What follows belongs to an exercise in optimizing a design on an open flow for small area, a short achievable clock period and few clock cycles per item; a production flow would make more cautious choices.
Where RTL was checked, it was by simulation tests only, not by an equivalence proof against the original.
Not every run is shown, and edits may drop behaviour that the tests do not exercise.
Function not checked in runs 2 to 11, 13 and 14: the RTL went through the layout flow alone.

`flow/design.v`:
```
`timescale 1ns / 1ps
module counter_ctrl(
  CLK,
  RSTn,
  start_sig,   
  nxt_pix_sig,      
  cols,                          
  column_addr_sig,  
  row_addr_sig,    
  pix_done_sig  
    );
  input CLK;
  input RSTn;
  input start_sig;
  input nxt_pix_sig;
  input [9:0] cols;
  output pix_done_sig;  
  output [9:0] column_addr_sig;    
  output [9:0] row_addr_sig;   
  reg isCtrlDone;
  reg [17:0] imk;    
  reg [9:0] row_addr;   
  reg [9:0] column_addr;    
  reg start_sig_d;
  wire start_sig_rising_vld;
   always @ (posedge CLK or negedge RSTn)  
    if (!RSTn)
        start_sig_d <= 0;
     else 
        start_sig_d <= start_sig;
  assign start_sig_rising_vld = start_sig & (~start_sig_d);
  always @ (posedge CLK or negedge RSTn) 
    if (!RSTn)
       begin  
        imk <= 18'b0; 
        column_addr <= 10'b0; 
        row_addr <= 10'b0;
        isCtrlDone <= 1'b0;    
        end
     else if (start_sig_rising_vld)
       begin  
        imk <= 18'b1; 
        column_addr <= 10'b1; 
        row_addr <= 10'b1;
        isCtrlDone <= 1'b1;    
        end    
     else if ( nxt_pix_sig )
       begin  
          imk <= imk + 1'b1;
          row_addr <= imk / cols + 1;   
          column_addr <= imk % cols + 1;   
        isCtrlDone <= 1'b1; 
        end
     else isCtrlDone <= 1'b0;    
  assign row_addr_sig = row_addr;
  assign column_addr_sig = column_addr;
  assign pix_done_sig = isCtrlDone;
endmodule
`timescale 1ns / 1ps
module win3by3_gen(
  CLK,
  RSTn,
  center_pix_sig,
  cols,    
  rows,
  rom_data_win,    
  column_addr_sig,     
  row_addr_sig,          
  rom_addr_sig,             
  data_out0,            
  data_out1,
  data_out2,
  data_out3,
  data_out4,
  data_out5,
  data_out6,
  data_out7,
  data_out8,
  win_data_done_sig             
    );
  input CLK;
  input RSTn;
  input [7:0] rom_data_win;
  input [9:0] cols;
  input [9:0] rows;
  input center_pix_sig;  
  input [9:0] column_addr_sig;
  input [9:0] row_addr_sig;
  output [7:0] data_out0;            
  output [7:0] data_out1;
  output [7:0] data_out2;
  output [7:0] data_out3;
  output [7:0] data_out4;
  output [7:0] data_out5;
  output [7:0] data_out6;
  output [7:0] data_out7;
  output [7:0] data_out8;
  output [17:0] rom_addr_sig;
  output win_data_done_sig;
  reg [9:0] m;
  always @ ( posedge CLK or negedge RSTn )
    if ( !RSTn )
       m <= 10'd1;
     else if (  center_pix_sig )
       m <= row_addr_sig[9:0];
  reg [9:0] n;
  always @ ( posedge CLK or negedge RSTn )
    if ( !RSTn )
       n <= 10'd1;
     else if (  center_pix_sig )
       n <= column_addr_sig[9:0];
  reg [3:0] i;
  reg isWinDone;
  reg [17:0] rom_addr;
  reg [7:0] a11;
  reg [7:0] a12;
  reg [7:0] a13;
  reg [7:0] a21;
  reg [7:0] a22;
  reg [7:0] a23;
  reg [7:0] a31;
  reg [7:0] a32;
  reg [7:0] a33;
reg get_9point_vld;
always @ ( posedge CLK or negedge RSTn )
    if (!RSTn)
           get_9point_vld <= 1'b0;
     else if ( center_pix_sig )
            get_9point_vld <= 1'b1;
     else if ( i==4'd10 )
            get_9point_vld <= 1'b0;
always @ ( posedge CLK or negedge RSTn )
    if ( !RSTn )
           isWinDone <= 1'b0;
     else if ( i==4'd10 )
            isWinDone <= 1'b1;
     else
            isWinDone <= 1'b0;
always @ ( posedge CLK or negedge RSTn )
    if ( !RSTn )
           i <= 4'd0;
     else if (i == 4'd10)
            i <= 4'd0;
     else if ( get_9point_vld )
            i <= i + 1'b1;
always @ ( posedge CLK or negedge RSTn )
    if (!RSTn)
            rom_addr <= 0;
     else if ( get_9point_vld)
       case (i)
          4'd0:
            if(!(m==1 || n==1)) rom_addr <= (m-2)*cols + (n-1) -1;
          4'd1:
          if(!(m==1 )) rom_addr <= (m-2)*cols + n -1;
          4'd2:
            if(!(m==1 || n==cols)) rom_addr <= (m-2)*cols + (n+1) -1;
          4'd3:
            if(!(n==1)) rom_addr <= (m-1)*cols + (n-1) -1;
          4'd4:
            rom_addr <= (m-1)*cols + n -1;
          4'd5:
            if(!(n==cols)) rom_addr <= (m-1)*cols + (n+1) -1;
          4'd6:
            if(!(m==cols || n==1)) rom_addr <= m*cols + (n-1) -1;
          4'd7:
            if(!(m==cols)) rom_addr <= m*cols + n -1;
          4'd8:
            if(!(m==cols || n==cols)) rom_addr <= m*cols + (n+1) -1;
          default:;
        endcase
always @ ( posedge CLK or negedge RSTn )
    if (!RSTn)
       begin
          a11 <= 0;
          a12 <= 0;
          a13 <= 0;
          a21 <= 0;
          a22 <= 0;
          a23 <= 0;
          a31 <= 0;
          a32 <= 0;
          a33 <= 0;
        end
     else if ( get_9point_vld )
       case (i)
          4'd2:
          if ( m==1 || n==1 )
                a11 <= 0;
          else
                a11 <= rom_data_win;
          4'd3:
          if ( m==1 )  a12 <= 0;
          else a12 <= rom_data_win;
          4'd4:
          if ( m==1 || n==cols ) a13 <= 0;
          else a13 <= rom_data_win;
          4'd5:
          if ( n==1 ) a21 <= 0;
          else  a21 <= rom_data_win;
          4'd6:
          a22 <= rom_data_win;
          4'd7:
          if ( n==cols ) a23 <= 0;
          else a23 <= rom_data_win;
          4'd8:
          if ( m==cols || n==1 ) a31 <= 0;
          else a31 <= rom_data_win;
          4'd9:
          if ( m==cols ) a32 <= 0;
          else a32 <= rom_data_win;
          4'd10:
          if ( m==cols || n==cols ) a33 <= 0;
          else a33 <= rom_data_win;
          default:;
      endcase
  assign win_data_done_sig = isWinDone;
  assign rom_addr_sig = rom_addr;
  assign data_out0 = a11;
  assign data_out1 = a12;
  assign data_out2 = a13;
  assign data_out3 = a21;
  assign data_out4 = a22;
  assign data_out5 = a23;
  assign data_out6 = a31;
  assign data_out7 = a32;
  assign data_out8 = a33;
endmodule
`timescale 1ns / 1ps
module medfilter3by3(
  CLK,
  RSTn,
  win_data_sig,   
  medfilt_done_sig,    
  data_in0,         
  data_in1,
  data_in2,
  data_in3,
  data_in4,
  data_in5,
  data_in6,
  data_in7,
  data_in8,
  medfilt_data_out     
    );
  input CLK;
  input RSTn;
  input win_data_sig;
  input [7:0] data_in0;        
  input [7:0] data_in1;
  input [7:0] data_in2;
  input [7:0] data_in3;
  input [7:0] data_in4;
  input [7:0] data_in5;
  input [7:0] data_in6;
  input [7:0] data_in7;
  input [7:0] data_in8;
  output medfilt_done_sig;
  output [7:0] medfilt_data_out;
  reg [7:0] a11;
  reg [7:0] a12;
  reg [7:0] a13;
  reg [7:0] a21;
  reg [7:0] a22;
  reg [7:0] a23;
  reg [7:0] a31;
  reg [7:0] a32;
  reg [7:0] a33;
  reg [7:0] b11;
  reg [7:0] b12;
  reg [7:0] b13;
  reg [7:0] b21;
  reg [7:0] b22;
  reg [7:0] b23;
  reg [7:0] b31;
  reg [7:0] b32;
  reg [7:0] b33;
  reg [7:0] c11;
  reg [7:0] c12;
  reg [7:0] c13;
  reg [7:0] c21;
  reg [7:0] c22;
  reg [7:0] c23;
  reg [7:0] c31;
  reg [7:0] c32;
  reg [7:0] c33;
  reg [2:0] i;
  reg [7:0] medfilt_data;
  reg filt_done;
  reg cal_vld;
always @ ( posedge CLK or negedge RSTn )
    if (!RSTn)
      begin
            a11 <= 0;
            a12 <= 0;
            a13 <= 0;
            a21 <= 0;
            a22 <= 0;
            a23 <= 0;
            a31 <= 0;
            a32 <= 0;
            a33 <= 0;
        end
     else if (win_data_sig)
       begin
            a11 <= data_in0;
            a12 <= data_in1;
            a13 <= data_in2;
            a21 <= data_in3;
            a22 <= data_in4;
            a23 <= data_in5;
            a31 <= data_in6;
            a32 <= data_in7;
            a33 <= data_in8;
        end
  always @ ( posedge CLK or negedge RSTn )
    if (!RSTn)
            i <= 3'd0;
     else if( cal_vld & ( i!=3 ) )
            i <= i + 1;
     else 
            i <= 0;
  always @ ( posedge CLK or negedge RSTn )
    if (!RSTn)
            cal_vld <= 1'b0;
     else if( win_data_sig )
            cal_vld <= 1'b1;
     else if( i==3'd3 )
            cal_vld <= 0;            
  always @ ( posedge CLK or negedge RSTn )
    if (!RSTn)
       begin
        filt_done <= 1'b0;
        b11 <= 0;
        b12 <= 0;
        b13 <= 0;
        b21 <= 0;
        b22 <= 0;
        b23 <= 0;
        b31 <= 0;
        b32 <= 0;
        b33 <= 0;
        c11 <= 0;
        c12 <= 0;
        c13 <= 0;
        c21 <= 0;
        c22 <= 0;
        c23 <= 0;
        c31 <= 0;
        c32 <= 0;
        c33 <= 0;
        medfilt_data <= 0;
        end
     else if( cal_vld )
       case(i)
          3'd0:
            begin
             b11 <= max(a11, a21, a31); 
             b12 <= max(a12, a22, a32); 
             b13 <= max(a13, a23, a33);
             b21 <= med(a11, a21, a31); 
             b22 <= med(a12, a22, a32); 
             b23 <= med(a13, a23, a33);
             b31 <= min(a11, a21, a31); 
             b32 <= min(a12, a22, a32); 
             b33 <= min(a13, a23, a33);
            end
          3'd1:
            begin
             c31 <= max(b31, b32, b33);
             c22 <= med(b21, b22, b23);
             c13 <= min(b11, b12, b13); 
             end
          3'd2:
             begin
             medfilt_data <= med(c13, c22, c31);
             filt_done<=1'b1;
             end
          3'd3:
             filt_done <= 1'b0; 
            default:;
        endcase
function [7:0] max; 
  input [7:0] a, b, c;
  begin
    max = (((a >= b) ? a : b) >= c ) ?  ((a >= b) ? a : b) : c;
  end
endfunction
function [7:0] med;
  input [7:0] a, b, c;
  begin
     med = a < b ? (b < c ? b : a < c ? c : a) : (b > c ? b : a > c ? c : a);
  end
endfunction
function [7:0] min;
  input [7:0] a, b, c;
  begin
     min= (((a <= b) ? a : b) <= c ) ?  ((a <= b) ? a : b) : c;
  end
endfunction
  assign medfilt_data_out = medfilt_data;
  assign medfilt_done_sig = filt_done;
endmodule
`timescale 1ns / 1ps
module medfilter2  
(
  CLK, 
  RSTn,
  Start_sig,
  Done_sig,
  Data_out,
  Rom_addr,
  Rom_data
);
  input CLK;
  input RSTn;
  input Start_sig;
  output Done_sig;
  output [7:0] Data_out;
  output [17:0] Rom_addr;
  input [7:0] Rom_data;
  wire [7:0] rom_data; 
  wire [17:0] rom_addr; 
  wire [7:0] data_out0;       
  wire [7:0] data_out1;
  wire [7:0] data_out2;
  wire [7:0] data_out3;
  wire [7:0] data_out4;
  wire [7:0] data_out5;
  wire [7:0] data_out6;
  wire [7:0] data_out7;
  wire [7:0] data_out8;
  wire win_done_sig;
  wire win_start_sig;
  wire [2:0] pixel;
 wire [9:0] column_addr_sig;
 wire [9:0] row_addr_sig;
  win3by3_gen win3by3_gen_inst (
  .CLK(CLK), 
  .RSTn(RSTn),
  .center_pix_sig(win_start_sig), 
  .cols(10'd512),    
  .rows(10'd512),    
  .rom_data_win(rom_data),     
  .column_addr_sig(column_addr_sig),  
  .row_addr_sig(row_addr_sig),      
  .rom_addr_sig(rom_addr), 
  .data_out0(data_out0),    
  .data_out1(data_out1),
  .data_out2(data_out2),
  .data_out3(data_out3),
  .data_out4(data_out4),
  .data_out5(data_out5),
  .data_out6(data_out6),
  .data_out7(data_out7),
  .data_out8(data_out8),
  .win_data_done_sig(win_done_sig)  
    );
  counter_ctrl counter_ctrl_inst(
  .CLK(CLK),
  .RSTn(RSTn),
  .start_sig(Start_sig),   
  .nxt_pix_sig(win_done_sig),   
  .cols(10'd512), 
  .column_addr_sig(column_addr_sig),  
  .row_addr_sig(row_addr_sig),     
  .pix_done_sig(win_start_sig)     
  );
 wire medfilt_done_sig;
 wire [7:0] medfilt_data_wire;
 medfilter3by3 medfilter3by3_inst
(
  .CLK(CLK),
  .RSTn(RSTn), 
  .win_data_sig(win_done_sig),   
  .medfilt_done_sig(medfilt_done_sig),
  .data_in0(data_out0),       
  .data_in1(data_out1),
  .data_in2(data_out2),
  .data_in3(data_out3),
  .data_in4(data_out4),
  .data_in5(data_out5),
  .data_in6(data_out6),
  .data_in7(data_out7),
  .data_in8(data_out8),
  .medfilt_data_out(medfilt_data_wire)      
); 
 wire Done_sig;
 wire [7:0] Data_out;
 assign Done_sig = medfilt_done_sig;
 assign Data_out = medfilt_data_wire;
 assign Rom_addr = rom_addr;
 assign rom_data = Rom_data;
endmodule
```
`flow/run.sh`:
```
#!/bin/bash
# synth_recipe.tcl (not shown) runs the flow's synth.tcl, then flattens the netlist and writes it again
# the make line also repeats each setting of config.mk as NAME=value (left out here)
make -C /OpenROAD-flow-scripts/flow DESIGN_CONFIG=/design/flow/config.mk WORK_HOME=/design/flow/orfs CLKGATE_MAP_FILE= SYNTH_SCRIPT=/design/flow/synth_recipe.tcl finish
```
`flow/config.mk`:
```
export PLATFORM = sky130hd
export DESIGN_NAME = medfilter2
export DESIGN_NICKNAME = medfilter2
export VERILOG_FILES = /design/flow/design.v
export SDC_FILE = /design/flow/constraint.sdc
export NUM_CORES = 4
export LEC_CHECK = 0
export CAP_MARGIN = 20
export CORE_MARGIN = 2
export CORE_UTILIZATION = 40
export SLEW_MARGIN = 20
```
`flow/constraint.sdc`:
```
create_clock -name core_clock -period 5.5 [get_ports {CLK}]
set_input_delay 1.1000 -clock core_clock [delete_from_list [all_inputs] [get_ports {CLK}]]
set_output_delay 1.1000 -clock core_clock [all_outputs]
set_load 0.01 [all_outputs]
```
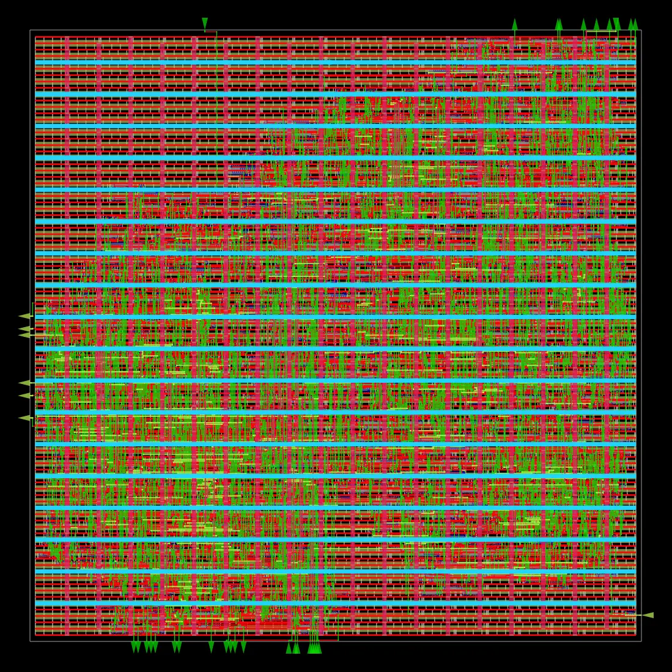
**Above:** run 1 (finished layout with every layer on).
total length of routed wires: 80,700 µm
fin area: 29,300 µm²

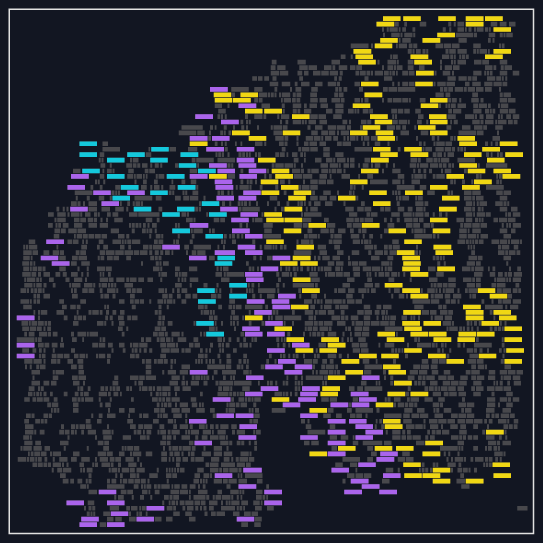
**Above:** run 1 (sequential cells coloured by instance or generate block).
Drawn at 2 px/µm. Other cells in grey.
Key: win3by3_gen_inst = purple [flops 116]; medfilter3by3_inst = yellow [flops 181]; counter_ctrl_inst = cyan [flops 31]
Finished Layout Cells: 3,861
full die area: 68,300 µm²

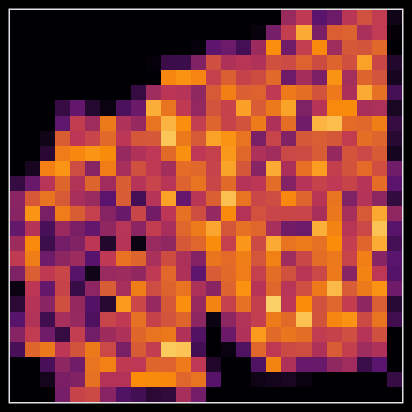
**Above:** run 1 (local utilization).
Drawn at 1.5 px/µm. 26 x 26 tiles, from black (low) to pale yellow (high), 0 to 100% covered.
The fullest tile reaches 90%. 18% of the tiles are nearly empty. The mean over all tiles is 41%.
Initial Utilization: 40.4%
core area: 65,600 µm²

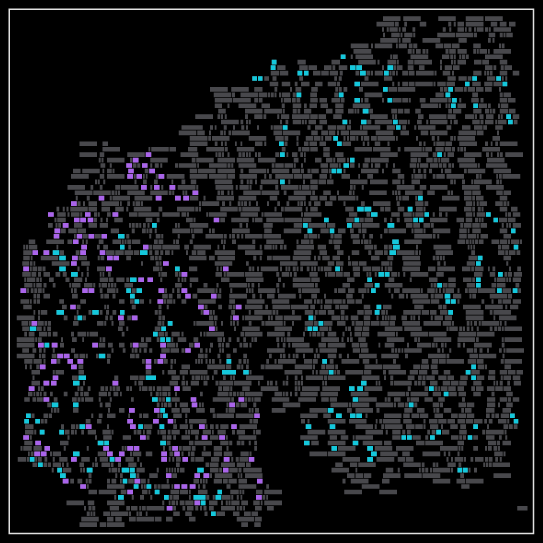
**Above:** run 1 (logic cells by family).
Drawn at 2 px/µm.
Key: AND-OR and OR-AND gates = cyan [cells 196, where all over the die]; XOR/XNOR gates = purple [cells 142]
multi-input combinational area share: 58.1%

==> run 1: cell families after synthesis <==
kind of cell / Yosys count
simple gates: 732
flops: 328
buf+inv: 344
fa+ha+maj: 340
compound gates: 769
xor+xnor: 142
mux: 296
==> run 1: layer usage <==
metal | vias to the layer above | share of wire (%) | GRT usage [%]
li1 | 10600 | - | -
met1 | 10700 | 44 | 30.9
met2 | 583 | 48 | 40.2
met3 | 151 | 4.4 | 2.94
met4 | 0 | 3.4 | 7.94
met5 | - | 0 | 0
==> run 1: what timing repair did <==
action                     in CTS  in global routing
resized for setup               0                  1
buffers inserted                0                  0
setup endpoints to repair       0                  1
==> run 1: layout by cell type, fill, tap and decap left out, drive strengths merged, types with 18 or more instances in the layout <==
cell type / synthesis / final
inv: 252 / 256
o21a: 51 / 51
a21o: 80 / 80
nand2b: 37 / 37
o22ai: 22 / 22
a21oi: 155 / 155
dfrtp: 326 / 326
mux2i: 106 / 106
mux2: 190 / 190
and3: 21 / 21
nand2: 339 / 339
nor3: 22 / 22
nor2b: 33 / 33
a22o: 18 / 18
nand3: 45 / 45
xnor2: 85 / 85
clkdlybuf4s50: 0 / 36
buf: 14 / 28
clkbuf: 77 / 59
ha: 338 / 338
xor2: 57 / 57
o21ai: 250 / 250
o221ai: 27 / 27
nor2: 161 / 161
nand4: 41 / 41
==> run 1: final cells by class <==
cell class / instances / area (µm²)
clock buffers: 59 / 1230
well taps: 864 / 1080
fillers: 6368 / 36300
repair buffers: 64 / 623
flip-flops and latches: 328 / 8210
inverters: 253 / 950
clock inverters: 14 / 199
multi-input cells: 2279 / 17000
==> run 1: worst reg2reg max path, delay by kind of cell (launching register included) <==
| kind | cells | cell delay (ns) |
|---|---|---|
| AO/OA/AOI/OAI | 7 | 2.12 |
| XOR/XNOR | 2 | 0.46 |
| adder cells (fa/ha/maj) | 2 | 0.48 |
| buffers and inverters | 2 | 0.27 |
| flip-flops | 1 | 0.50 |
| multiplexers | 1 | 0.15 |
| AND/OR/NAND/NOR | 5 | 0.95 |
==> results.cfg, run 1 <==
[timing]
worst_pin_slew_ns = 1.02
maxSlewHeadroom_pct = 31.7
holdWs_ns = 0.379
finalSetupViolCount = 0
fin_worst_skew_ns = 0.0279

[worst_setup_path]
cp_max_fo = 7
crit_end = win3by3_gen_inst.rom_addr[17]
startpoint = win3by3_gen_inst.n[2]
crit_required_ns = 5.95
critPathSlowestCell = or4_1
r2r-start = win3by3_gen_inst.n[2]
cp_num_cells = 19
ff2ff_path_depth = 19
start_kind = flop
endpoint_kind = flop

[synth]
synth_top_family_by_area = compound AO/OA/AOI/OAI gates
ys_types = 81
synth-edff-count = 0
synth_area_um2 = 26500
netlist_instances = 2951
synthMostInstantiatedCell = nand2_1
ys_warn_count = 3
synth.avg_cell_area_um2 = 8.98
synth_ff_type = dfrtp_1

[cts]
cts.sinks = 328
clk_latency_ns = 0.59
numCtsBuffers = 42

[outcome]
status = complete, no violations

[finish]
drive_above_1_share_pct = 10.8

[global_routing]
grt_use_total_pct = 23.6
grt_start_max_net_pins = 123

[detailed_routing]
routedWlPerCell_um = 20.9
dr_total_vias = 22000

[placement]
placedCellCount = 3787
dpl.hpwl_um = 62300
dp_slack_ns = 0.337
placed_area_um2 = 27800
gp_congestion = 0.950

[floorplanning]
io_pins = 38
chipHeight_um = 261

[run]
maxCapViolCount = 0
Testbench counts for the RTL of run 1, summed over its fixed seeds: cycles 10,223,631, items 786,432.
==> run 1 -> run 2 <==
==> flow/design.v (replaced) <==
`timescale 1ns / 1ps
module medfilter2
(
  CLK,
  RSTn,
  Start_sig,
  Done_sig,
  Data_out,
  Rom_addr,
  Rom_data
);
  input CLK;
  input RSTn;
  input Start_sig;
  output Done_sig;
  output [7:0] Data_out;
  output [17:0] Rom_addr;
  input [7:0] Rom_data;
  reg       start_d;
  reg       run;
  reg [1:0] ph;        
  reg       z;         
  reg       first;     
  reg [8:0] rowA;
  reg [8:0] colA;
  reg       zq;        
  reg       done;
  wire start = Start_sig & ~start_d;
  always @(posedge CLK or negedge RSTn)
    if (!RSTn)
      start_d <= 1'b0;
    else
      start_d <= Start_sig;
  always @(posedge CLK or negedge RSTn)
    if (!RSTn) begin
      run   <= 1'b0;
      ph    <= 2'd0;
      z     <= 1'b0;
      first <= 1'b0;
      rowA  <= 9'd0;
      colA  <= 9'd0;
      zq    <= 1'b0;
      done  <= 1'b0;
    end else if (start) begin
      run   <= 1'b1;
      ph    <= 2'd0;
      z     <= 1'b1;
      first <= 1'b1;
      rowA  <= 9'd511;
      colA  <= 9'd0;
      zq    <= 1'b1;
      done  <= 1'b0;
    end else if (run) begin
      ph <= (ph == 2'd2) ? 2'd0 : ph + 2'd1;
      if (ph == 2'd2) begin
        if (z) begin
          z    <= 1'b0;
          rowA <= rowA - 9'd2;
        end else if (colA == 9'd511) begin
          z    <= 1'b1;
          colA <= 9'd0;
          rowA <= rowA - 9'd1;
        end else begin
          colA <= colA + 9'd1;
          rowA <= rowA - 9'd2;
        end
      end else
        rowA <= rowA + 9'd1;
      zq   <= z | (ph == 2'd0 && rowA == 9'd511) | (ph == 2'd2 && rowA == 9'd0);
      done <= (ph == 2'd0) & ~first & ~(~z & colA == 9'd3);
      if (ph == 2'd0 && !z && colA == 9'd2)
        first <= 1'b0;
    end
  assign Rom_addr = {rowA, colA};
  assign Done_sig = done;
  wire g0 = (ph == 2'd0);
  wire g1 = (ph == 2'd1);
  wire g2 = (ph == 2'd2);
  reg [7:0] s0, s1, s2, s3, s4, s5, s6, s7, s8, s9, s10;
  reg [7:0] r0, r1, r2;
  reg [7:0] dout;
  wire swa = (g0 | g1) & (s0 < s1);
  wire swb = g2 & (s2 < s3);
  wire gab = s10 > s7;
  wire gac = s10 > s4;
  wire gbc = s7 > s4;
  wire oa = g0 ? (gab & gac)   : g1 ? (gab ^ gac)    : (~gab & ~gac);
  wire ob = g0 ? (~gab & gbc)  : g1 ? ~(gab ^ gbc)   : (gab & ~gbc);
  wire oc = g0 ? (~gac & ~gbc) : g1 ? (gac ^ gbc)    : (gac & gbc);
  wire [7:0] op3 = ({8{oa}} & s10) | ({8{ob}} & s7) | ({8{oc}} & s4);
  wire fab = r2 > r1;
  wire fac = r2 > r0;
  wire fbc = r1 > r0;
  wire [7:0] fmed = ({8{fab ^ fac}} & r2) | ({8{~(fab ^ fbc)}} & r1) | ({8{fac ^ fbc}} & r0);
  always @(posedge CLK) begin
    s0  <= Rom_data & {8{~zq}};
    s1  <= swa ? s1 : s0;
    s2  <= swa ? s0 : s1;
    s3  <= swb ? s3 : s2;
    s4  <= swb ? s2 : s3;
    s5  <= s4;
    s6  <= s5;
    s7  <= s6;
    s8  <= s7;
    s9  <= s8;
    s10 <= s9;
    r0  <= op3;
    r1  <= r0;
    r2  <= r1;
    dout <= fmed;
  end
  assign Data_out = dout;
endmodule
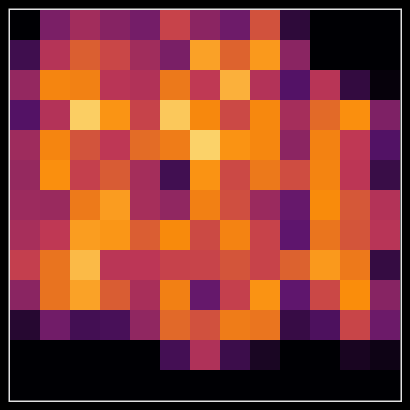
**Above:** run 2 (local utilization).
Drawn at 3 px/µm. 13 x 13 tiles, from black (low) to pale yellow (high), 0 to 100% covered.
The mean over all tiles is 43%. 11% of the tiles are over 75% full. The fullest tile reaches 90%.
Initial Utilization: 40.5%
Layout Utilization: 48.0%
core area: 15,700 µm²

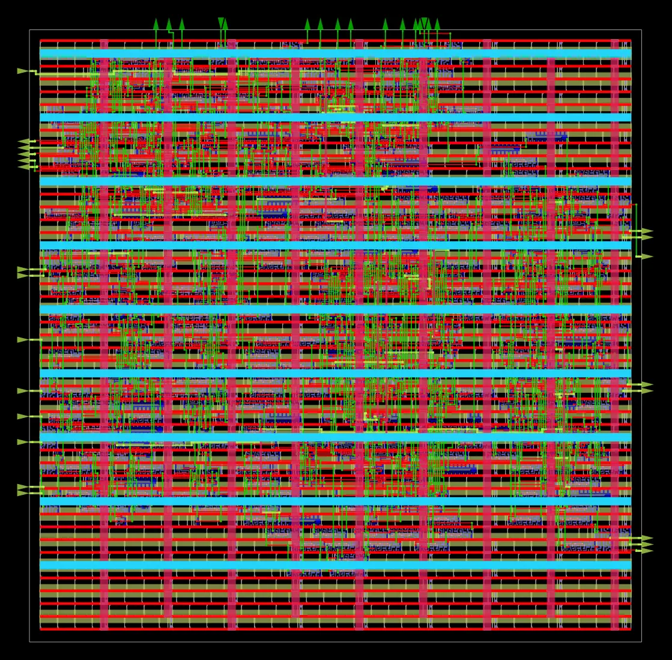
**Above:** run 2 (finished layout with every layer on).
width of the chip: 130 µm
IO Pins: 38

==> results.cfg, run 2 <==
[timing]
worst_pin_slew_ns = 0.799
finalSetupViolCount = 0
maxSlewHeadroom_pct = 46.7

[worst_setup_path]
endpoint_kind = flop
start_kind = flop
critPathSlowestCell = dfrtp_1

[placement]
placedCellCount = 847
gp_congestion = 0.825
dpl.hpwl_um = 8810

[global_routing]
grt_start_max_net_pins = 27
met1_usage_pct = 19.3
grt_use_total_pct = 15.5
groute.layer.met3.usage_pct = 4.59
grt.busiest_layer = met2

[outcome]
status = complete, no violations

[detailed_routing]
routedWlPerCell_um = 13.6
routed_wl_um = 12000
wl_met1_um = 5460
wl_met2_um = 5960
top_layer = met4
wl_met3_um = 374

[synth]
synth.avg_cell_area_um2 = 10.5
ys_warn_count = 1
synth_area_um2 = 6360
netlist_instances = 607
synth-edff-count = 16
synthMostInstantiatedCell = dfxtp_1

[finish]
layout.cells.non_filler = 879
final_common_cell = dfxtp_1
final_cell_mix = dfxtp_1 (104), ha_1 (72), inv_1 (64)
drive_above_1_share_pct = 8.14

[cts]
cts_resized = 0
numCtsBuffers = 17
clk_latency_ns = 0.42
postCtsSetupRepairBufs = 0

[run]
maxCapViolCount = 0

[floorplanning]
dieArea_um2 = 16900
-- run 2: cell count changes in the layout (fill, tap and decap cells not counted), sizes merged, moves of 73 or more --
| cell | previous run | this run |
|---|---|---|
| nand2 | 339 | 33 |
| mux2 | 190 | 16 |
| mux2i | 106 | 4 |
| a21o | 80 | 7 |
| ha | 338 | 72 |
| nor2 | 161 | 32 |
| xnor2 | 85 | 4 |
| o21ai | 250 | 41 |
| a21oi | 155 | 28 |
| dfxtp | 0 | 104 |
| dfrtp | 326 | 26 |
| inv | 256 | 68 |
-- run 2: cells by family (layout without fill, tap and decap cells) --
logic type	count (synthesis)	in the layout	synth area share, %
simple gates	152	152	12.2
flops	146	146	50.5
compound gates	130	130	13.7
buf+inv	78	134	4.74
fa+ha+maj	72	72	14.2
mux	20	20	3.46
xor+xnor	9	9	1.24
-- run 2: final cells by class --
cell class	count	area (µm²)	area share (%)
clock inverter	8	63.8	0.846
sequential	146	3210	42.6
clock buffer	24	526	6.97
tap	216	270	3.58
multi-input combinational	383	2850	37.8
inverter	64	240	3.19
timing repair buffer	38	378	5.01
-- run 2: worst register-to-register path, delay by kind of cell, from the launching register on --
kind | cells | cell delay, ns
simple gates | 7 | 1.36
fa+ha+maj | 2 | 0.46
flops | 1 | 0.44
xor+xnor | 1 | 0.17
compound gates | 2 | 0.39
-- run 2: path summary, 6_finish.rpt --
| check | from | to | slack, ns | cells after the start |
|---|---|---|---|---|
| min in group asynchronous | RSTn | colA[7] | 1.06 | 2 |
| worst min-delay path | s6[5] | s7[5] | 0.33 | 0 |
| max in group asynchronous | RSTn | rowA[0] | 4.18 | 2 |
| worst max register to register | colA[0] | rowA[7] | 2.54 | 12 |
| worst min register to register | s6[5] | s7[5] | 0.33 | 0 |
| worst max-delay path | colA[0] | rowA[7] | 2.54 | 12 |
-- run 2: per-stage QoR --
stage / instance area, µm² / utilization (%) / setup slack [ns] / hold WS (ns)
detailed placement: 6950 / 44.2 / 2.57 / 0.312
CTS: 7540 / 48.0 / 2.59 / 0.326
global route: 7540 / 48.0 / 2.31 / 0.328
finish: 7540 / 48.0 / 2.54 / 0.325
global placement: 6950 / 44.2 / 2.61 / 0.310
floorplan: 6360 / - / 2.76 / 0.310
==> run 2 -> run 3 <==
--- a/flow/design.v
+++ b/flow/design.v
@@ -31,6 +31,10 @@
       start_d <= 1'b0;
     else
       start_d <= Start_sig;
+  reg       eor;       
+  wire [8:0] row_inc  = rowA + 9'd1;
+  wire [8:0] row_dec1 = rowA - 9'd1;
+  wire [8:0] row_dec2 = {rowA[8:1] - 8'd1, rowA[0]};
   always @(posedge CLK or negedge RSTn)
     if (!RSTn) begin
       run   <= 1'b0;
@@ -41,6 +45,7 @@
       colA  <= 9'd0;
       zq    <= 1'b0;
       done  <= 1'b0;
+      eor   <= 1'b0;
     end else if (start) begin
       run   <= 1'b1;
       ph    <= 2'd0;
@@ -50,23 +55,18 @@
       colA  <= 9'd0;
       zq    <= 1'b1;
       done  <= 1'b0;
+      eor   <= 1'b0;
     end else if (run) begin
-      ph <= (ph == 2'd2) ? 2'd0 : ph + 2'd1;
-      if (ph == 2'd2) begin
-        if (z) begin
-          z    <= 1'b0;
-          rowA <= rowA - 9'd2;
-        end else if (colA == 9'd511) begin
-          z    <= 1'b1;
-          colA <= 9'd0;
-          rowA <= rowA - 9'd1;
-        end else begin
+      ph  <= {ph[0], ~ph[1] & ~ph[0]};
+      eor <= ~z & (colA == 9'd511);
+      if (ph[1]) begin
+        z    <= eor;
+        rowA <= eor ? row_dec1 : row_dec2;
+        if (!z)
           colA <= colA + 9'd1;
-          rowA <= rowA - 9'd2;
-        end
       end else
-        rowA <= rowA + 9'd1;
-      zq   <= z | (ph == 2'd0 && rowA == 9'd511) | (ph == 2'd2 && rowA == 9'd0);
+        rowA <= row_inc;
+      zq   <= z | (ph == 2'd0 && rowA == 9'd511) | (ph[1] && rowA == 9'd0);
       done <= (ph == 2'd0) & ~first & ~(~z & colA == 9'd3);
       if (ph == 2'd0 && !z && colA == 9'd2)
         first <= 1'b0;
--- a/flow/config.mk
+++ b/flow/config.mk
@@ -8,4 +8,5 @@
 export CAP_MARGIN = 20
 export CORE_MARGIN = 2
 export CORE_UTILIZATION = 40
+export SETUP_SLACK_MARGIN = 3.3
 export SLEW_MARGIN = 20
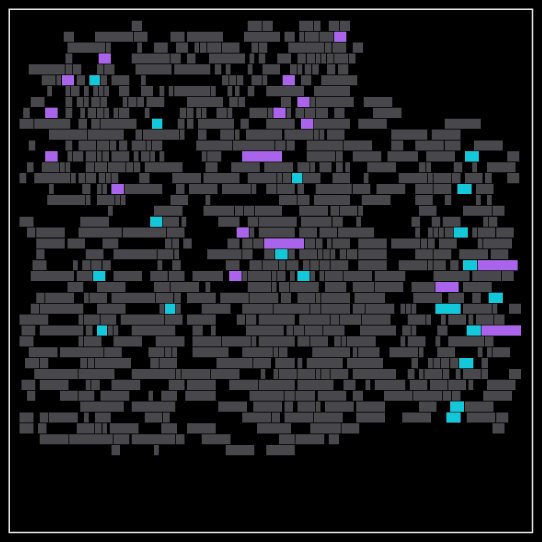
**Above:** run 3 (logic cells by family).
Drawn at 4 px/µm.
Key: XOR/XNOR gates = purple [cells 17]; AND-OR and OR-AND gates = cyan [cells 19]
multi-input combinational area share: 39.7%
Finished Layout Cells: 912
commonest non-fill, non-tap cell in the layout: dfxtp_1

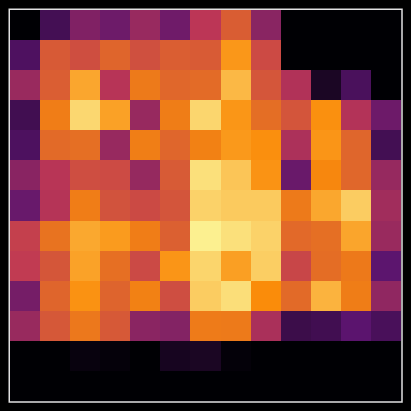
**Above:** run 3 (local utilization).
Drawn at 3 px/µm. 13 x 13 tiles, from black (low) to pale yellow (high), 0 to 100% covered.
20% of the tiles are nearly empty. The densest ninth of the die: middle. 21% of the tiles are over 75% full. The fullest tile reaches 97%.
Layout Utilization: 52.4%
core area: 15,800 µm²

==> results.cfg, run 3 <==
[timing]
worst_pin_slew_ns = 0.642
hold_violations = 0
maxSlewHeadroom_pct = 57.1
finalSetupViolCount = 0

[finish]
drive_above_1_share_pct = 25.1
num-fill-cells = 1384
top_regs = colA: 9 flops, rowA: 9 flops
design_area_um2 = 8260
final_cell_mix = dfxtp_1 (90), ha_1 (64), inv_1 (61)
multiInputGateArea_um2 = 3280
seq_area_um2 = 3280

[synth]
yosysSeqAreaShare_pct = 50.6
netlist_instances = 607
synth_area_um2 = 6390
synthSimpleGateAreaFrac_pct = 12.3
synthMostInstantiatedCell = dfxtp_1
synth_top_family_by_area = adder cells
synth.avg_cell_area_um2 = 10.5
ys_warn_count = 1
synthXorXnorAreaFrac_pct = 2.33
synth-edff-count = 16
yosysTopAreaCellShare_pct = 32.6
synth_mux_area_share_pct = 3.29
synthAdderAreaFrac_pct = 14.1
synth_compound_area_share_pct = 12.4

[run]
maxCapViolCount = 0

[cts]
numCtsBuffers = 17
clk_latency_ns = 0.42
root_buffer = clkbuf_16
clkTransAtPathRegs_ns = 0.06
cts.sinks = 147

[global_routing]
antenna_found_initial = 0
grt_use_total_pct = 16.4
grt_start_max_net_pins = 28

[floorplanning]
initial_utilization_pct = 40.6
dieWidth_um = 130
fp-row-count = 46
dieArea_um2 = 17000
io_pins = 38

[worst_setup_path]
start_kind = flop
cp_top_family = compound AO/OA/AOI/OAI gates
worstPathCellList = ha_4 -> nor2b_4 -> o211ai_1 -> a211oi_2 -> or2_4 -> and2b_2 -> a221oi_4 -> buf_12 -> o221ai_2
critPathArrivalTime_ns = 2.77
critPathSlowestCell = dfxtp_2
endpoint_kind = flop

[detailed_routing]
routed_wl_um = 13500
postRouteAntennaNets = 0
first_pass_iters = 5
drtIter0Drc = 198
routedWlPerCell_um = 14.8

[placement]
gp_congestion = 0.911
placed_area_um2 = 6970
dpl.hpwl_um = 8820

[outcome]
status = complete, no violations
[run 3: changes by cell type after synthesis, moves of 4 or more]
cell      delta
nor2_1       +6
and3_1       -6
or3_1        +4
and2_1      +12
xor2_1       +5
a222oi_1     -8
o21ai_0     -18
o22ai_1      +7
o21a_1       -4
a221o_1      +7
clkbuf_1     -4
[run 3: path summary, 6_finish.rpt]
kind,from,end,slack (ns),depth (start not counted)
worst min register to register,s6[7],s7[7],0.32,0
min in group asynchronous,RSTn,colA[7],1.06,2
worst max register to register,s10[1],r0[6],3.01,9
worst min-delay path,s6[7],s7[7],0.32,0
worst max-delay path,s10[1],r0[6],3.01,9
max in group asynchronous,RSTn,ph[1],4.14,2
[run 3: layer usage]
layer,track usage [%],part of all wire [%],up-vias,wire [µm]
met5,0,0,-,0
met4,6.20,1.9,0,259
met3,4.48,3.2,16,437
met2,28.0,52,91,7000
met1,19.8,43,2197,5810
li1,-,-,2294,-
[run 3: logic make-up (layout without fill, tap and decap cells)]
logic type / after synthesis / in the layout
AO/OA/AOI/OAI: 116 / 116
XOR/XNOR: 17 / 17
adder cells (fa/ha/maj): 72 / 72
buffers and inverters: 79 / 168
flip-flops: 147 / 147
multiplexers: 19 / 19
AND/OR/NAND/NOR: 157 / 157
[run 3: area by class of cell]
type                            count  share of cell area, %
Multi-Input combinational cell    381                   39.7
Sequential cell                   147                   39.7
Timing Repair Buffer               70                   7.43
Clock buffer                       18                   5.19
Tap cell                          216                   3.27
Inverter                           66                   3.03
Clock inverter                     14                   1.71
[run 3: repair_timing]
action,CTS,global route
gates resized for setup,106,53
buffers inserted,27,5
pin swaps,24,18
setup endpoints to repair,73,55
[run 3: per-stage QoR]
stage,utilization [%],setup slack (ns),hold slack (ns),instances
global placement,44.2,2.79,0.310,848
global route,52.4,2.98,0.331,912
finish,52.4,3.01,0.320,912
detailed placement,44.2,2.71,0.312,848
floorplan,-,3.30,0.310,607
CTS,51.1,3.16,0.323,907
==> run 3 -> run 4 <==
--- a/flow/config.mk
+++ b/flow/config.mk
@@ -8,5 +8,4 @@
 export CAP_MARGIN = 20
 export CORE_MARGIN = 2
 export CORE_UTILIZATION = 40
-export SETUP_SLACK_MARGIN = 3.3
 export SLEW_MARGIN = 20
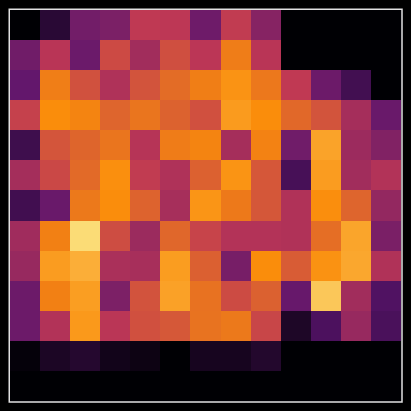
**Above:** run 4 (local utilization).
Drawn at 3 px/µm. 13 x 13 tiles, from black (low) to pale yellow (high), 0 to 100% covered.
The fullest tile reaches 92%. The mean over all tiles is 43%. 14% of the tiles are over 75% full. 17% of the tiles are nearly empty.
Layout Utilization: 47.9%
Initial Utilization: 40.6%

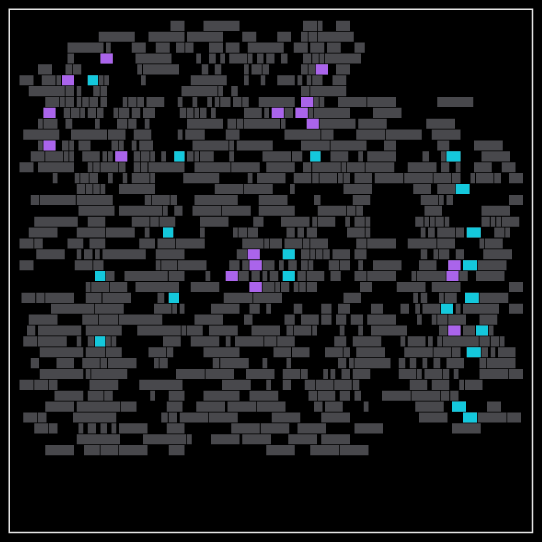
**Above:** run 4 (logic cells by family).
Drawn at 4 px/µm.
Key: AND-OR and OR-AND gates = cyan [cells 19]; XOR/XNOR gates = purple [cells 17]
multi-input combinational area share: 37.6%
Finished Layout Cells: 880

==> results.cfg, run 4 <==
[synth]
ys_warn_count = 1
synth.avg_cell_area_um2 = 10.5
synthMostInstantiatedCell = dfxtp_1
yosysTopAreaCellShare_pct = 32.6
netlist_instances = 607
yosysSeqAreaShare_pct = 50.6
synth-edff-count = 16

[worst_setup_path]
worstPathCellList = clkinv_1 -> or3_1 -> nor3_1 -> a21o_1 -> inv_1
r2r-end = s3[4]
ff2ff_path_depth = 5
r2r_slack_ns = 2.65
start_kind = flop

[floorplanning]
io_pins = 38
fp-row-count = 46
dieWidth_um = 130

[finish]
top_regs = colA: 9 flops, rowA: 9 flops
num-fill-cells = 1471

[min_path]
hold_depth = 0
holdPathEnd = s9[0]
hold_path_startpoint = s8[0]

[cts]
root_buffer = clkbuf_16
clk_latency_ns = 0.42
clkTransAtPathRegs_ns = 0.06
cts.sinks = 147
postCtsSetupRepairBufs = 0

[placement]
placedCellCount = 848
placed_area_um2 = 6970
gp_congestion = 0.903
dpl.hpwl_um = 8930

[global_routing]
antenna_found_initial = 0
groute.layer.met3.usage_pct = 4.03
grt_use_total_pct = 15.6

[timing]
worst_pin_slew_ns = 0.984
fin_ws_ns = 2.65
finalSetupViolCount = 0
holdWs_ns = 0.325

[detailed_routing]
first_pass_iters = 4
routedWlPerCell_um = 13.8
postRouteAntennaNets = 0

[outcome]
status = complete, no violations
## run 4: cell types whose count changed in the layout (fill, tap and decap cells not counted), moves of 6 or more
cell,change
buf_4,-28
clkbuf_2,-7
clkdlybuf4s15_1,-12
clkdlybuf4s50_1,+27
dfrtp_1,+10
dfrtp_2,-9
dfxtp_1,+14
dfxtp_2,-11
dlygate4sd2_1,-8
ha_1,+8
ha_4,-8
o221ai_1,+6
## run 4: metal layers
metal,routed length (µm),part of all wire (%),up-vias
li1,-,-,2222
met1,5470,45,2078
met2,5930,49,79
met4,308,2.5,0
met5,0,0,-
met3,422,3.5,24
## run 4: final cells by class
cell class / instances / area, µm² / area share (%)
inverter: 66 / 248 / 3.28
clock inverter: 12 / 115 / 1.52
sequential: 147 / 3240 / 42.9
clock buffer: 20 / 467 / 6.18
timing repair buffer: 38 / 378 / 5.00
multi-input combinational: 381 / 2840 / 37.6
tap: 216 / 270 / 3.58
## run 4: worst max path at each step
| stage | startpoint | cells after the start | endpoint | slack (ns) |
|---|---|---|---|---|
| 6_report | ph[1] | 5 | s3[4] | 2.65 |
| 5_1_grt | ph[1] | 5 | s3[2] | 2.45 |
| 4_1_cts | ph[1] | 5 | s3[4] | 2.65 |
| 3_5_place_dp | ph[1] | 5 | s3[7] | 2.68 |
| 3_3_place_gp | ph[1] | 5 | s3[6] | 2.73 |
| 2_1_floorplan | s4[1] | 10 | r0[0] | 3.28 |
## run 4: critical path: cells and delay by family (launching register included)
| kind | cells | cell delay (ns) |
|---|---|---|
| DFF | 1 | 0.78 |
| buffers and inverters | 2 | 0.76 |
| and+or+nand+nor | 2 | 0.65 |
| AOI/OAI and AO/OA | 1 | 0.37 |
## run 4: cells by family (layout without fill, tap and decap cells)
family          count (synthesis)  in the layout  share of synthesized area [%]
compound gates                116            116                           12.4
simple gates                  157            157                           12.3
mux                            19             19                           3.29
buf+inv                        79            136                           4.95
xor+xnor                       17             17                           2.33
flops                         147            147                           50.6
fa+ha+maj                      72             72                           14.1
==> run 4 -> run 5 <==
--- a/flow/design.v
+++ b/flow/design.v
@@ -79,19 +79,29 @@
   reg [7:0] s0, s1, s2, s3, s4, s5, s6, s7, s8, s9, s10;
   reg [7:0] r0, r1, r2;
   reg [7:0] dout;
-  wire swa = (g0 | g1) & (s0 < s1);
-  wire swb = g2 & (s2 < s3);
-  wire gab = s10 > s7;
-  wire gac = s10 > s4;
-  wire gbc = s7 > s4;
+  wire swa = (g0 | g1) & gt8(s1, s0);
+  wire swb = g2 & gt8(s3, s2);
+  wire gab = gt8(s10, s7);
+  wire gac = gt8(s10, s4);
+  wire gbc = gt8(s7, s4);
   wire oa = g0 ? (gab & gac)   : g1 ? (gab ^ gac)    : (~gab & ~gac);
   wire ob = g0 ? (~gab & gbc)  : g1 ? ~(gab ^ gbc)   : (gab & ~gbc);
   wire oc = g0 ? (~gac & ~gbc) : g1 ? (gac ^ gbc)    : (gac & gbc);
   wire [7:0] op3 = ({8{oa}} & s10) | ({8{ob}} & s7) | ({8{oc}} & s4);
-  wire fab = r2 > r1;
-  wire fac = r2 > r0;
-  wire fbc = r1 > r0;
+  wire fab = gt8(r2, r1);
+  wire fac = gt8(r2, r0);
+  wire fbc = gt8(r1, r0);
   wire [7:0] fmed = ({8{fab ^ fac}} & r2) | ({8{~(fab ^ fbc)}} & r1) | ({8{fac ^ fbc}} & r0);
+  function gt8;
+    input [7:0] a, b;
+    reg [7:0] g, p;
+    begin
+      g = a & ~b;
+      p = a | ~b;
+      gt8 = g[7] | p[7] & (g[6] | p[6] & (g[5] | p[5] & (g[4] | p[4] &
+            (g[3] | p[3] & (g[2] | p[2] & (g[1] | p[1] & g[0]))))));
+    end
+  endfunction
   always @(posedge CLK) begin
     s0  <= Rom_data & {8{~zq}};
     s1  <= swa ? s1 : s0;
--- a/flow/config.mk
+++ b/flow/config.mk
@@ -8,4 +8,5 @@
 export CAP_MARGIN = 20
 export CORE_MARGIN = 2
 export CORE_UTILIZATION = 40
+export SETUP_SLACK_MARGIN = 3.3
 export SLEW_MARGIN = 20
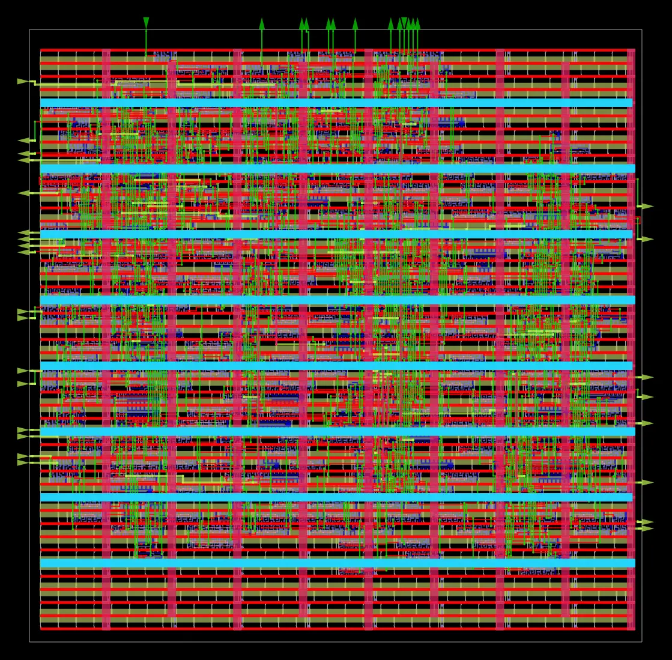
**Above:** run 5 (finished layout with every layer on).
total length of routed wires: 12,200 µm
fin area: 7710 µm²
Layout Utilization: 52.7%
std cell rows: 44
width of the chip: 127 µm

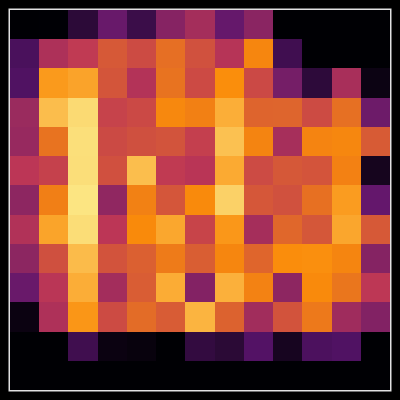
**Above:** run 5 (local utilization).
Drawn at 3 px/µm. 13 x 13 tiles, from black (low) to pale yellow (high), 0 to 100% covered.
The mean over all tiles is 47%. The fullest tile reaches 94%. 16% of the tiles are over 75% full.
Initial Utilization: 41.1%
core area: 14,600 µm²

==> results.cfg, run 5 <==
[synth]
synth-edff-count = 16
yosysSeqAreaShare_pct = 53.8
ys_warn_count = 1
synthAdderAreaFrac_pct = 4.74
synth_mux_area_share_pct = 3.78
synthMostInstantiatedCell = dfxtp_1
synthXorXnorAreaFrac_pct = 2.62
synthSimpleGateAreaFrac_pct = 16.4
yosysTopAreaCellShare_pct = 34.6

[global_routing]
grt_use_total_pct = 15.8
antenna_found_initial = 0

[worst_setup_path]
cp_top_family = adder cells
worstPathCellList = nand2b_4 -> maj3_2 -> maj3_2 -> maj3_2 -> o221ai_4 -> a21oi_2 -> maj3_2 -> nor2_8 -> mux2_4
start_kind = flop
r2r_slack_ns = 2.86

[placement]
placedCellCount = 778
dpl.hpwl_um = 7830
gp_congestion = 0.871

[min_path]
hold_depth = 0
hold_path_startpoint = s9[3]

[floorplanning]
io_pins = 38

[outcome]
status = complete, no violations

[finish]
top_regs = colA: 9 flops, rowA: 9 flops

[cts]
clkTransAtPathRegs_ns = 0.06
-- run 5: cell types whose count changed in the layout (fill, tap and decap cells not counted), moves of 10 or more --
cell / before / now
dfrtp_2: 0 / 10
buf_4: 1 / 33
inv_1: 65 / 42
clkdlybuf4s15_1: 0 / 13
clkdlybuf4s50_1: 37 / 10
maj3_2: 0 / 11
dfrtp_1: 27 / 17
nor2b_1: 15 / 29
ha_1: 72 / 10
a21oi_1: 30 / 19
dfxtp_2: 0 / 14
mux2_2: 16 / 0
dfxtp_1: 104 / 89
-- run 5: cell type report --
class | instances | area (µm²) | share of cell area, %
clock buffer | 23 | 522 | 6.76
sequential | 147 | 3270 | 42.4
tap | 184 | 230 | 2.98
timing repair buffer | 72 | 612 | 7.93
multi-input combinational | 363 | 2810 | 36.4
inverter | 46 | 178 | 2.30
clock inverter | 9 | 90.1 | 1.17
-- run 5: what timing repair did --
item	CTS	global route
hold buffers	0	0
setup buffers	31	3
pin swaps	32	13
gates resized for setup	78	34
setup endpoints to repair	76	53
-- run 5: routing by layer --
metal / vias to the layer above / global-route usage [%] / wire length [µm]
li1: 2178 / - / -
met1: 2144 / 19.4 / 5530
met2: 92 / 26.3 / 6020
met3: 21 / 3.75 / 401
met4: 0 / 7.82 / 267
met5: - / 0 / 0
-- run 5: worst register-to-register path: cells and delay by family (launching register included) --
kind                     cells  cell delay, ns
AO/OA/AOI/OAI                2            0.24
adder cells (fa/ha/maj)      4            1.30
flip-flops                   1            0.39
multiplexers                 1            0.33
AND/OR/NAND/NOR              2            0.27
-- run 5: per-stage QoR --
step | util, % | instance area (µm²) | hold WS (ns) | setup WS (ns)
2_1_floorplan | - | 6090 | 0.310 | 2.99
3_3_place_gp | 45.4 | 6650 | 0.310 | 2.82
3_5_place_dp | 45.4 | 6650 | 0.312 | 2.82
4_1_cts | 51.7 | 7570 | 0.326 | 2.87
5_1_grt | 52.7 | 7710 | 0.321 | 2.76
6_report | 52.7 | 7710 | 0.322 | 2.86
-- run 5: worst max-delay path by stage --
stage | from | endpoint | cells past startpoint
finish | s1[0] | s2[1] | 9
global route | s3[0] | s3[2] | 9
CTS | s3[0] | s3[4] | 9
global placement | s4[3] | r0[2] | 8
detailed placement | Start_sig | colA[4] | 3
floorplan | s0[0] | s2[0] | 9
==> run 5 -> run 6 <==
--- a/flow/config.mk
+++ b/flow/config.mk
@@ -8,5 +8,4 @@
 export CAP_MARGIN = 20
 export CORE_MARGIN = 2
 export CORE_UTILIZATION = 40
-export SETUP_SLACK_MARGIN = 3.3
 export SLEW_MARGIN = 20
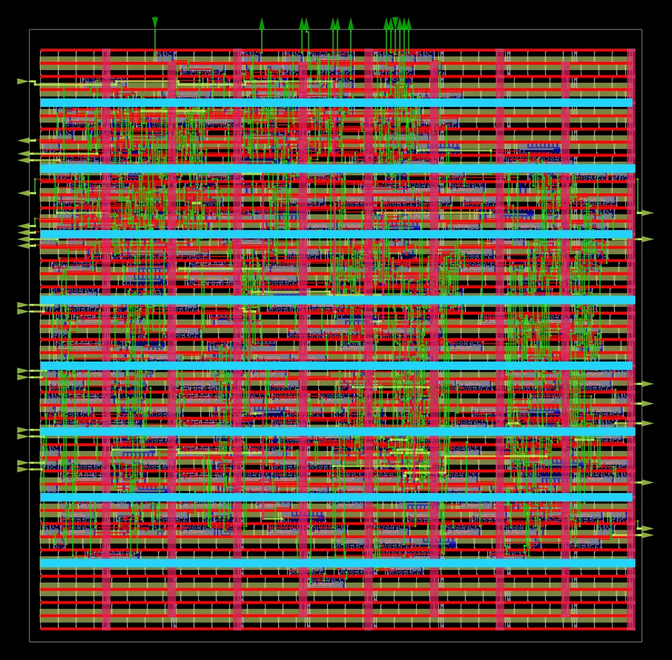
**Above:** run 6 (finished layout with every layer on).
Finished Layout Cells: 810
Layout Utilization: 48.8%
total length of routed wires: 11,200 µm

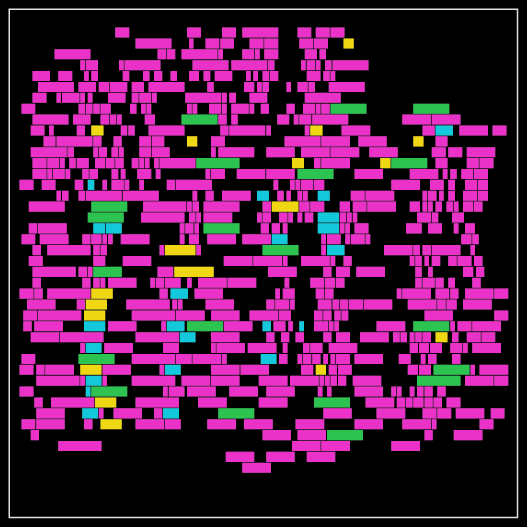
**Above:** run 6 (cells by drive strength).
Drawn at 4 px/µm.
Key: drive 1 or less = magenta [cells 565, most used dfxtp_1]; drive 2 = cyan [cells 23, most used maj3_2]; drive 3 to 4 = yellow [cells 18, most used mux2_4]; drive 6 and up = green [cells 20, most used clkbuf_16]
Buffers, non-clock: 38
P&R area growth vs syn: 18.7%
fin area: 7150 µm²
final worst setup slack: 2.72 ns

==> results.cfg, run 6 <==
[global_routing]
grt_use_total_pct = 15.2
grt_overflow = 0
antenna_found_initial = 0

[floorplanning]
fp-row-count = 44
initial_utilization_pct = 41.1
dieWidth_um = 127
core_area_um2 = 14600
io_pins = 38

[placement]
placedCellCount = 778
dpl.hpwl_um = 7790

[cts]
hold_buffers = 0
cts_resized = 0
postCtsSetupRepairBufs = 0
clkTransAtPathRegs_ns = 0.06

[synth]
synthAdderAreaFrac_pct = 4.74
synth_mux_area_share_pct = 3.78
yosysTopAreaCellShare_pct = 34.6
yosysSeqAreaShare_pct = 53.8
synthMostInstantiatedCell = dfxtp_1
synthSimpleGateAreaFrac_pct = 16.4
netlist_instances = 568
synthXorXnorAreaFrac_pct = 2.62
ys_warn_count = 1
synth-edff-count = 16

[outcome]
status = complete, no violations

[worst_setup_path]
r2r_slack_ns = 2.72
start_kind = flop
endpoint_kind = flop

[finish]
top_regs = colA: 9 flops, rowA: 9 flops
multiInputGateArea_um2 = 2560
seq_area_um2 = 3240

[detailed_routing]
first_pass_iters = 4

[min_path]
hold_depth = 0
hold_path_startpoint = s8[2]

[run]
maxCapViolCount = 0
## run 6: cell types whose count changed in the layout (fill, tap and decap cells not counted), sizes merged, moves of 4 or more
| cell | before | now |
|---|---|---|
| buf | 37 | 1 |
| clkdlybuf4s50 | 10 | 37 |
| clkdlybuf4s15 | 13 | 0 |
| dlygate4sd2 | 9 | 0 |
| clkbuf | 25 | 19 |
| clkinvlp | 0 | 4 |
## run 6: kinds of logic (layout without fill, tap and decap cells)
logic type,after synthesis,after routing
AO/OA/AOI/OAI,116,116
XOR/XNOR,18,18
adder cells (fa/ha/maj),25,25
buffers and inverters,58,116
flip-flops,147,147
multiplexers,19,19
AND/OR/NAND/NOR,185,185
## run 6: critical path: stages (launching register included)
cell       delay, ns
dfxtp_1         0.34
nand2b_1        0.16
maj3_2          0.32
a221oi_1        0.31
a2111oi_0       0.13
o221a_2         0.30
nor2_1          0.22
mux2i_1         0.21
o211ai_1        0.30
a221o_1         0.39
## run 6: worst max-delay path by stage
stage                        from      endpoint  slack [ns]  depth (start not counted)
after floorplan             s3[0]         s3[0]        2.97                          9
after global placement      s4[0]         r0[0]        2.81                          9
after detailed placement    s3[0]         s3[1]        2.77                          9
after CTS                 rowA[2]  Rom_addr[11]        2.75                          1
after global routing        s4[0]         r0[7]        2.49                          9
final                       s4[0]         r0[0]        2.72                          9
## run 6: metrics by stage
stage	area [µm²]	hold slack (ns)	worst slack, ns
after floorplan	6020	0.310	2.97
after global placement	6580	0.310	2.81
after detailed placement	6580	0.312	2.77
after CTS	7150	0.326	2.75
after global routing	7150	0.329	2.49
final	7150	0.321	2.72
## run 6: final cells by class
class                           instances  share of cell area, %
Tap cell                              184                   3.22
Multi-Input combinational cell        363                   35.8
Clock buffer                           19                   6.06
Timing Repair Buffer                   38                   5.29
Clock inverter                         13                   1.93
Sequential cell                       147                   45.3
Inverter                               46                   2.42
## run 6: layer usage
layer  GRT usage (%)  share of wire (%)
met1            18.3                 46
met4            6.59                1.6
met3            4.64                3.5
met2            25.2                 48
met5               0                  0
==> run 6 -> run 7 <==
--- a/flow/config.mk
+++ b/flow/config.mk
@@ -5,7 +5,9 @@
 export SDC_FILE = /design/flow/constraint.sdc
 export NUM_CORES = 4
 export LEC_CHECK = 0
+export ABC_CLOCK_PERIOD_IN_PS = 2200
 export CAP_MARGIN = 20
 export CORE_MARGIN = 2
 export CORE_UTILIZATION = 40
+export SETUP_SLACK_MARGIN = 3.4
 export SLEW_MARGIN = 20
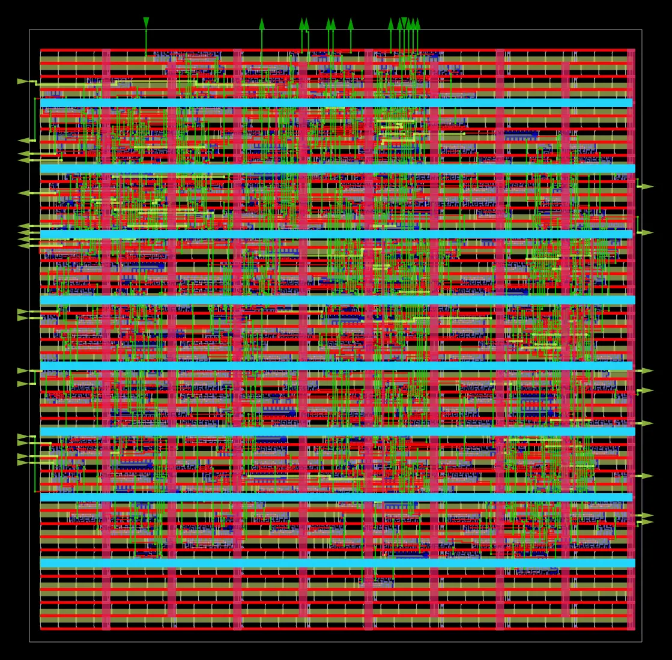
**Above:** run 7 (finished layout with every layer on).
Finished Layout Cells: 842
total length of routed wires: 12,300 µm
full die area: 16,000 µm²

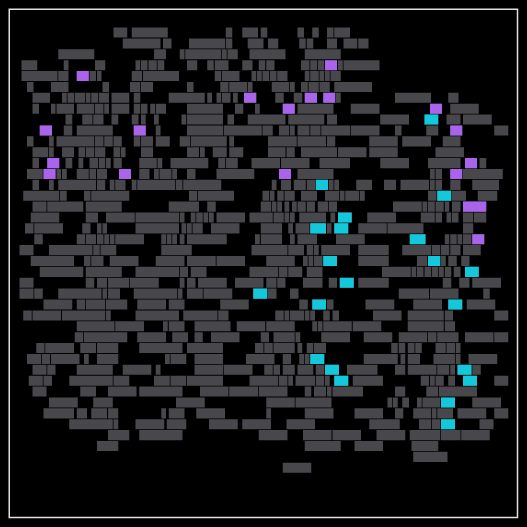
**Above:** run 7 (logic cells by family).
Drawn at 4 px/µm.
Key: XOR/XNOR gates = purple [cells 18]; AND-OR and OR-AND gates = cyan [cells 21]
multi-input combinational area share: 36.8%

==> results.cfg, run 7 <==
[floorplanning]
initial_utilization_pct = 41.1
dieWidth_um = 127
fp-row-count = 44
core_area_um2 = 14600
io_pins = 38

[global_routing]
grt_use_total_pct = 16.0
grt_overflow = 0
antenna_found_initial = 0

[worst_setup_path]
cp_top_family = compound AO/OA/AOI/OAI gates
max_stage_delay_ns = 0.36
critPathSlowestCell = dfxtp_4
crit_required_ns = 5.80
start_kind = flop
worstPathCellList = nor2b_4 -> maj3_2 -> a41o_1 -> nor4b_2 -> a311oi_2 -> buf_4 -> buf_6 -> nor2b_4 -> mux2i_1 -> o211ai_1 -> buf_4 -> a221o_1
critPathKind = flop to flop
critPathBufInv = 3
endpoint_kind = flop

[synth]
synthMostInstantiatedCell = dfxtp_1
yosysSeqAreaShare_pct = 53.8
yosysTopAreaCellShare_pct = 34.6
synth-edff-count = 16
ys_warn_count = 1
synth_nets = 589
netlist_instances = 568

[cts]
clkTransAtPathRegs_ns = 0.06
clock_path_buffers = 2
hold_buffers = 0

[timing]
holdWs_ns = 0.319

[detailed_routing]
first_pass_iters = 4
drc = 0

[finish]
final_util_pct = 52.2
area_growth_pct = 27.0
top_regs = colA: 9 flops, rowA: 9 flops
diodes = 0
drive_above_1_share_pct = 26.9

[placement]
dpl.hpwl_um = 7920

[run]
maxCapViolCount = 0

[outcome]
status = complete, no violations
## run 7: cell counts after synthesis
No cell type changed its count.
## run 7: final cells by class
type / instances / area, µm²
inverters: 46 / 180
clock buffers: 20 / 489
flip-flops and latches: 147 / 3280
fillers: 1268 / 7000
repair buffers: 70 / 567
clock inverters: 12 / 88.8
well taps: 184 / 230
multi-input cells: 363 / 2820
## run 7: cell families (layout without fill, tap and decap cells)
family                     count (synthesis)  after routing  synth area share (%)
muxes                                     19             19                  3.78
buffers and inverters                     58            148                  3.70
DFF                                      147            147                  53.8
adders and majority gates                 25             25                  4.74
xor gates and xnor gates                  18             18                  2.62
AOI/OAI and AO/OA                        116            116                  14.9
and+or+nand+nor                          185            185                  16.4
## run 7: metrics by stage
step / cells / setup WS [ns] / cell area [µm²]
after floorplan: 568 / 2.99 / 6100
after global placement: 778 / 2.83 / 6660
after detailed placement: 778 / 2.80 / 6660
after CTS: 837 / 2.87 / 7470
after global routing: 842 / 2.76 / 7650
final: 842 / 2.88 / 7650
## run 7: final timing paths
check | startpoint | to | slack, ns | cells after the start
min reg2reg | s6[2] | s7[2] | 0.32 | 0
max in group asynchronous | RSTn | ph[1] | 4.16 | 2
max | s4[4] | r0[5] | 2.88 | 12
min | s6[2] | s7[2] | 0.32 | 0
max reg2reg | s4[4] | r0[5] | 2.88 | 12
min in group asynchronous | RSTn | colA[6] | 1.05 | 2
## run 7: per-layer routing
layer | track usage, % | vias to the layer above | share of wire [%]
met2 | 26.6 | 101 | 49
met4 | 8.73 | 0 | 2.5
met3 | 3.71 | 20 | 3.9
li1 | - | 2175 | -
met5 | 0 | - | 0
met1 | 19.2 | 2053 | 45
## run 7: timing repair
| item | in CTS | in global routing |
|---|---|---|
| endpoints found under the hold margin | 0 | 0 |
| pin swaps | 30 | 18 |
| endpoints found under the setup margin | 86 | 55 |
| setup buffers | 27 | 5 |
| gates resized for setup | 129 | 32 |
==> run 7 -> run 8 <==
--- a/flow/config.mk
+++ b/flow/config.mk
@@ -5,9 +5,9 @@
 export SDC_FILE = /design/flow/constraint.sdc
 export NUM_CORES = 4
 export LEC_CHECK = 0
-export ABC_CLOCK_PERIOD_IN_PS = 2200
+export ABC_CLOCK_PERIOD_IN_PS = 1500
 export CAP_MARGIN = 20
 export CORE_MARGIN = 2
 export CORE_UTILIZATION = 40
-export SETUP_SLACK_MARGIN = 3.4
+export SETUP_SLACK_MARGIN = 3.3
 export SLEW_MARGIN = 20
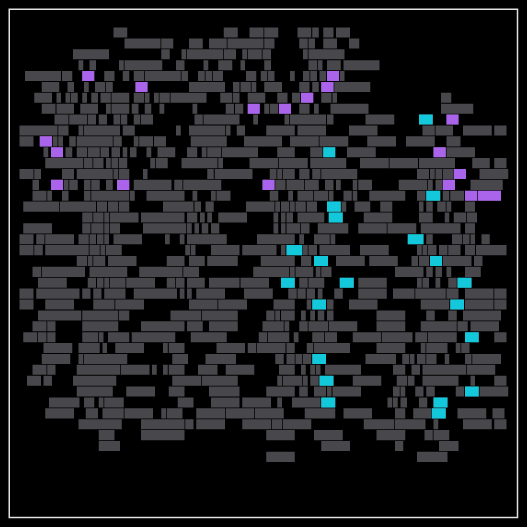
**Above:** run 8 (logic cells by family).
Drawn at 4 px/µm.
Key: XOR/XNOR gates = purple [cells 18]; AND-OR and OR-AND gates = cyan [cells 21]
multi-input combinational area share: 36.4%
Finished Layout Cells: 844

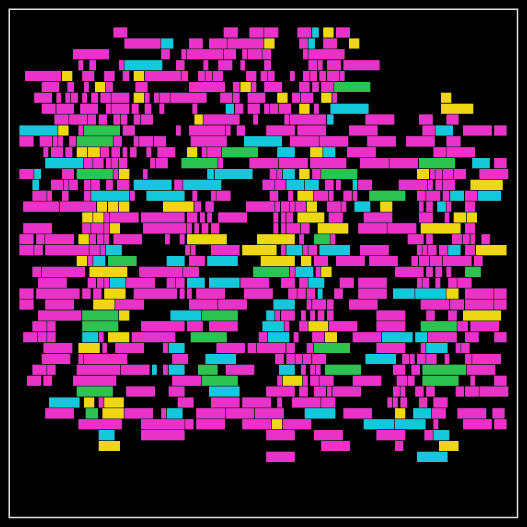
**Above:** run 8 (cells by drive strength).
Drawn at 4 px/µm.
Key: drive 6 and up = green [cells 26, most used clkbuf_16]; drive 1 or less = magenta [cells 499, most used dfxtp_1]; drive 3 to 4 = yellow [cells 65, most used buf_4]; drive 2 = cyan [cells 70, most used dfxtp_2]
Buffers, non-clock: 72
P&R area growth vs syn: 28.1%
fin area: 7710 µm²

==> results.cfg, run 8 <==
[worst_setup_path]
critPathKind = flop to flop
start_kind = flop
crit_required_ns = 5.81
critPathBufInv = 0
worstPathCellList = nand2b_4 -> maj3_2 -> maj3_2 -> maj3_2 -> o221ai_4 -> a21oi_2 -> maj3_2 -> nor2_8 -> mux2_4

[cts]
clkTransAtPathRegs_ns = 0.06
clock_path_buffers = 2
hold_buffers = 0

[floorplanning]
initial_utilization_pct = 41.1
io_pins = 38
dieArea_um2 = 16000
fp-row-count = 44
dieWidth_um = 127
core_area_um2 = 14600

[detailed_routing]
routed_wl_um = 12200
drc = 0

[synth]
ys_warn_count = 1
synthSimpleGateAreaFrac_pct = 16.4
yosysTopAreaCellShare_pct = 34.6
yosysSeqAreaShare_pct = 53.8
synth_top_family_by_area = simple AND/OR/NAND/NOR gates
synth-edff-count = 16
synth_mux_area_share_pct = 3.78
synthAdderAreaFrac_pct = 4.74

[global_routing]
antenna_found_initial = 0
grt_use_total_pct = 15.8
grt_overflow = 0

[placement]
dpl.hpwl_um = 7830
placed_area_um2 = 6650
placedCellCount = 778

[timing]
fmax_mhz = 379

[run]
maxCapViolCount = 0

[finish]
diodes = 0
drive_above_1_share_pct = 24.4

[outcome]
status = complete, no violations
[run 8: cell counts after synthesis]
No cell type changed its count.
[run 8: layout make-up]
class	count	area [µm²]	share of cell area (%)
sequential	147	3270	42.4
multi-input combinational	363	2810	36.4
timing repair buffer	72	612	7.93
clock buffer	23	522	6.76
tap	184	230	2.98
inverter	46	178	2.30
clock inverter	9	90.1	1.17
[run 8: what timing repair did]
action | CTS | global route
setup endpoints to repair | 76 | 53
gates resized for setup | 78 | 34
pin swaps | 32 | 13
setup buffers | 31 | 3
endpoints found under the hold margin | 0 | 0
[run 8: worst paths after layout]
kind	startpoint	end	slack, ns	cells past startpoint
worst min-delay path	s9[3]	s10[3]	0.32	0
worst min register to register	s9[3]	s10[3]	0.32	0
worst max register to register	s1[0]	s2[1]	2.86	9
min in group asynchronous	RSTn	colA[5]	1.05	2
max in group asynchronous	RSTn	rowA[8]	4.17	2
worst max-delay path	s1[0]	s2[1]	2.86	9
[run 8: cell families (layout without fill, tap and decap cells)]
group | Yosys count | after routing
compound gates | 116 | 116
xor+xnor | 18 | 18
fa+ha+maj | 25 | 25
buf+inv | 58 | 150
flops | 147 | 147
mux | 19 | 19
simple gates | 185 | 185
[run 8: metal layers]
layer	part of all wire [%]	GRT usage (%)
met4	2.2	7.82
met3	3.3	3.75
met5	0	0
met1	45	19.4
met2	49	26.3
[run 8: through the flow]
| step | hold slack (ns) | setup slack [ns] |
|---|---|---|
| final | 0.322 | 2.86 |
| after global routing | 0.321 | 2.76 |
| after CTS | 0.326 | 2.87 |
| after detailed placement | 0.312 | 2.82 |
| after global placement | 0.310 | 2.82 |
| after floorplan | 0.310 | 2.99 |
==> run 8 -> run 9 <==
--- a/flow/config.mk
+++ b/flow/config.mk
@@ -5,9 +5,9 @@
 export SDC_FILE = /design/flow/constraint.sdc
 export NUM_CORES = 4
 export LEC_CHECK = 0
-export ABC_CLOCK_PERIOD_IN_PS = 1500
 export CAP_MARGIN = 20
 export CORE_MARGIN = 2
 export CORE_UTILIZATION = 40
-export SETUP_SLACK_MARGIN = 3.3
+export CTS_CLUSTER_DIAMETER = 100
+export CTS_CLUSTER_SIZE = 40
 export SLEW_MARGIN = 20
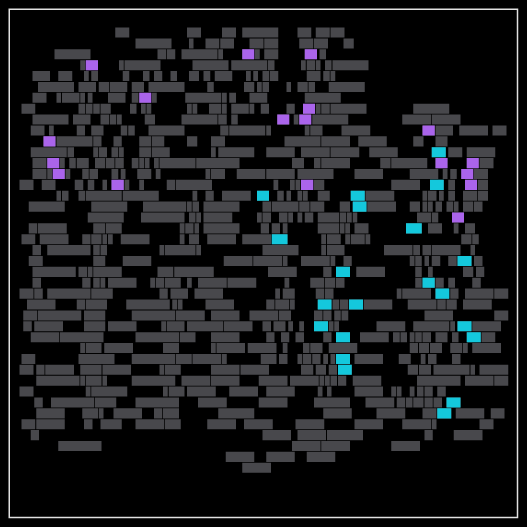
**Above:** run 9 (logic cells by family).
Drawn at 4 px/µm.
Key: AND-OR and OR-AND gates = cyan [cells 21]; XOR/XNOR gates = purple [cells 18]
Finished Layout Cells: 810
multi-input combinational area share: 35.8%

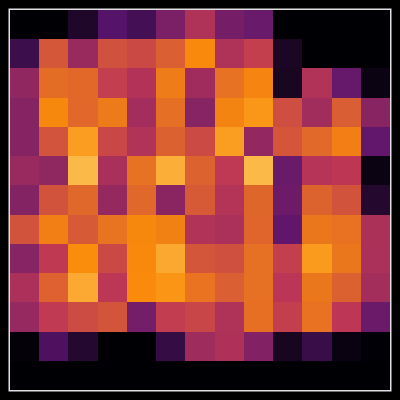
**Above:** run 9 (local utilization).
Drawn at 3 px/µm. 13 x 13 tiles, from black (low) to pale yellow (high), 0 to 100% covered.
15% of the tiles are nearly empty. The mean over all tiles is 43%. The densest ninth of the die: middle. The fullest tile reaches 85%.

==> results.cfg, run 9 <==
[outcome]
status = complete, no violations

[floorplanning]
fp-row-count = 44
chipHeight_um = 127
dieWidth_um = 127
core_area_um2 = 14600
io_pins = 38
dieArea_um2 = 16000
initial_utilization_pct = 41.1

[timing]
slew_violations = 0
fmax_mhz = 359
holdWs_ns = 0.321
fin_worst_skew_ns = 0.00812
finalCritPeriodShare_pct = 50.6

[finish]
num-fill-cells = 1354
seq_area_um2 = 3240
final_common_cell = dfxtp_1
multiInputGateArea_um2 = 2560
diodes = 0
area_growth_pct = 18.7

[worst_setup_path]
cp_num_cells = 9
crit_end = r0[0]
endpoint_kind = flop
r2r-end = r0[0]
critPathBufInv = 0
r2r-start = s4[0]
ff2ff_path_depth = 9
crit_required_ns = 5.81
worstPathCellList = nand2b_1 -> maj3_2 -> a221oi_1 -> a2111oi_0 -> o221a_2 -> nor2_1 -> mux2i_1 -> o211ai_1 -> a221o_1
start_kind = flop
r2r_slack_ns = 2.72
startpoint = s4[0]

[synth]
synthMostInstantiatedCell = dfxtp_1
synth_area_um2 = 6020
synth-edff-count = 16
ys_warn_count = 1
yosysSeqAreaShare_pct = 53.8
yosysTopAreaCellShare_pct = 34.6
synthTopCellsByCount = dfxtp_1 (104), inv_1 (44), nor2_1 (43)
netlist_instances = 568
async_reset_ff_share_pct = 18.4

[placement]
dpl.hpwl_um = 7790
placedCellCount = 778

[cts]
numCtsBuffers = 17
clkTransAtPathRegs_ns = 0.06
hold_buffers = 0
clock_path_buffers = 2
postCtsSetupRepairBufs = 0

[detailed_routing]
routed_wl_um = 11200
drc = 0

[min_path]
hold_depth = 0

[global_routing]
antenna_found_initial = 0
grt_overflow = 0
grt_use_total_pct = 15.2
==> run 9: cell counts after synthesis <==
No cell type changed its count.
==> run 9: how the worst min path moves through the flow <==
stage / start / endpoint / slack [ns]
floorplan: s9[0] / s10[0] / 0.31
global placement: s6[6] / s7[6] / 0.31
detailed placement: s9[3] / s10[3] / 0.31
CTS: s9[3] / s10[3] / 0.33
global route: s9[3] / s10[3] / 0.33
finish: s8[2] / s9[2] / 0.32
==> run 9: layout make-up <==
type,count,area share (%)
tap,184,3.22
sequential,147,45.3
clock buffer,19,6.06
timing repair buffer,38,5.29
inverter,46,2.42
multi-input combinational,363,35.8
clock inverter,13,1.93
==> run 9: stage by stage <==
step	util [%]	setup WS, ns	area, µm²
4_1_cts	48.8	2.75	7150
2_1_floorplan	-	2.97	6020
5_1_grt	48.8	2.49	7150
3_3_place_gp	44.9	2.81	6580
6_report	48.8	2.72	7150
3_5_place_dp	44.9	2.77	6580
==> run 9: logic make-up after synthesis <==
family	Yosys count	synth area share [%]
and+or+nand+nor	185	16.4
DFF	147	53.8
AOI/OAI and AO/OA	116	14.9
buffers and inverters	58	3.70
adders and majority gates	25	4.74
muxes	19	3.78
xor gates and xnor gates	18	2.62
==> run 9: worst register-to-register path: stages (launching register included) <==
cell and delay, ns:
dfxtp_1 0.34, nand2b_1 0.16, maj3_2 0.32, a221oi_1 0.31
a2111oi_0 0.13, o221a_2 0.30, nor2_1 0.22, mux2i_1 0.21
o211ai_1 0.30, a221o_1 0.39
==> run 9: routing by layer <==
layer	routed length, µm	global-route usage [%]	up-vias
met4	178	6.59	0
met2	5450	25.2	69
li1	-	-	2108
met5	0	0	-
met1	5220	18.3	2018
met3	389	4.64	17
==> run 9 -> run 10 <==
--- a/flow/config.mk
+++ b/flow/config.mk
@@ -8,6 +8,7 @@
 export CAP_MARGIN = 20
 export CORE_MARGIN = 2
 export CORE_UTILIZATION = 40
-export CTS_CLUSTER_DIAMETER = 100
-export CTS_CLUSTER_SIZE = 40
+export CTS_BUF_LIST = sky130_fd_sc_hd__clkbuf_8
+export CTS_CLUSTER_DIAMETER = 200
+export CTS_CLUSTER_SIZE = 50
 export SLEW_MARGIN = 20
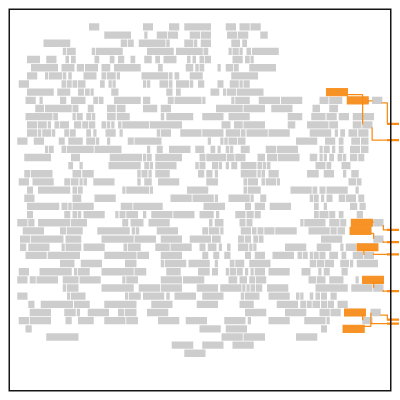
**Above:** run 10 (I/O nets highlighted).
Drawn at 3 px/µm.
Key: Data_out = orange [direction output, end cells 8, buffers 8, wire 84.8 µm]
# port buffers: 37

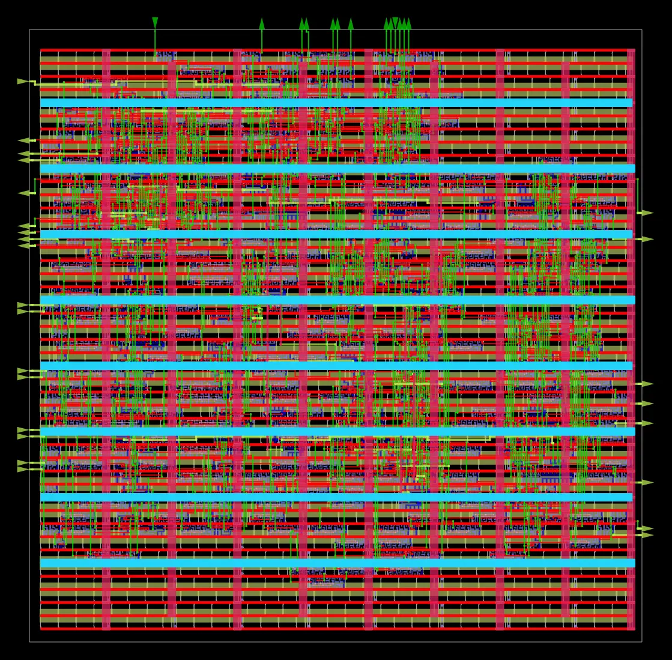
**Above:** run 10 (finished layout with every layer on).
Die Y: 127 µm
fin area: 6960 µm²

==> results.cfg, run 10 <==
[timing]
fmax_mhz = 359
slew_violations = 0

[floorplanning]
initial_utilization_pct = 41.1
io_pins = 38
core_area_um2 = 14600
fp-row-count = 44
dieArea_um2 = 16000

[global_routing]
antenna_found_initial = 0
grt_use_total_pct = 14.9

[synth]
synthSimpleGateAreaFrac_pct = 16.4
ys_warn_count = 1
synth_compound_area_share_pct = 14.9
yosysSeqAreaShare_pct = 53.8
synthAdderAreaFrac_pct = 4.74
synthTopCellsByCount = dfxtp_1 (104), inv_1 (44), nor2_1 (43)
synth_mux_area_share_pct = 3.78

[worst_setup_path]
critPathBufInv = 0
endpoint_kind = flop

[cts]
clkTransAtPathRegs_ns = 0.08
numCtsBuffers = 17

[placement]
dpl.hpwl_um = 7790

[outcome]
status = complete, no violations

[finish]
area_growth_pct = 15.6

[detailed_routing]
routed_wl_um = 11200
drc = 0

[min_path]
hold_depth = 0
run 10: layout make-up:
class / count / area (µm²)
repair buffers: 38 / 378
multi-input cells: 363 / 2560
clock inverters: 15 / 145
inverters: 46 / 173
flip-flops and latches: 147 / 3240
fillers: 1376 / 7690
clock buffers: 17 / 234
well taps: 184 / 230
run 10: cell families (layout without fill, tap and decap cells):
logic type | count (synthesis) | in the layout
simple gates | 185 | 185
flops | 147 | 147
compound gates | 116 | 116
buf+inv | 58 | 116
fa+ha+maj | 25 | 25
mux | 19 | 19
xor+xnor | 18 | 18
run 10: metal layers:
| metal | track usage [%] | vias to the layer above | share of wire, % |
|---|---|---|---|
| met5 | 0 | - | 0 |
| met4 | 5.69 | 0 | 1.8 |
| met3 | 4.68 | 21 | 3.9 |
| met2 | 24.9 | 78 | 48 |
| met1 | 18.1 | 1995 | 46 |
| li1 | - | 2102 | - |
run 10: path summary, 6_finish.rpt:
kind                       startpoint       to  slack, ns
setup / recovery                s4[0]    r0[0]       2.72
hold / removal                  s8[6]    s9[6]       0.33
setup reg to reg                s4[0]    r0[0]       2.72
hold reg to reg                 s8[6]    s9[6]       0.33
max in group asynchronous        RSTn     done       4.20
min in group asynchronous        RSTn  colA[6]       1.03
run 10: stage by stage:
| step | setup WS (ns) | cells | hold slack, ns | area (µm²) | util (%) |
|---|---|---|---|---|---|
| final | 2.72 | 810 | 0.328 | 6960 | 47.5 |
| after CTS | 2.71 | 810 | 0.326 | 6960 | 47.5 |
| after global placement | 2.81 | 778 | 0.310 | 6580 | 44.9 |
| after floorplan | 2.97 | 568 | 0.310 | 6020 | - |
| after global routing | 2.49 | 810 | 0.332 | 6960 | 47.5 |
| after detailed placement | 2.77 | 778 | 0.312 | 6580 | 44.9 |
==> run 10 -> run 11 <==
--- a/flow/design.v
+++ b/flow/design.v
@@ -95,11 +95,21 @@
   function gt8;
     input [7:0] a, b;
     reg [7:0] g, p;
+    reg [3:0] g2, p2;
+    reg [1:0] g4, p4;
+    integer i;
     begin
       g = a & ~b;
       p = a | ~b;
-      gt8 = g[7] | p[7] & (g[6] | p[6] & (g[5] | p[5] & (g[4] | p[4] &
-            (g[3] | p[3] & (g[2] | p[2] & (g[1] | p[1] & g[0]))))));
+      for (i = 0; i < 4; i = i + 1) begin
+        g2[i] = g[2*i+1] | p[2*i+1] & g[2*i];
+        p2[i] = p[2*i+1] & p[2*i];
+      end
+      for (i = 0; i < 2; i = i + 1) begin
+        g4[i] = g2[2*i+1] | p2[2*i+1] & g2[2*i];
+        p4[i] = p2[2*i+1] & p2[2*i];
+      end
+      gt8 = g4[1] | p4[1] & g4[0];
     end
   endfunction
   always @(posedge CLK) begin
--- a/flow/config.mk
+++ b/flow/config.mk
@@ -9,6 +9,5 @@
 export CORE_MARGIN = 2
 export CORE_UTILIZATION = 40
 export CTS_BUF_LIST = sky130_fd_sc_hd__clkbuf_8
-export CTS_CLUSTER_DIAMETER = 200
-export CTS_CLUSTER_SIZE = 50
+export SETUP_SLACK_MARGIN = 3.3
 export SLEW_MARGIN = 20
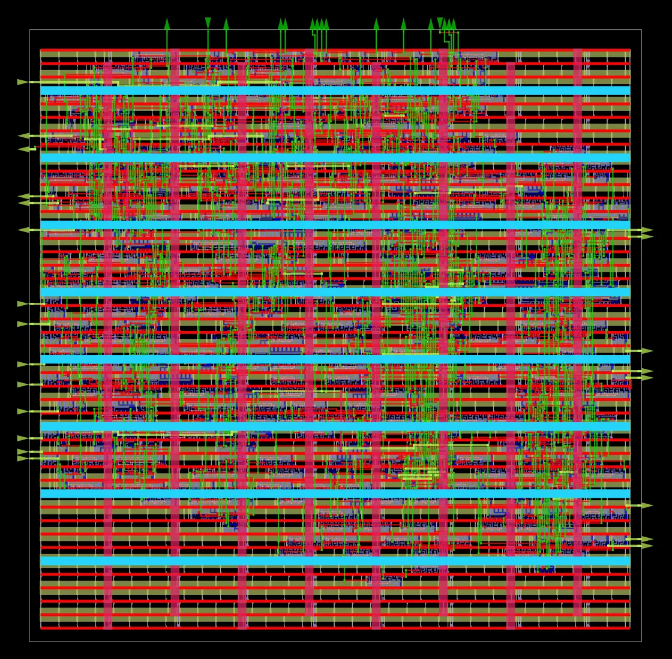
**Above:** run 11 (finished layout with every layer on).
Die Y: 124 µm
fin area: 7220 µm²
width of the chip: 124 µm
full die area: 15,300 µm²

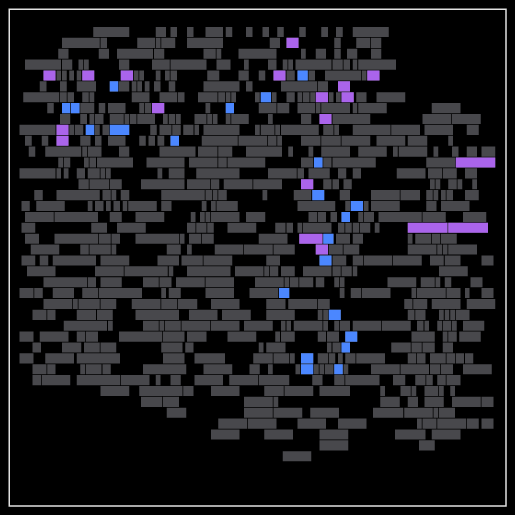
**Above:** run 11 (logic cells by family).
Drawn at 4 px/µm.
Key: XOR/XNOR gates = purple [cells 19]; AND and OR gates = blue [cells 22]
multi-input combinational area share: 34.8%
Finished Layout Cells: 816

==> results.cfg, run 11 <==
[cts]
numCtsBuffers = 17
clock_path_buffers = 2
cts.sinks = 147
clkTransAtPathRegs_ns = 0.08
htreeDepth = 4

[detailed_routing]
top_layer = met4
wl_met1_um = 5050
wl_met3_um = 421
drc = 0
routed_wl_um = 11000
wl_met2_um = 5490

[synth]
netlist_instances = 541
ys_ff_latch = 147
ys_types = 63
synthTopCellsByCount = dfxtp_1 (104), nand2_1 (52), inv_1 (51)
ys_warn_count = 1
async_reset_ff_share_pct = 18.4
synth_area_um2 = 5740
yosysSeqAreaShare_pct = 56.4
synthMostInstantiatedCell = dfxtp_1

[min_path]
hold_depth = 0
hold_path_startpoint = s6[2]
holdPathEnd = s7[2]

[finish]
num-fill-cells = 1221
seq_area_um2 = 3260
final_cell_mix = dfxtp_1 (98), inv_1 (52), nand2_1 (52)
area_growth_pct = 25.8
multiInputGateArea_um2 = 2510

[global_routing]
grt_start_max_net_pins = 28
antenna_found_initial = 0
grt_use_total_pct = 15.6

[placement]
dp_slack_ns = 2.81
dpl.hpwl_um = 7290
portBuffers = 37

[worst_setup_path]
r2r_slack_ns = 2.94
endpoint_kind = flop
r2r-start = s4[0]
cp_max_fo = 8
r2r-end = r0[6]

[floorplanning]
initial_utilization_pct = 41.2
fp-row-count = 43
io_pins = 38
core_area_um2 = 13900

[timing]
slew_violations = 0
fmax_mhz = 391
fin_ws_ns = 2.94

[outcome]
status = complete, no violations
[run 11: changes by cell type after synthesis, moves of 7 or more]
cell,previous run,this run
a221o_1,16,1
a222oi_1,1,11
and2_1,10,2
inv_1,44,51
mux2_2,0,9
nand2_1,35,52
nor2_1,43,33
nor2b_1,30,20
o21ai_0,22,13
[run 11: final cells by class]
cell class / instances / area share (%)
sequential: 147 / 45.1
tap: 180 / 3.12
multi-input combinational: 334 / 34.8
clock inverter: 14 / 2.88
clock buffer: 18 / 3.43
timing repair buffer: 71 / 7.92
inverter: 52 / 2.77
[run 11: per-stage QoR]
step / hold WS (ns) / instance area (µm²) / util, % / cells
finish: 0.322 / 7220 / 51.8 / 816
floorplan: 0.310 / 5820 / - / 541
detailed placement: 0.312 / 6370 / 45.7 / 751
global route: 0.326 / 7220 / 51.8 / 816
CTS: 0.326 / 7190 / 51.6 / 811
global placement: 0.310 / 6370 / 45.7 / 751
[run 11: repair_timing]
item / in CTS / in global routing
resized for setup: 108 / 29
setup buffers: 28 / 5
setup endpoints to repair: 73 / 66
pin swaps: 26 / 12
gates cloned: 0 / 0
[run 11: worst max-delay path: cells and delay by family, from the launching register on]
family,cells,cell delay (ns)
AND/OR/NAND/NOR,2,0.41
adder cells (fa/ha/maj),1,0.29
buffers and inverters,1,0.17
AO/OA/AOI/OAI,5,1.25
flip-flops,1,0.32
[run 11: worst max-delay path by stage]
stage | startpoint | end | slack [ns] | cells past startpoint
global route | s4[0] | r0[5] | 2.74 | 9
global placement | s4[0] | r0[0] | 2.85 | 9
CTS | s4[0] | r0[6] | 2.94 | 9
finish | s4[0] | r0[6] | 2.94 | 9
floorplan | s4[0] | r0[0] | 3.14 | 9
detailed placement | Start_sig | colA[5] | 2.81 | 6
[run 11: cell families (layout without fill, tap and decap cells)]
group / count (synthesis) / after routing / share of synthesized area [%]
AOI/OAI and AO/OA: 101 / 101 / 13.1
xor gates and xnor gates: 19 / 19 / 2.90
adders and majority gates: 25 / 25 / 4.84
buffers and inverters: 60 / 155 / 4.34
DFF: 147 / 147 / 56.4
muxes: 17 / 17 / 3.23
and+or+nand+nor: 172 / 172 / 15.3
[run 11: layer usage]
layer	track usage, %	up-vias
li1	-	2071
met1	19.3	2002
met2	25.3	76
met3	4.67	7
met4	6.32	0
met5	0	-
==> run 11 -> run 12 <==
--- a/flow/design.v
+++ b/flow/design.v
@@ -67,8 +67,8 @@
       end else
         rowA <= row_inc;
       zq   <= z | (ph == 2'd0 && rowA == 9'd511) | (ph[1] && rowA == 9'd0);
-      done <= (ph == 2'd0) & ~first & ~(~z & colA == 9'd3);
-      if (ph == 2'd0 && !z && colA == 9'd2)
+      done <= ph[1] & ~first & ~(~z & colA == 9'd3);
+      if (ph[1] && !z && colA == 9'd2)
         first <= 1'b0;
     end
   assign Rom_addr = {rowA, colA};
@@ -76,22 +76,24 @@
   wire g0 = (ph == 2'd0);
   wire g1 = (ph == 2'd1);
   wire g2 = (ph == 2'd2);
-  reg [7:0] s0, s1, s2, s3, s4, s5, s6, s7, s8, s9, s10;
-  reg [7:0] r0, r1, r2;
+  reg [7:0] s0, s1, s2, s3, s4, s5, s6, s7, s8, s9, s10, s11;
+  reg [7:0] r0, r1, r2, r3;
   reg [7:0] dout;
   wire swa = (g0 | g1) & gt8(s1, s0);
   wire swb = g2 & gt8(s3, s2);
-  wire gab = gt8(s10, s7);
-  wire gac = gt8(s10, s4);
-  wire gbc = gt8(s7, s4);
-  wire oa = g0 ? (gab & gac)   : g1 ? (gab ^ gac)    : (~gab & ~gac);
-  wire ob = g0 ? (~gab & gbc)  : g1 ? ~(gab ^ gbc)   : (gab & ~gbc);
-  wire oc = g0 ? (~gac & ~gbc) : g1 ? (gac ^ gbc)    : (gac & gbc);
-  wire [7:0] op3 = ({8{oa}} & s10) | ({8{ob}} & s7) | ({8{oc}} & s4);
-  wire fab = gt8(r2, r1);
-  wire fac = gt8(r2, r0);
-  wire fbc = gt8(r1, r0);
-  wire [7:0] fmed = ({8{fab ^ fac}} & r2) | ({8{~(fab ^ fbc)}} & r1) | ({8{fac ^ fbc}} & r0);
+  reg q_bc, q_ac, x1, x2, x3;
+  wire gab = x3;
+  wire gac = q_ac;
+  wire gbc = q_bc;
+  wire oa = g1 ? (gab & gac)   : g2 ? (gab ^ gac)    : (~gab & ~gac);
+  wire ob = g1 ? (~gab & gbc)  : g2 ? ~(gab ^ gbc)   : (gab & ~gbc);
+  wire oc = g1 ? (~gac & ~gbc) : g2 ? (gac ^ gbc)    : (gac & gbc);
+  wire [7:0] op3 = ({8{oa}} & s11) | ({8{ob}} & s8) | ({8{oc}} & s5);
+  reg f1, f1d, f2;
+  wire fab = f1d;
+  wire fac = f2;
+  wire fbc = f1;
+  wire [7:0] fmed = ({8{fab ^ fac}} & r3) | ({8{~(fab ^ fbc)}} & r2) | ({8{fac ^ fbc}} & r1);
   function gt8;
     input [7:0] a, b;
     reg [7:0] g, p;
@@ -124,9 +126,19 @@
     s8  <= s7;
     s9  <= s8;
     s10 <= s9;
+    s11 <= s10;
+    q_bc <= gt8(s7, s4);
+    q_ac <= gt8(s10, s4);
+    x1  <= q_bc;
+    x2  <= x1;
+    x3  <= x2;
     r0  <= op3;
     r1  <= r0;
     r2  <= r1;
+    r3  <= r2;
+    f1  <= gt8(r1, r0);
+    f2  <= gt8(r2, r0);
+    f1d <= f1;
     dout <= fmed;
   end
   assign Data_out = dout;
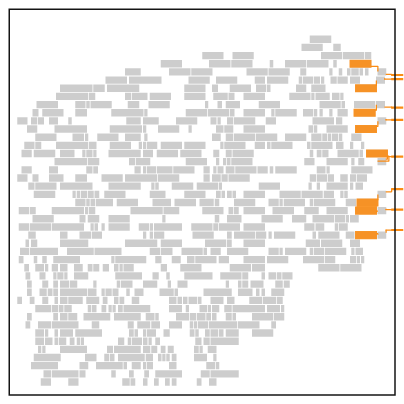
**Above:** run 12 (I/O nets highlighted).
Drawn at 3 px/µm.
Key: Data_out = orange [direction output, end cells 8, buffers 8, wire 40.0 µm]

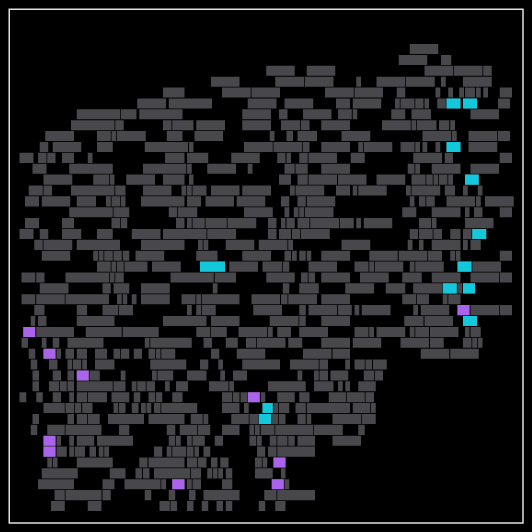
**Above:** run 12 (logic cells by family).
Drawn at 4 px/µm.
Key: XOR/XNOR gates = purple [cells 10]; AND-OR and OR-AND gates = cyan [cells 12]
Finished Layout Cells: 814
multi-input combinational area share: 29.7%

==> results.cfg, run 12 <==
[floorplanning]
fp-row-count = 45
io_pins = 38
core_area_um2 = 15100

[timing]
slew_violations = 0
fmax_mhz = 461

[placement]
placed_area_um2 = 6710
dpl.hpwl_um = 7020
dp_slack_ns = 2.69

[synth]
synthTopCellsByCount = dfxtp_1 (128), inv_1 (66), nor2_1 (38)
ys_types = 56
ys_warn_count = 1
netlist_instances = 552
synth_area_um2 = 6160

[global_routing]
groute.layer.met3.usage_pct = 4.63
grt_use_total_pct = 13.7
met2_usage_pct = 22.7

[worst_setup_path]
cp_max_fo = 5

[outcome]
status = complete, no violations

[finish]
num-fill-cells = 1375
final_cell_mix = dfxtp_1 (128), inv_1 (69), nor2_1 (38)
design_area_um2 = 7180

[cts]
clock_path_buffers = 2
clkTransAtPathRegs_ns = 0.09
numCtsBuffers = 17
cts.sinks = 171

[detailed_routing]
drc = 0
Testbench counts for the RTL of run 12, summed over its fixed seeds: cycles 2,363,946, items 786,432.
run 12: per-layer routing:
layer	wire length [µm]	part of all wire, %
met1	4950	47
met2	5160	49
met3	420	4.0
met4	61	0.58
met5	0	0
run 12: timing repair:
item | CTS | global route
setup endpoints to repair | 53 | 27
buffers inserted | 18 | 1
gates resized for setup | 81 | 14
pin swaps | 0 | 1
cloned | 0 | 0
run 12: worst paths after layout:
kind	cells after the start	end	slack [ns]	startpoint
max in group asynchronous	2	ph[1]	4.16	RSTn
worst max register to register	9	rowA[8]	3.47	rowA[1]
worst max-delay path	6	colA[5]	3.33	Start_sig
worst min-delay path	0	s10[7]	0.33	s9[7]
min in group asynchronous	2	colA[2]	1.04	RSTn
worst min register to register	0	s10[7]	0.33	s9[7]
run 12: through the flow:
stage          std cells  util [%]  hold WS, ns
2_1_floorplan        552         -        0.310
3_3_place_gp         763      44.3        0.310
3_5_place_dp         763      44.3        0.312
4_1_cts              813      47.5        0.323
5_1_grt              814      47.4        0.336
6_report             814      47.4        0.325
run 12: area by class of cell:
| type | count | area (µm²) | share of cell area [%] |
|---|---|---|---|
| timing repair buffer | 58 | 439 | 6.11 |
| inverter | 67 | 251 | 3.50 |
| multi-input combinational | 298 | 2140 | 29.7 |
| clock buffer | 18 | 248 | 3.45 |
| clock inverter | 14 | 141 | 1.97 |
| tap | 188 | 235 | 3.27 |
| sequential | 171 | 3730 | 52.0 |
run 12: worst max-delay path: cells and delay by family:
kind / cells / cell delay [ns]
buf+inv: 2 / 0.60
simple gates: 2 / 0.51
compound gates: 2 / 0.32
run 12: kinds of logic (layout without fill, tap and decap cells):
logic type	count (synthesis)	count (layout)	synth area share, %
flip-flops	171	171	60.4
multiplexers	22	22	4.23
AO/OA/AOI/OAI	104	104	11.9
AND/OR/NAND/NOR	128	128	10.6
buffers and inverters	83	157	5.20
XOR/XNOR	10	10	1.42
adder cells (fa/ha/maj)	34	34	6.22
==> run 12 -> run 13 <==
--- a/flow/design.v
+++ b/flow/design.v
@@ -16,6 +16,7 @@
   output [7:0] Data_out;
   output [17:0] Rom_addr;
   input [7:0] Rom_data;
+  reg       st1;       
   reg       start_d;
   reg       run;
   reg [1:0] ph;        
@@ -25,12 +26,15 @@
   reg [8:0] colA;
   reg       zq;        
   reg       done;
-  wire start = Start_sig & ~start_d;
+  wire start = st1 & ~start_d;
   always @(posedge CLK or negedge RSTn)
-    if (!RSTn)
+    if (!RSTn) begin
+      st1     <= 1'b0;
       start_d <= 1'b0;
-    else
-      start_d <= Start_sig;
+    end else begin
+      st1     <= Start_sig;
+      start_d <= st1;
+    end
   reg       eor;       
   wire [8:0] row_inc  = rowA + 9'd1;
   wire [8:0] row_dec1 = rowA - 9'd1;
@@ -77,7 +81,7 @@
   wire g1 = (ph == 2'd1);
   wire g2 = (ph == 2'd2);
   reg [7:0] s0, s1, s2, s3, s4, s5, s6, s7, s8, s9, s10, s11;
-  reg [7:0] r0, r1, r2, r3;
+  reg [7:0] r0n, r1n, r2n, r3n;    
   reg [7:0] dout;
   wire swa = (g0 | g1) & gt8(s1, s0);
   wire swb = g2 & gt8(s3, s2);
@@ -88,12 +92,12 @@
   wire oa = g1 ? (gab & gac)   : g2 ? (gab ^ gac)    : (~gab & ~gac);
   wire ob = g1 ? (~gab & gbc)  : g2 ? ~(gab ^ gbc)   : (gab & ~gbc);
   wire oc = g1 ? (~gac & ~gbc) : g2 ? (gac ^ gbc)    : (gac & gbc);
-  wire [7:0] op3 = ({8{oa}} & s11) | ({8{ob}} & s8) | ({8{oc}} & s5);
+  wire [7:0] op3n = ~(({8{oa}} & s11) | ({8{ob}} & s8) | ({8{oc}} & s5));
   reg f1, f1d, f2;
   wire fab = f1d;
   wire fac = f2;
   wire fbc = f1;
-  wire [7:0] fmed = ({8{fab ^ fac}} & r3) | ({8{~(fab ^ fbc)}} & r2) | ({8{fac ^ fbc}} & r1);
+  wire [7:0] fmed = ~(({8{fab ^ fac}} & r3n) | ({8{~(fab ^ fbc)}} & r2n) | ({8{fac ^ fbc}} & r1n));
   function gt8;
     input [7:0] a, b;
     reg [7:0] g, p;
@@ -132,12 +136,12 @@
     x1  <= q_bc;
     x2  <= x1;
     x3  <= x2;
-    r0  <= op3;
-    r1  <= r0;
-    r2  <= r1;
-    r3  <= r2;
-    f1  <= gt8(r1, r0);
-    f2  <= gt8(r2, r0);
+    r0n <= op3n;
+    r1n <= r0n;
+    r2n <= r1n;
+    r3n <= r2n;
+    f1  <= gt8(r0n, r1n);
+    f2  <= gt8(r0n, r2n);
     f1d <= f1;
     dout <= fmed;
   end
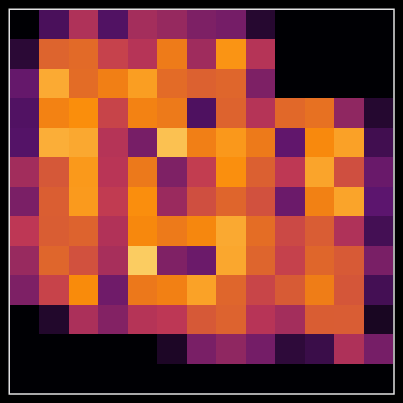
**Above:** run 13 (local utilization).
Drawn at 3 px/µm. 13 x 13 tiles, from black (low) to pale yellow (high), 0 to 100% covered.
11% of the tiles are over 75% full. The mean over all tiles is 42%. The emptiest ninth of the die: top right. 19% of the tiles are nearly empty.
Initial Utilization: 40.6%
Layout Utilization: 47.3%
core area: 15,100 µm²

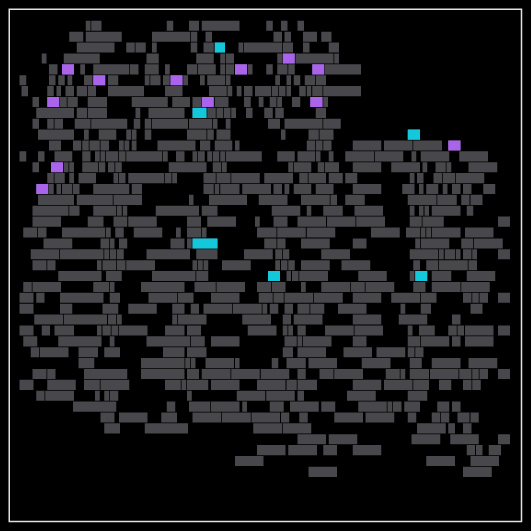
**Above:** run 13 (logic cells by family).
Drawn at 4 px/µm.
Key: AND-OR and OR-AND gates = cyan [cells 6]; XOR/XNOR gates = purple [cells 12]
multi-input combinational area share: 30.1%
Finished Layout Cells: 803

==> results.cfg, run 13 <==
[detailed_routing]
drc = 0
via_per_inst = 5.06
routedWlPerCell_um = 13.5

[placement]
dpl.hpwl_um = 7330
gp_congestion = 0.781
dp_slack_ns = 3.05

[timing]
finalCritPeriodShare_pct = 38.6
slew_violations = 0
fmax_mhz = 471

[run]
maxCapViolCount = 0

[floorplanning]
dieWidth_um = 128
fp-row-count = 45
chipHeight_um = 128
io_pins = 38
dieArea_um2 = 16300

[synth]
netlist_instances = 539
ys_types = 49
ys_warn_count = 1
async_reset_ff_share_pct = 16.3
synthTopCellsByCount = dfxtp_1 (128), inv_1 (48), nor2_1 (34)
yosysSeqAreaShare_pct = 61.1
synth_area_um2 = 6120

[global_routing]
grt_use_total_pct = 14.2
groute.layer.met3.usage_pct = 4.51
grt_overflow = 0
met2_usage_pct = 24.1

[min_path]
holdPathEnd = s7[2]
worstHoldPathType = flop to flop
hold_depth = 0
hold_path_startpoint = s6[2]

[worst_setup_path]
critPathBufInv = 1
critPathKind = flop to output port
crit_required_ns = 4.40
cp_max_fo = 4
ff2ff_path_depth = 6
r2r-start = s2[0]
r2r-end = s4[5]
cp_top_family = flip-flops
r2r_slack_ns = 3.48
worstPathCellList = buf_2

[cts]
root_buffer = clkbuf_8
clock_path_buffers = 2
cts.sinks = 172
numCtsBuffers = 17
clkTransAtPathRegs_ns = 0.10
cts_tree = yes

[finish]
final_cell_mix = dfxtp_1 (128), inv_1 (48), nor2_1 (33)

[outcome]
status = complete, no violations
[run 13: metal layers]
metal	vias up	wire, µm
met5	-	0
met3	8	395
met2	65	5310
met4	0	98
li1	2024	-
met1	1964	5040
[run 13: kinds of logic after synthesis]
| logic type | synth area share (%) |
|---|---|
| flip-flops | 61.1 |
| multiplexers | 4.13 |
| AND/OR/NAND/NOR | 10.9 |
| AO/OA/AOI/OAI | 12.0 |
| XOR/XNOR | 1.72 |
| buffers and inverters | 3.99 |
| adder cells (fa/ha/maj) | 6.17 |
[run 13: per-stage QoR]
stage                     utilization, %  hold WS [ns]  instance area, µm²  cells
after floorplan                        -         0.310                6120    539
after global placement              44.3         0.310                6680    751
after detailed placement            44.3         0.314                6680    751
after CTS                           47.2         0.322                7130    800
after global routing                47.3         0.334                7140    803
final                               47.3         0.317                7140    803
[run 13: cell type report]
cell class,instances,area [µm²]
fill,1391,7950
sequential,172,3760
multi-input combinational,304,2150
timing repair buffer,59,443
tap,188,235
clock buffer,17,234
inverter,48,180
clock inverter,15,141
[run 13: repair_timing]
item / 4_1_cts / 5_1_grt
cloned: 0 / 0
buffers inserted: 17 / 3
endpoints found under the setup margin: 44 / 24
gates resized for setup: 87 / 10
pin swaps: 0 / 1
[run 13: worst max-delay path by stage]
stage	slack (ns)	start	endpoint	cells past startpoint
after floorplan	3.64	s2[0]	s4[1]	7
after global placement	3.21	ph[1]	r0n[7]	5
after detailed placement	3.05	ph[1]	r0n[0]	5
after CTS	3.23	rowA[2]	Rom_addr[11]	1
after global routing	3.30	colA[8]	Rom_addr[8]	1
final	3.38	colA[8]	Rom_addr[8]	1
==> run 13 -> run 14 <==
--- a/flow/config.mk
+++ b/flow/config.mk
@@ -9,5 +9,5 @@
 export CORE_MARGIN = 2
 export CORE_UTILIZATION = 40
 export CTS_BUF_LIST = sky130_fd_sc_hd__clkbuf_8
-export SETUP_SLACK_MARGIN = 3.3
+export SETUP_SLACK_MARGIN = 3.55
 export SLEW_MARGIN = 20
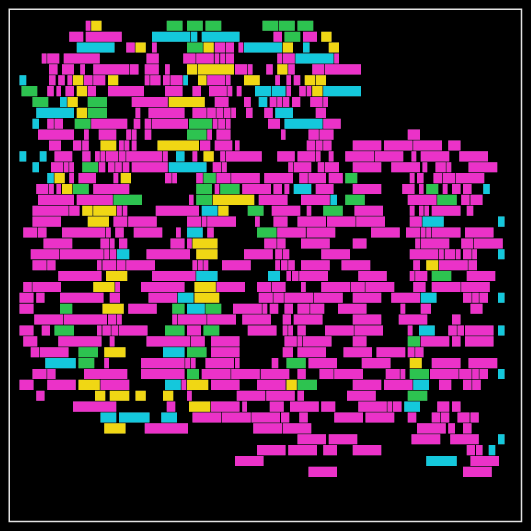
**Above:** run 14 (cells by drive strength).
Drawn at 4 px/µm.
Key: drive 6 and up = green [cells 45, most used clkbuf_8]; drive 1 or less = magenta [cells 477, most used dfxtp_1]; drive 2 = cyan [cells 53, most used buf_2]; drive 3 to 4 = yellow [cells 50, most used buf_4]
final worst setup slack: 3.37 ns
P&R area growth vs syn: 20.9%
Buffers, non-clock: 68
fin area: 7400 µm²

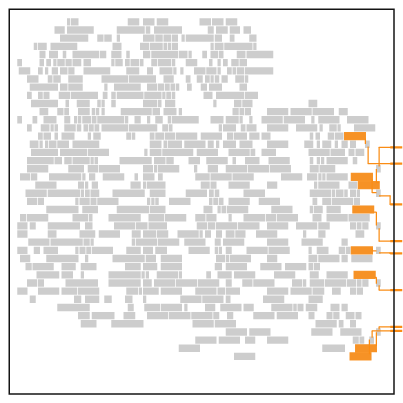
**Above:** run 14 (I/O nets highlighted).
Drawn at 3 px/µm.
Key: Data_out = orange [direction output, end cells 8, buffers 8, wire 97.1 µm]

==> results.cfg, run 14 <==
[finish]
num-fill-cells = 1365
final_util_pct = 49.0
final_cell_mix = dfxtp_1 (125), inv_1 (45), nor2_1 (32)

[worst_setup_path]
crit_required_ns = 4.40
ff2ff_path_depth = 6
r2r_slack_ns = 3.56
critPathKind = flop to output port
cp_top_family = flip-flops
cp_max_fo = 4
r2r-start = s2[0]

[placement]
dpl.hpwl_um = 7330
gp_congestion = 0.781

[cts]
clkTransAtPathRegs_ns = 0.10
root_buffer = clkbuf_8
cts.sinks = 172
numCtsBuffers = 17

[floorplanning]
dieWidth_um = 128
chipHeight_um = 128
core_area_um2 = 15100

[timing]
holdWs_ns = 0.321
slew_violations = 0
finalCritPeriodShare_pct = 38.6

[synth]
netlist_instances = 539
synthTopCellsByCount = dfxtp_1 (128), inv_1 (48), nor2_1 (34)
async_reset_ff_share_pct = 16.3

[min_path]
hold_path_startpoint = s6[2]
hold_depth = 0
holdPathEnd = s7[2]

[global_routing]
grt_overflow = 0

[detailed_routing]
drc = 0

[run]
maxCapViolCount = 0

[outcome]
status = complete, no violations
==> run 14: cell count changes in the layout (fill, tap and decap cells not counted), sizes merged <==
cell / previous run / this run
clkbuf: 19 / 17
dlygate4sd2: 8 / 0
buf: 39 / 58
clkinvlp: 1 / 2
inv: 58 / 57
a211o: 3 / 4
==> run 14: timing repair <==
| item | in CTS | in global routing |
|---|---|---|
| setup buffers | 22 | 7 |
| endpoints found under the hold margin | 0 | 0 |
| cloned | 1 | 0 |
| pin swaps | 5 | 9 |
| setup endpoints to repair | 76 | 64 |
| hold buffers | 0 | 0 |
| resized for setup | 136 | 34 |
==> run 14: final cells by class <==
class                           instances  area [µm²]  area share, %
Clock buffer                           17         234           3.16
Clock inverter                         15         141           1.91
Inverter                               48         186           2.52
Multi-Input combinational cell        305        2270           30.7
Sequential cell                       172        3770           50.9
Tap cell                              188         235           3.18
Timing Repair Buffer                   68         566           7.64
==> run 14: worst max path at each step <==
stage	startpoint	end	cells after the start
floorplan	s2[0]	s4[1]	7
global placement	ph[1]	r0n[7]	5
detailed placement	ph[1]	r0n[0]	5
CTS	colA[6]	Rom_addr[6]	1
global route	colA[8]	Rom_addr[8]	1
finish	colA[8]	Rom_addr[8]	1
==> run 14: routing by layer <==
layer  vias up  share of wire, %  track usage, %
li1       2048                 -               -
met1      2011                46            17.4
met2        67                50            24.9
met3         9               3.6            4.51
met4         0              0.94            4.40
met5         -                 0               0
==> run 14: logic make-up after synthesis <==
kind of cell,Yosys count,synth area share (%)
AOI/OAI and AO/OA,105,12.0
xor gates and xnor gates,12,1.72
adders and majority gates,33,6.17
buffers and inverters,63,3.99
DFF,172,61.1
muxes,22,4.13
and+or+nand+nor,132,10.9
==> run 14: stage by stage <==
| step | setup slack (ns) |
|---|---|
| floorplan | 3.64 |
| global placement | 3.21 |
| detailed placement | 3.05 |
| CTS | 3.34 |
| global route | 3.30 |
| finish | 3.37 |
==> run 14 -> run 15 <==
--- a/flow/design.v
+++ b/flow/design.v
@@ -41,26 +41,23 @@
   wire [8:0] row_dec2 = {rowA[8:1] - 8'd1, rowA[0]};
   always @(posedge CLK or negedge RSTn)
     if (!RSTn) begin
-      run   <= 1'b0;
-      ph    <= 2'd0;
-      z     <= 1'b0;
-      first <= 1'b0;
-      rowA  <= 9'd0;
-      colA  <= 9'd0;
-      zq    <= 1'b0;
-      done  <= 1'b0;
-      eor   <= 1'b0;
-    end else if (start) begin
-      run   <= 1'b1;
+      run  <= 1'b0;
+      done <= 1'b0;
+    end else begin
+      if (start)
+        run <= 1'b1;
+      done <= run & ~start & ph[1] & ~first & ~(~z & colA == 9'd3);
+    end
+  always @(posedge CLK)
+    if (start) begin
       ph    <= 2'd0;
       z     <= 1'b1;
       first <= 1'b1;
       rowA  <= 9'd511;
       colA  <= 9'd0;
       zq    <= 1'b1;
-      done  <= 1'b0;
       eor   <= 1'b0;
-    end else if (run) begin
+    end else begin
       ph  <= {ph[0], ~ph[1] & ~ph[0]};
       eor <= ~z & (colA == 9'd511);
       if (ph[1]) begin
@@ -71,7 +68,6 @@
       end else
         rowA <= row_inc;
       zq   <= z | (ph == 2'd0 && rowA == 9'd511) | (ph[1] && rowA == 9'd0);
-      done <= ph[1] & ~first & ~(~z & colA == 9'd3);
       if (ph[1] && !z && colA == 9'd2)
         first <= 1'b0;
     end
--- a/flow/config.mk
+++ b/flow/config.mk
@@ -9,5 +9,5 @@
 export CORE_MARGIN = 2
 export CORE_UTILIZATION = 40
 export CTS_BUF_LIST = sky130_fd_sc_hd__clkbuf_8
-export SETUP_SLACK_MARGIN = 3.55
+export SETUP_SLACK_MARGIN = 3.3
 export SLEW_MARGIN = 20
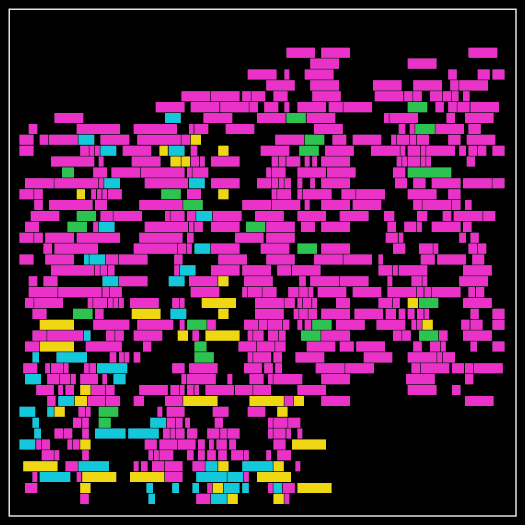
**Above:** run 15 (cells by drive strength).
Drawn at 4 px/µm.
Key: drive 6 and up = green [cells 23, most used clkbuf_8]; drive 2 = cyan [cells 44, most used mux2_2]; drive 3 to 4 = yellow [cells 37, most used buf_4]; drive 1 or less = magenta [cells 499, most used dfxtp_1]
final worst setup slack: 3.35 ns
fin area: 7040 µm²
Buffers, non-clock: 53

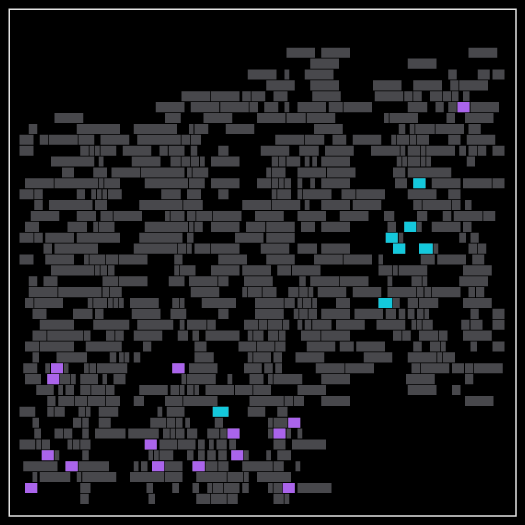
**Above:** run 15 (logic cells by family).
Drawn at 4 px/µm.
Key: AND-OR and OR-AND gates = cyan [cells 7, where right middle]; XOR/XNOR gates = purple [cells 15]
Finished Layout Cells: 787
multi-input combinational area share: 30.8%

==> results.cfg, run 15 <==
[worst_setup_path]
crit_required_ns = 4.40
r2r-start = s3[2]
cp_max_fo = 5

[synth]
synth_top_family_by_area = simple AND/OR/NAND/NOR gates
synthSimpleGateAreaFrac_pct = 12.6
synth_mux_area_share_pct = 4.16
synth_compound_area_share_pct = 11.8
async_reset_ff_share_pct = 2.33
synthAdderAreaFrac_pct = 5.38
synthXorXnorAreaFrac_pct = 2.20

[finish]
area_growth_pct = 17.8
nonClkBufAreaFrac_pct = 6.23
num-fill-cells = 1309
clkCellAreaFrac_pct = 5.33
inverters = 40

[outcome]
status = complete, no violations

[global_routing]
grt_overflow = 0

[cts]
cts.sinks = 172
root_buffer = clkbuf_8
numCtsBuffers = 17

[timing]
slew_violations = 0
finalCritPeriodShare_pct = 39.1

[floorplanning]
core_area_um2 = 14600

[min_path]
hold_path_startpoint = s9[3]
Testbench counts for the RTL of run 15, summed over its fixed seeds: cycles 2,363,949, items 786,432.
==> run 15: cell types whose count changed in the layout (fill, tap and decap cells not counted), moves of 11 or more <==
cell	previous run	this run
buf_6	16	0
mux2_4	11	0
dfxtp_4	0	11
buf_2	17	0
dfrtp_1	17	4
mux2_2	3	14
==> run 15: metrics by stage <==
| stage | instance area (µm²) | util [%] | hold slack (ns) | std cells |
|---|---|---|---|---|
| finish | 7040 | 48.3 | 0.326 | 787 |
| CTS | 6960 | 47.7 | 0.329 | 773 |
| global route | 7040 | 48.3 | 0.336 | 787 |
| floorplan | 5980 | - | 0.310 | 530 |
| detailed placement | 6540 | 44.8 | 0.314 | 739 |
| global placement | 6540 | 44.8 | 0.311 | 739 |
==> run 15: timing repair <==
item                       CTS  global route
setup endpoints to repair   41            44
buffers inserted             2            14
hold buffers                 0             0
cloned                       0             0
pin swaps                    0             1
resized for setup           78            19
==> run 15: routing by layer <==
| metal | up-vias | track usage, % | part of all wire (%) |
|---|---|---|---|
| met5 | - | 0 | 0 |
| met4 | 0 | 5.24 | 1.0 |
| met3 | 12 | 4.39 | 3.5 |
| met2 | 65 | 22.2 | 48 |
| met1 | 1880 | 16.9 | 47 |
| li1 | 2003 | - | - |
==> run 15: kinds of logic (layout without fill, tap and decap cells) <==
kind of cell / Yosys count / after routing
DFF: 172 / 172
AOI/OAI and AO/OA: 100 / 100
xor gates and xnor gates: 15 / 15
muxes: 23 / 23
adders and majority gates: 28 / 28
buffers and inverters: 52 / 125
and+or+nand+nor: 140 / 140
==> run 15: worst paths after layout <==
check / endpoint / slack [ns]
hold / removal: s10[3] / 0.33
setup reg to reg: s4[2] / 3.45
hold reg to reg: s10[3] / 0.33
max in group asynchronous: start_d / 4.47
min in group asynchronous: done / 0.86
setup / recovery: Rom_addr[1] / 3.35
==> run 15 -> run 16 <==
--- a/flow/config.mk
+++ b/flow/config.mk
@@ -9,5 +9,5 @@
 export CORE_MARGIN = 2
 export CORE_UTILIZATION = 40
 export CTS_BUF_LIST = sky130_fd_sc_hd__clkbuf_8
-export SETUP_SLACK_MARGIN = 3.3
+export SETUP_SLACK_MARGIN = 3.6
 export SLEW_MARGIN = 20
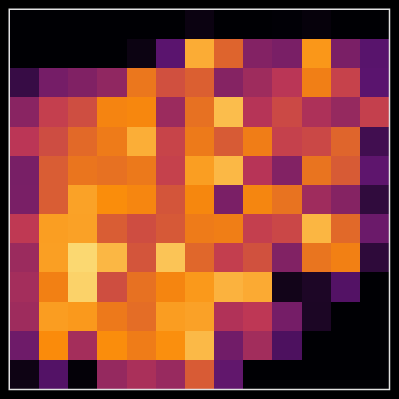
**Above:** run 16 (local utilization).
Drawn at 3 px/µm. 13 x 13 tiles, from black (low) to pale yellow (high), 0 to 100% covered.
The fullest tile reaches 92%. The mean over all tiles is 45%. 15% of the tiles are over 75% full. The emptiest ninth of the die: bottom right.
Layout Utilization: 51.0%
core area: 14,600 µm²

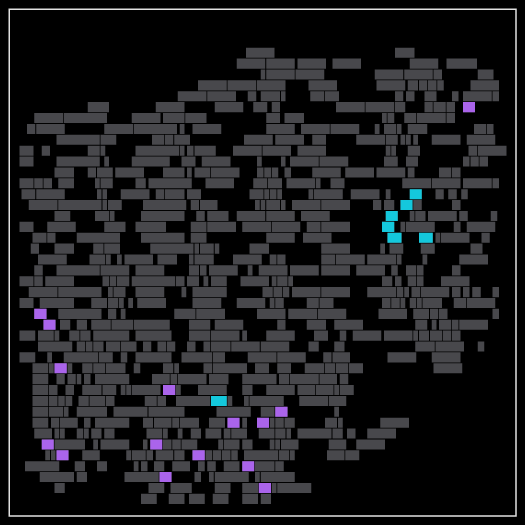
**Above:** run 16 (logic cells by family).
Drawn at 4 px/µm.
Key: XOR/XNOR gates = purple [cells 15]; AND-OR and OR-AND gates = cyan [cells 7, where right middle]
Finished Layout Cells: 804
multi-input combinational area share: 31.5%

==> results.cfg, run 16 <==
[finish]
design_area_um2 = 7450
final_cell_mix = dfxtp_1 (130), inv_1 (35), nand2_1 (32)
final_common_cell = dfxtp_1
area_growth_pct = 24.5
num-fill-cells = 1250

[timing]
finalCritPeriodShare_pct = 37.2
fmax_mhz = 488
worst_pin_slew_ns = 0.886
hold_violations = 0
finalSetupTns_ns = 0
finalSetupViolCount = 0
holdWs_ns = 0.329
fin_ws_ns = 3.45
maxSlewHeadroom_pct = 40.8
slew_violations = 0

[detailed_routing]
top_layer = met4
wl_met2_um = 5620
wl_met1_um = 5120
wl_met3_um = 414

[global_routing]
grt_overflow = 0
grt_start_max_net_pins = 19

[worst_setup_path]
cp_max_fo = 1
start_kind = flop
crit_required_ns = 4.40

[cts]
hold_buffers = 0
root_buffer = clkbuf_8
cts.sinks = 172

[synth]
synth_top_area_cell = dfxtp_1
async_reset_ff_share_pct = 2.33

[placement]
gp_congestion = 0.797
portBuffers = 37

[outcome]
status = complete, no violations
## run 16: cell counts after synthesis
No cell type changed its count.
## run 16: stage by stage
stage | std cells | util, %
floorplan | 530 | -
global route | 804 | 51.0
CTS | 793 | 49.2
finish | 804 | 51.0
detailed placement | 739 | 44.8
global placement | 739 | 44.8
## run 16: final cells by class
type / count / area (µm²) / share of cell area, %
flip-flops and latches: 172 / 3690 / 49.6
clock buffers: 17 / 234 / 3.14
well taps: 184 / 230 / 3.09
multi-input cells: 306 / 2350 / 31.5
inverters: 40 / 168 / 2.25
repair buffers: 70 / 639 / 8.59
clock inverters: 15 / 134 / 1.80
## run 16: logic make-up after synthesis
group	Yosys count	synth area share, %
AOI/OAI and AO/OA	100	11.8
adders and majority gates	28	5.38
muxes	23	4.16
xor gates and xnor gates	15	2.20
buffers and inverters	52	3.30
and+or+nand+nor	140	12.6
DFF	172	60.6
## run 16: path summary, 6_finish.rpt
check	to	startpoint	slack [ns]	cells past startpoint
worst min register to register	s10[6]	s9[6]	0.33	0
max in group asynchronous	start_d	RSTn	4.50	1
worst min-delay path	s10[6]	s9[6]	0.33	0
min in group asynchronous	run	RSTn	0.84	1
worst max-delay path	Done_sig	done	3.45	1
worst max register to register	s4[6]	s3[6]	3.48	8
## run 16: layer usage
metal	GRT usage, %	vias to the layer above
met4	6.40	0
met2	23.8	74
li1	-	2025
met1	17.0	1988
met3	4.09	16
met5	0	-
## run 16: what timing repair did
action	4_1_cts	5_1_grt
resized for setup	180	49
pin swaps	5	8
endpoints found under the setup margin	79	71
setup buffers	22	10
cloned	0	1

==> port drivers added, routing unchanged <==
In the flow no input, the clock included, has a driving cell. The finished layouts below were timed again as built, in two steps.
Step 1 (the two cells are an assumption about what drives the block):
set clk [get_ports {CLK}]
set_driving_cell -lib_cell sky130_fd_sc_hd__clkbuf_16 $clk
set_driving_cell -lib_cell sky130_fd_sc_hd__buf_2 [delete_from_list [all_inputs] $clk]
Step 2 adds t to the input delays and takes it off the output delays; t is the mean of the earliest and latest rising clock arrival at the registers after step 1. Input paths then give back, and output paths get back, about the clock's delay inside the block.
a / b / c = ideal / step 1 / step 2; a / b = the first two.
run	t (ns)	setup slack, ns	hold WS [ns]	cell pins on the clock port's net
run 1	0.642	0.440 / 0.440 / 0.440	0.379 / 0.358 / 0.472	1
run 2	0.455	2.543 / 2.543 / 2.543	0.325 / 0.325 / 0.325	1
run 3	0.454	3.012 / 3.012 / 3.012	0.320 / 0.320 / 0.320	1
run 4	0.456	2.645 / 2.645 / 2.645	0.325 / 0.325 / 0.325	1
run 5	0.463	2.863 / 2.863 / 2.863	0.322 / 0.322 / 0.322	1
run 6	0.459	2.716 / 2.716 / 2.716	0.321 / 0.321 / 0.321	1
run 7	0.461	2.883 / 2.883 / 2.883	0.319 / 0.319 / 0.319	1
run 8	0.463	2.863 / 2.863 / 2.863	0.322 / 0.322 / 0.322	1
run 9	0.459	2.716 / 2.716 / 2.716	0.321 / 0.321 / 0.321	1
run 10	0.474	2.718 / 2.703 / 2.718	0.328 / 0.328 / 0.328	1
run 11	0.468	2.944 / 2.944 / 2.944	0.322 / 0.322 / 0.322	1
run 12	0.462	3.331 / 3.344 / 2.882	0.325 / 0.325 / 0.325	1
run 13	0.479	3.377 / 3.341 / 3.476	0.317 / 0.317 / 0.317	1
run 14	0.477	3.375 / 3.339 / 3.557	0.321 / 0.321 / 0.321	1
run 15	0.474	3.349 / 3.317 / 3.452	0.326 / 0.326 / 0.326	1
run 16	0.481	3.452 / 3.421 / 3.481	0.329 / 0.329 / 0.329	1
After both steps every run listed still meets setup and hold. For run 12, which loses most, drivers alone change the setup slack by +0.013 ns; drivers and shift together by -0.449 ns.
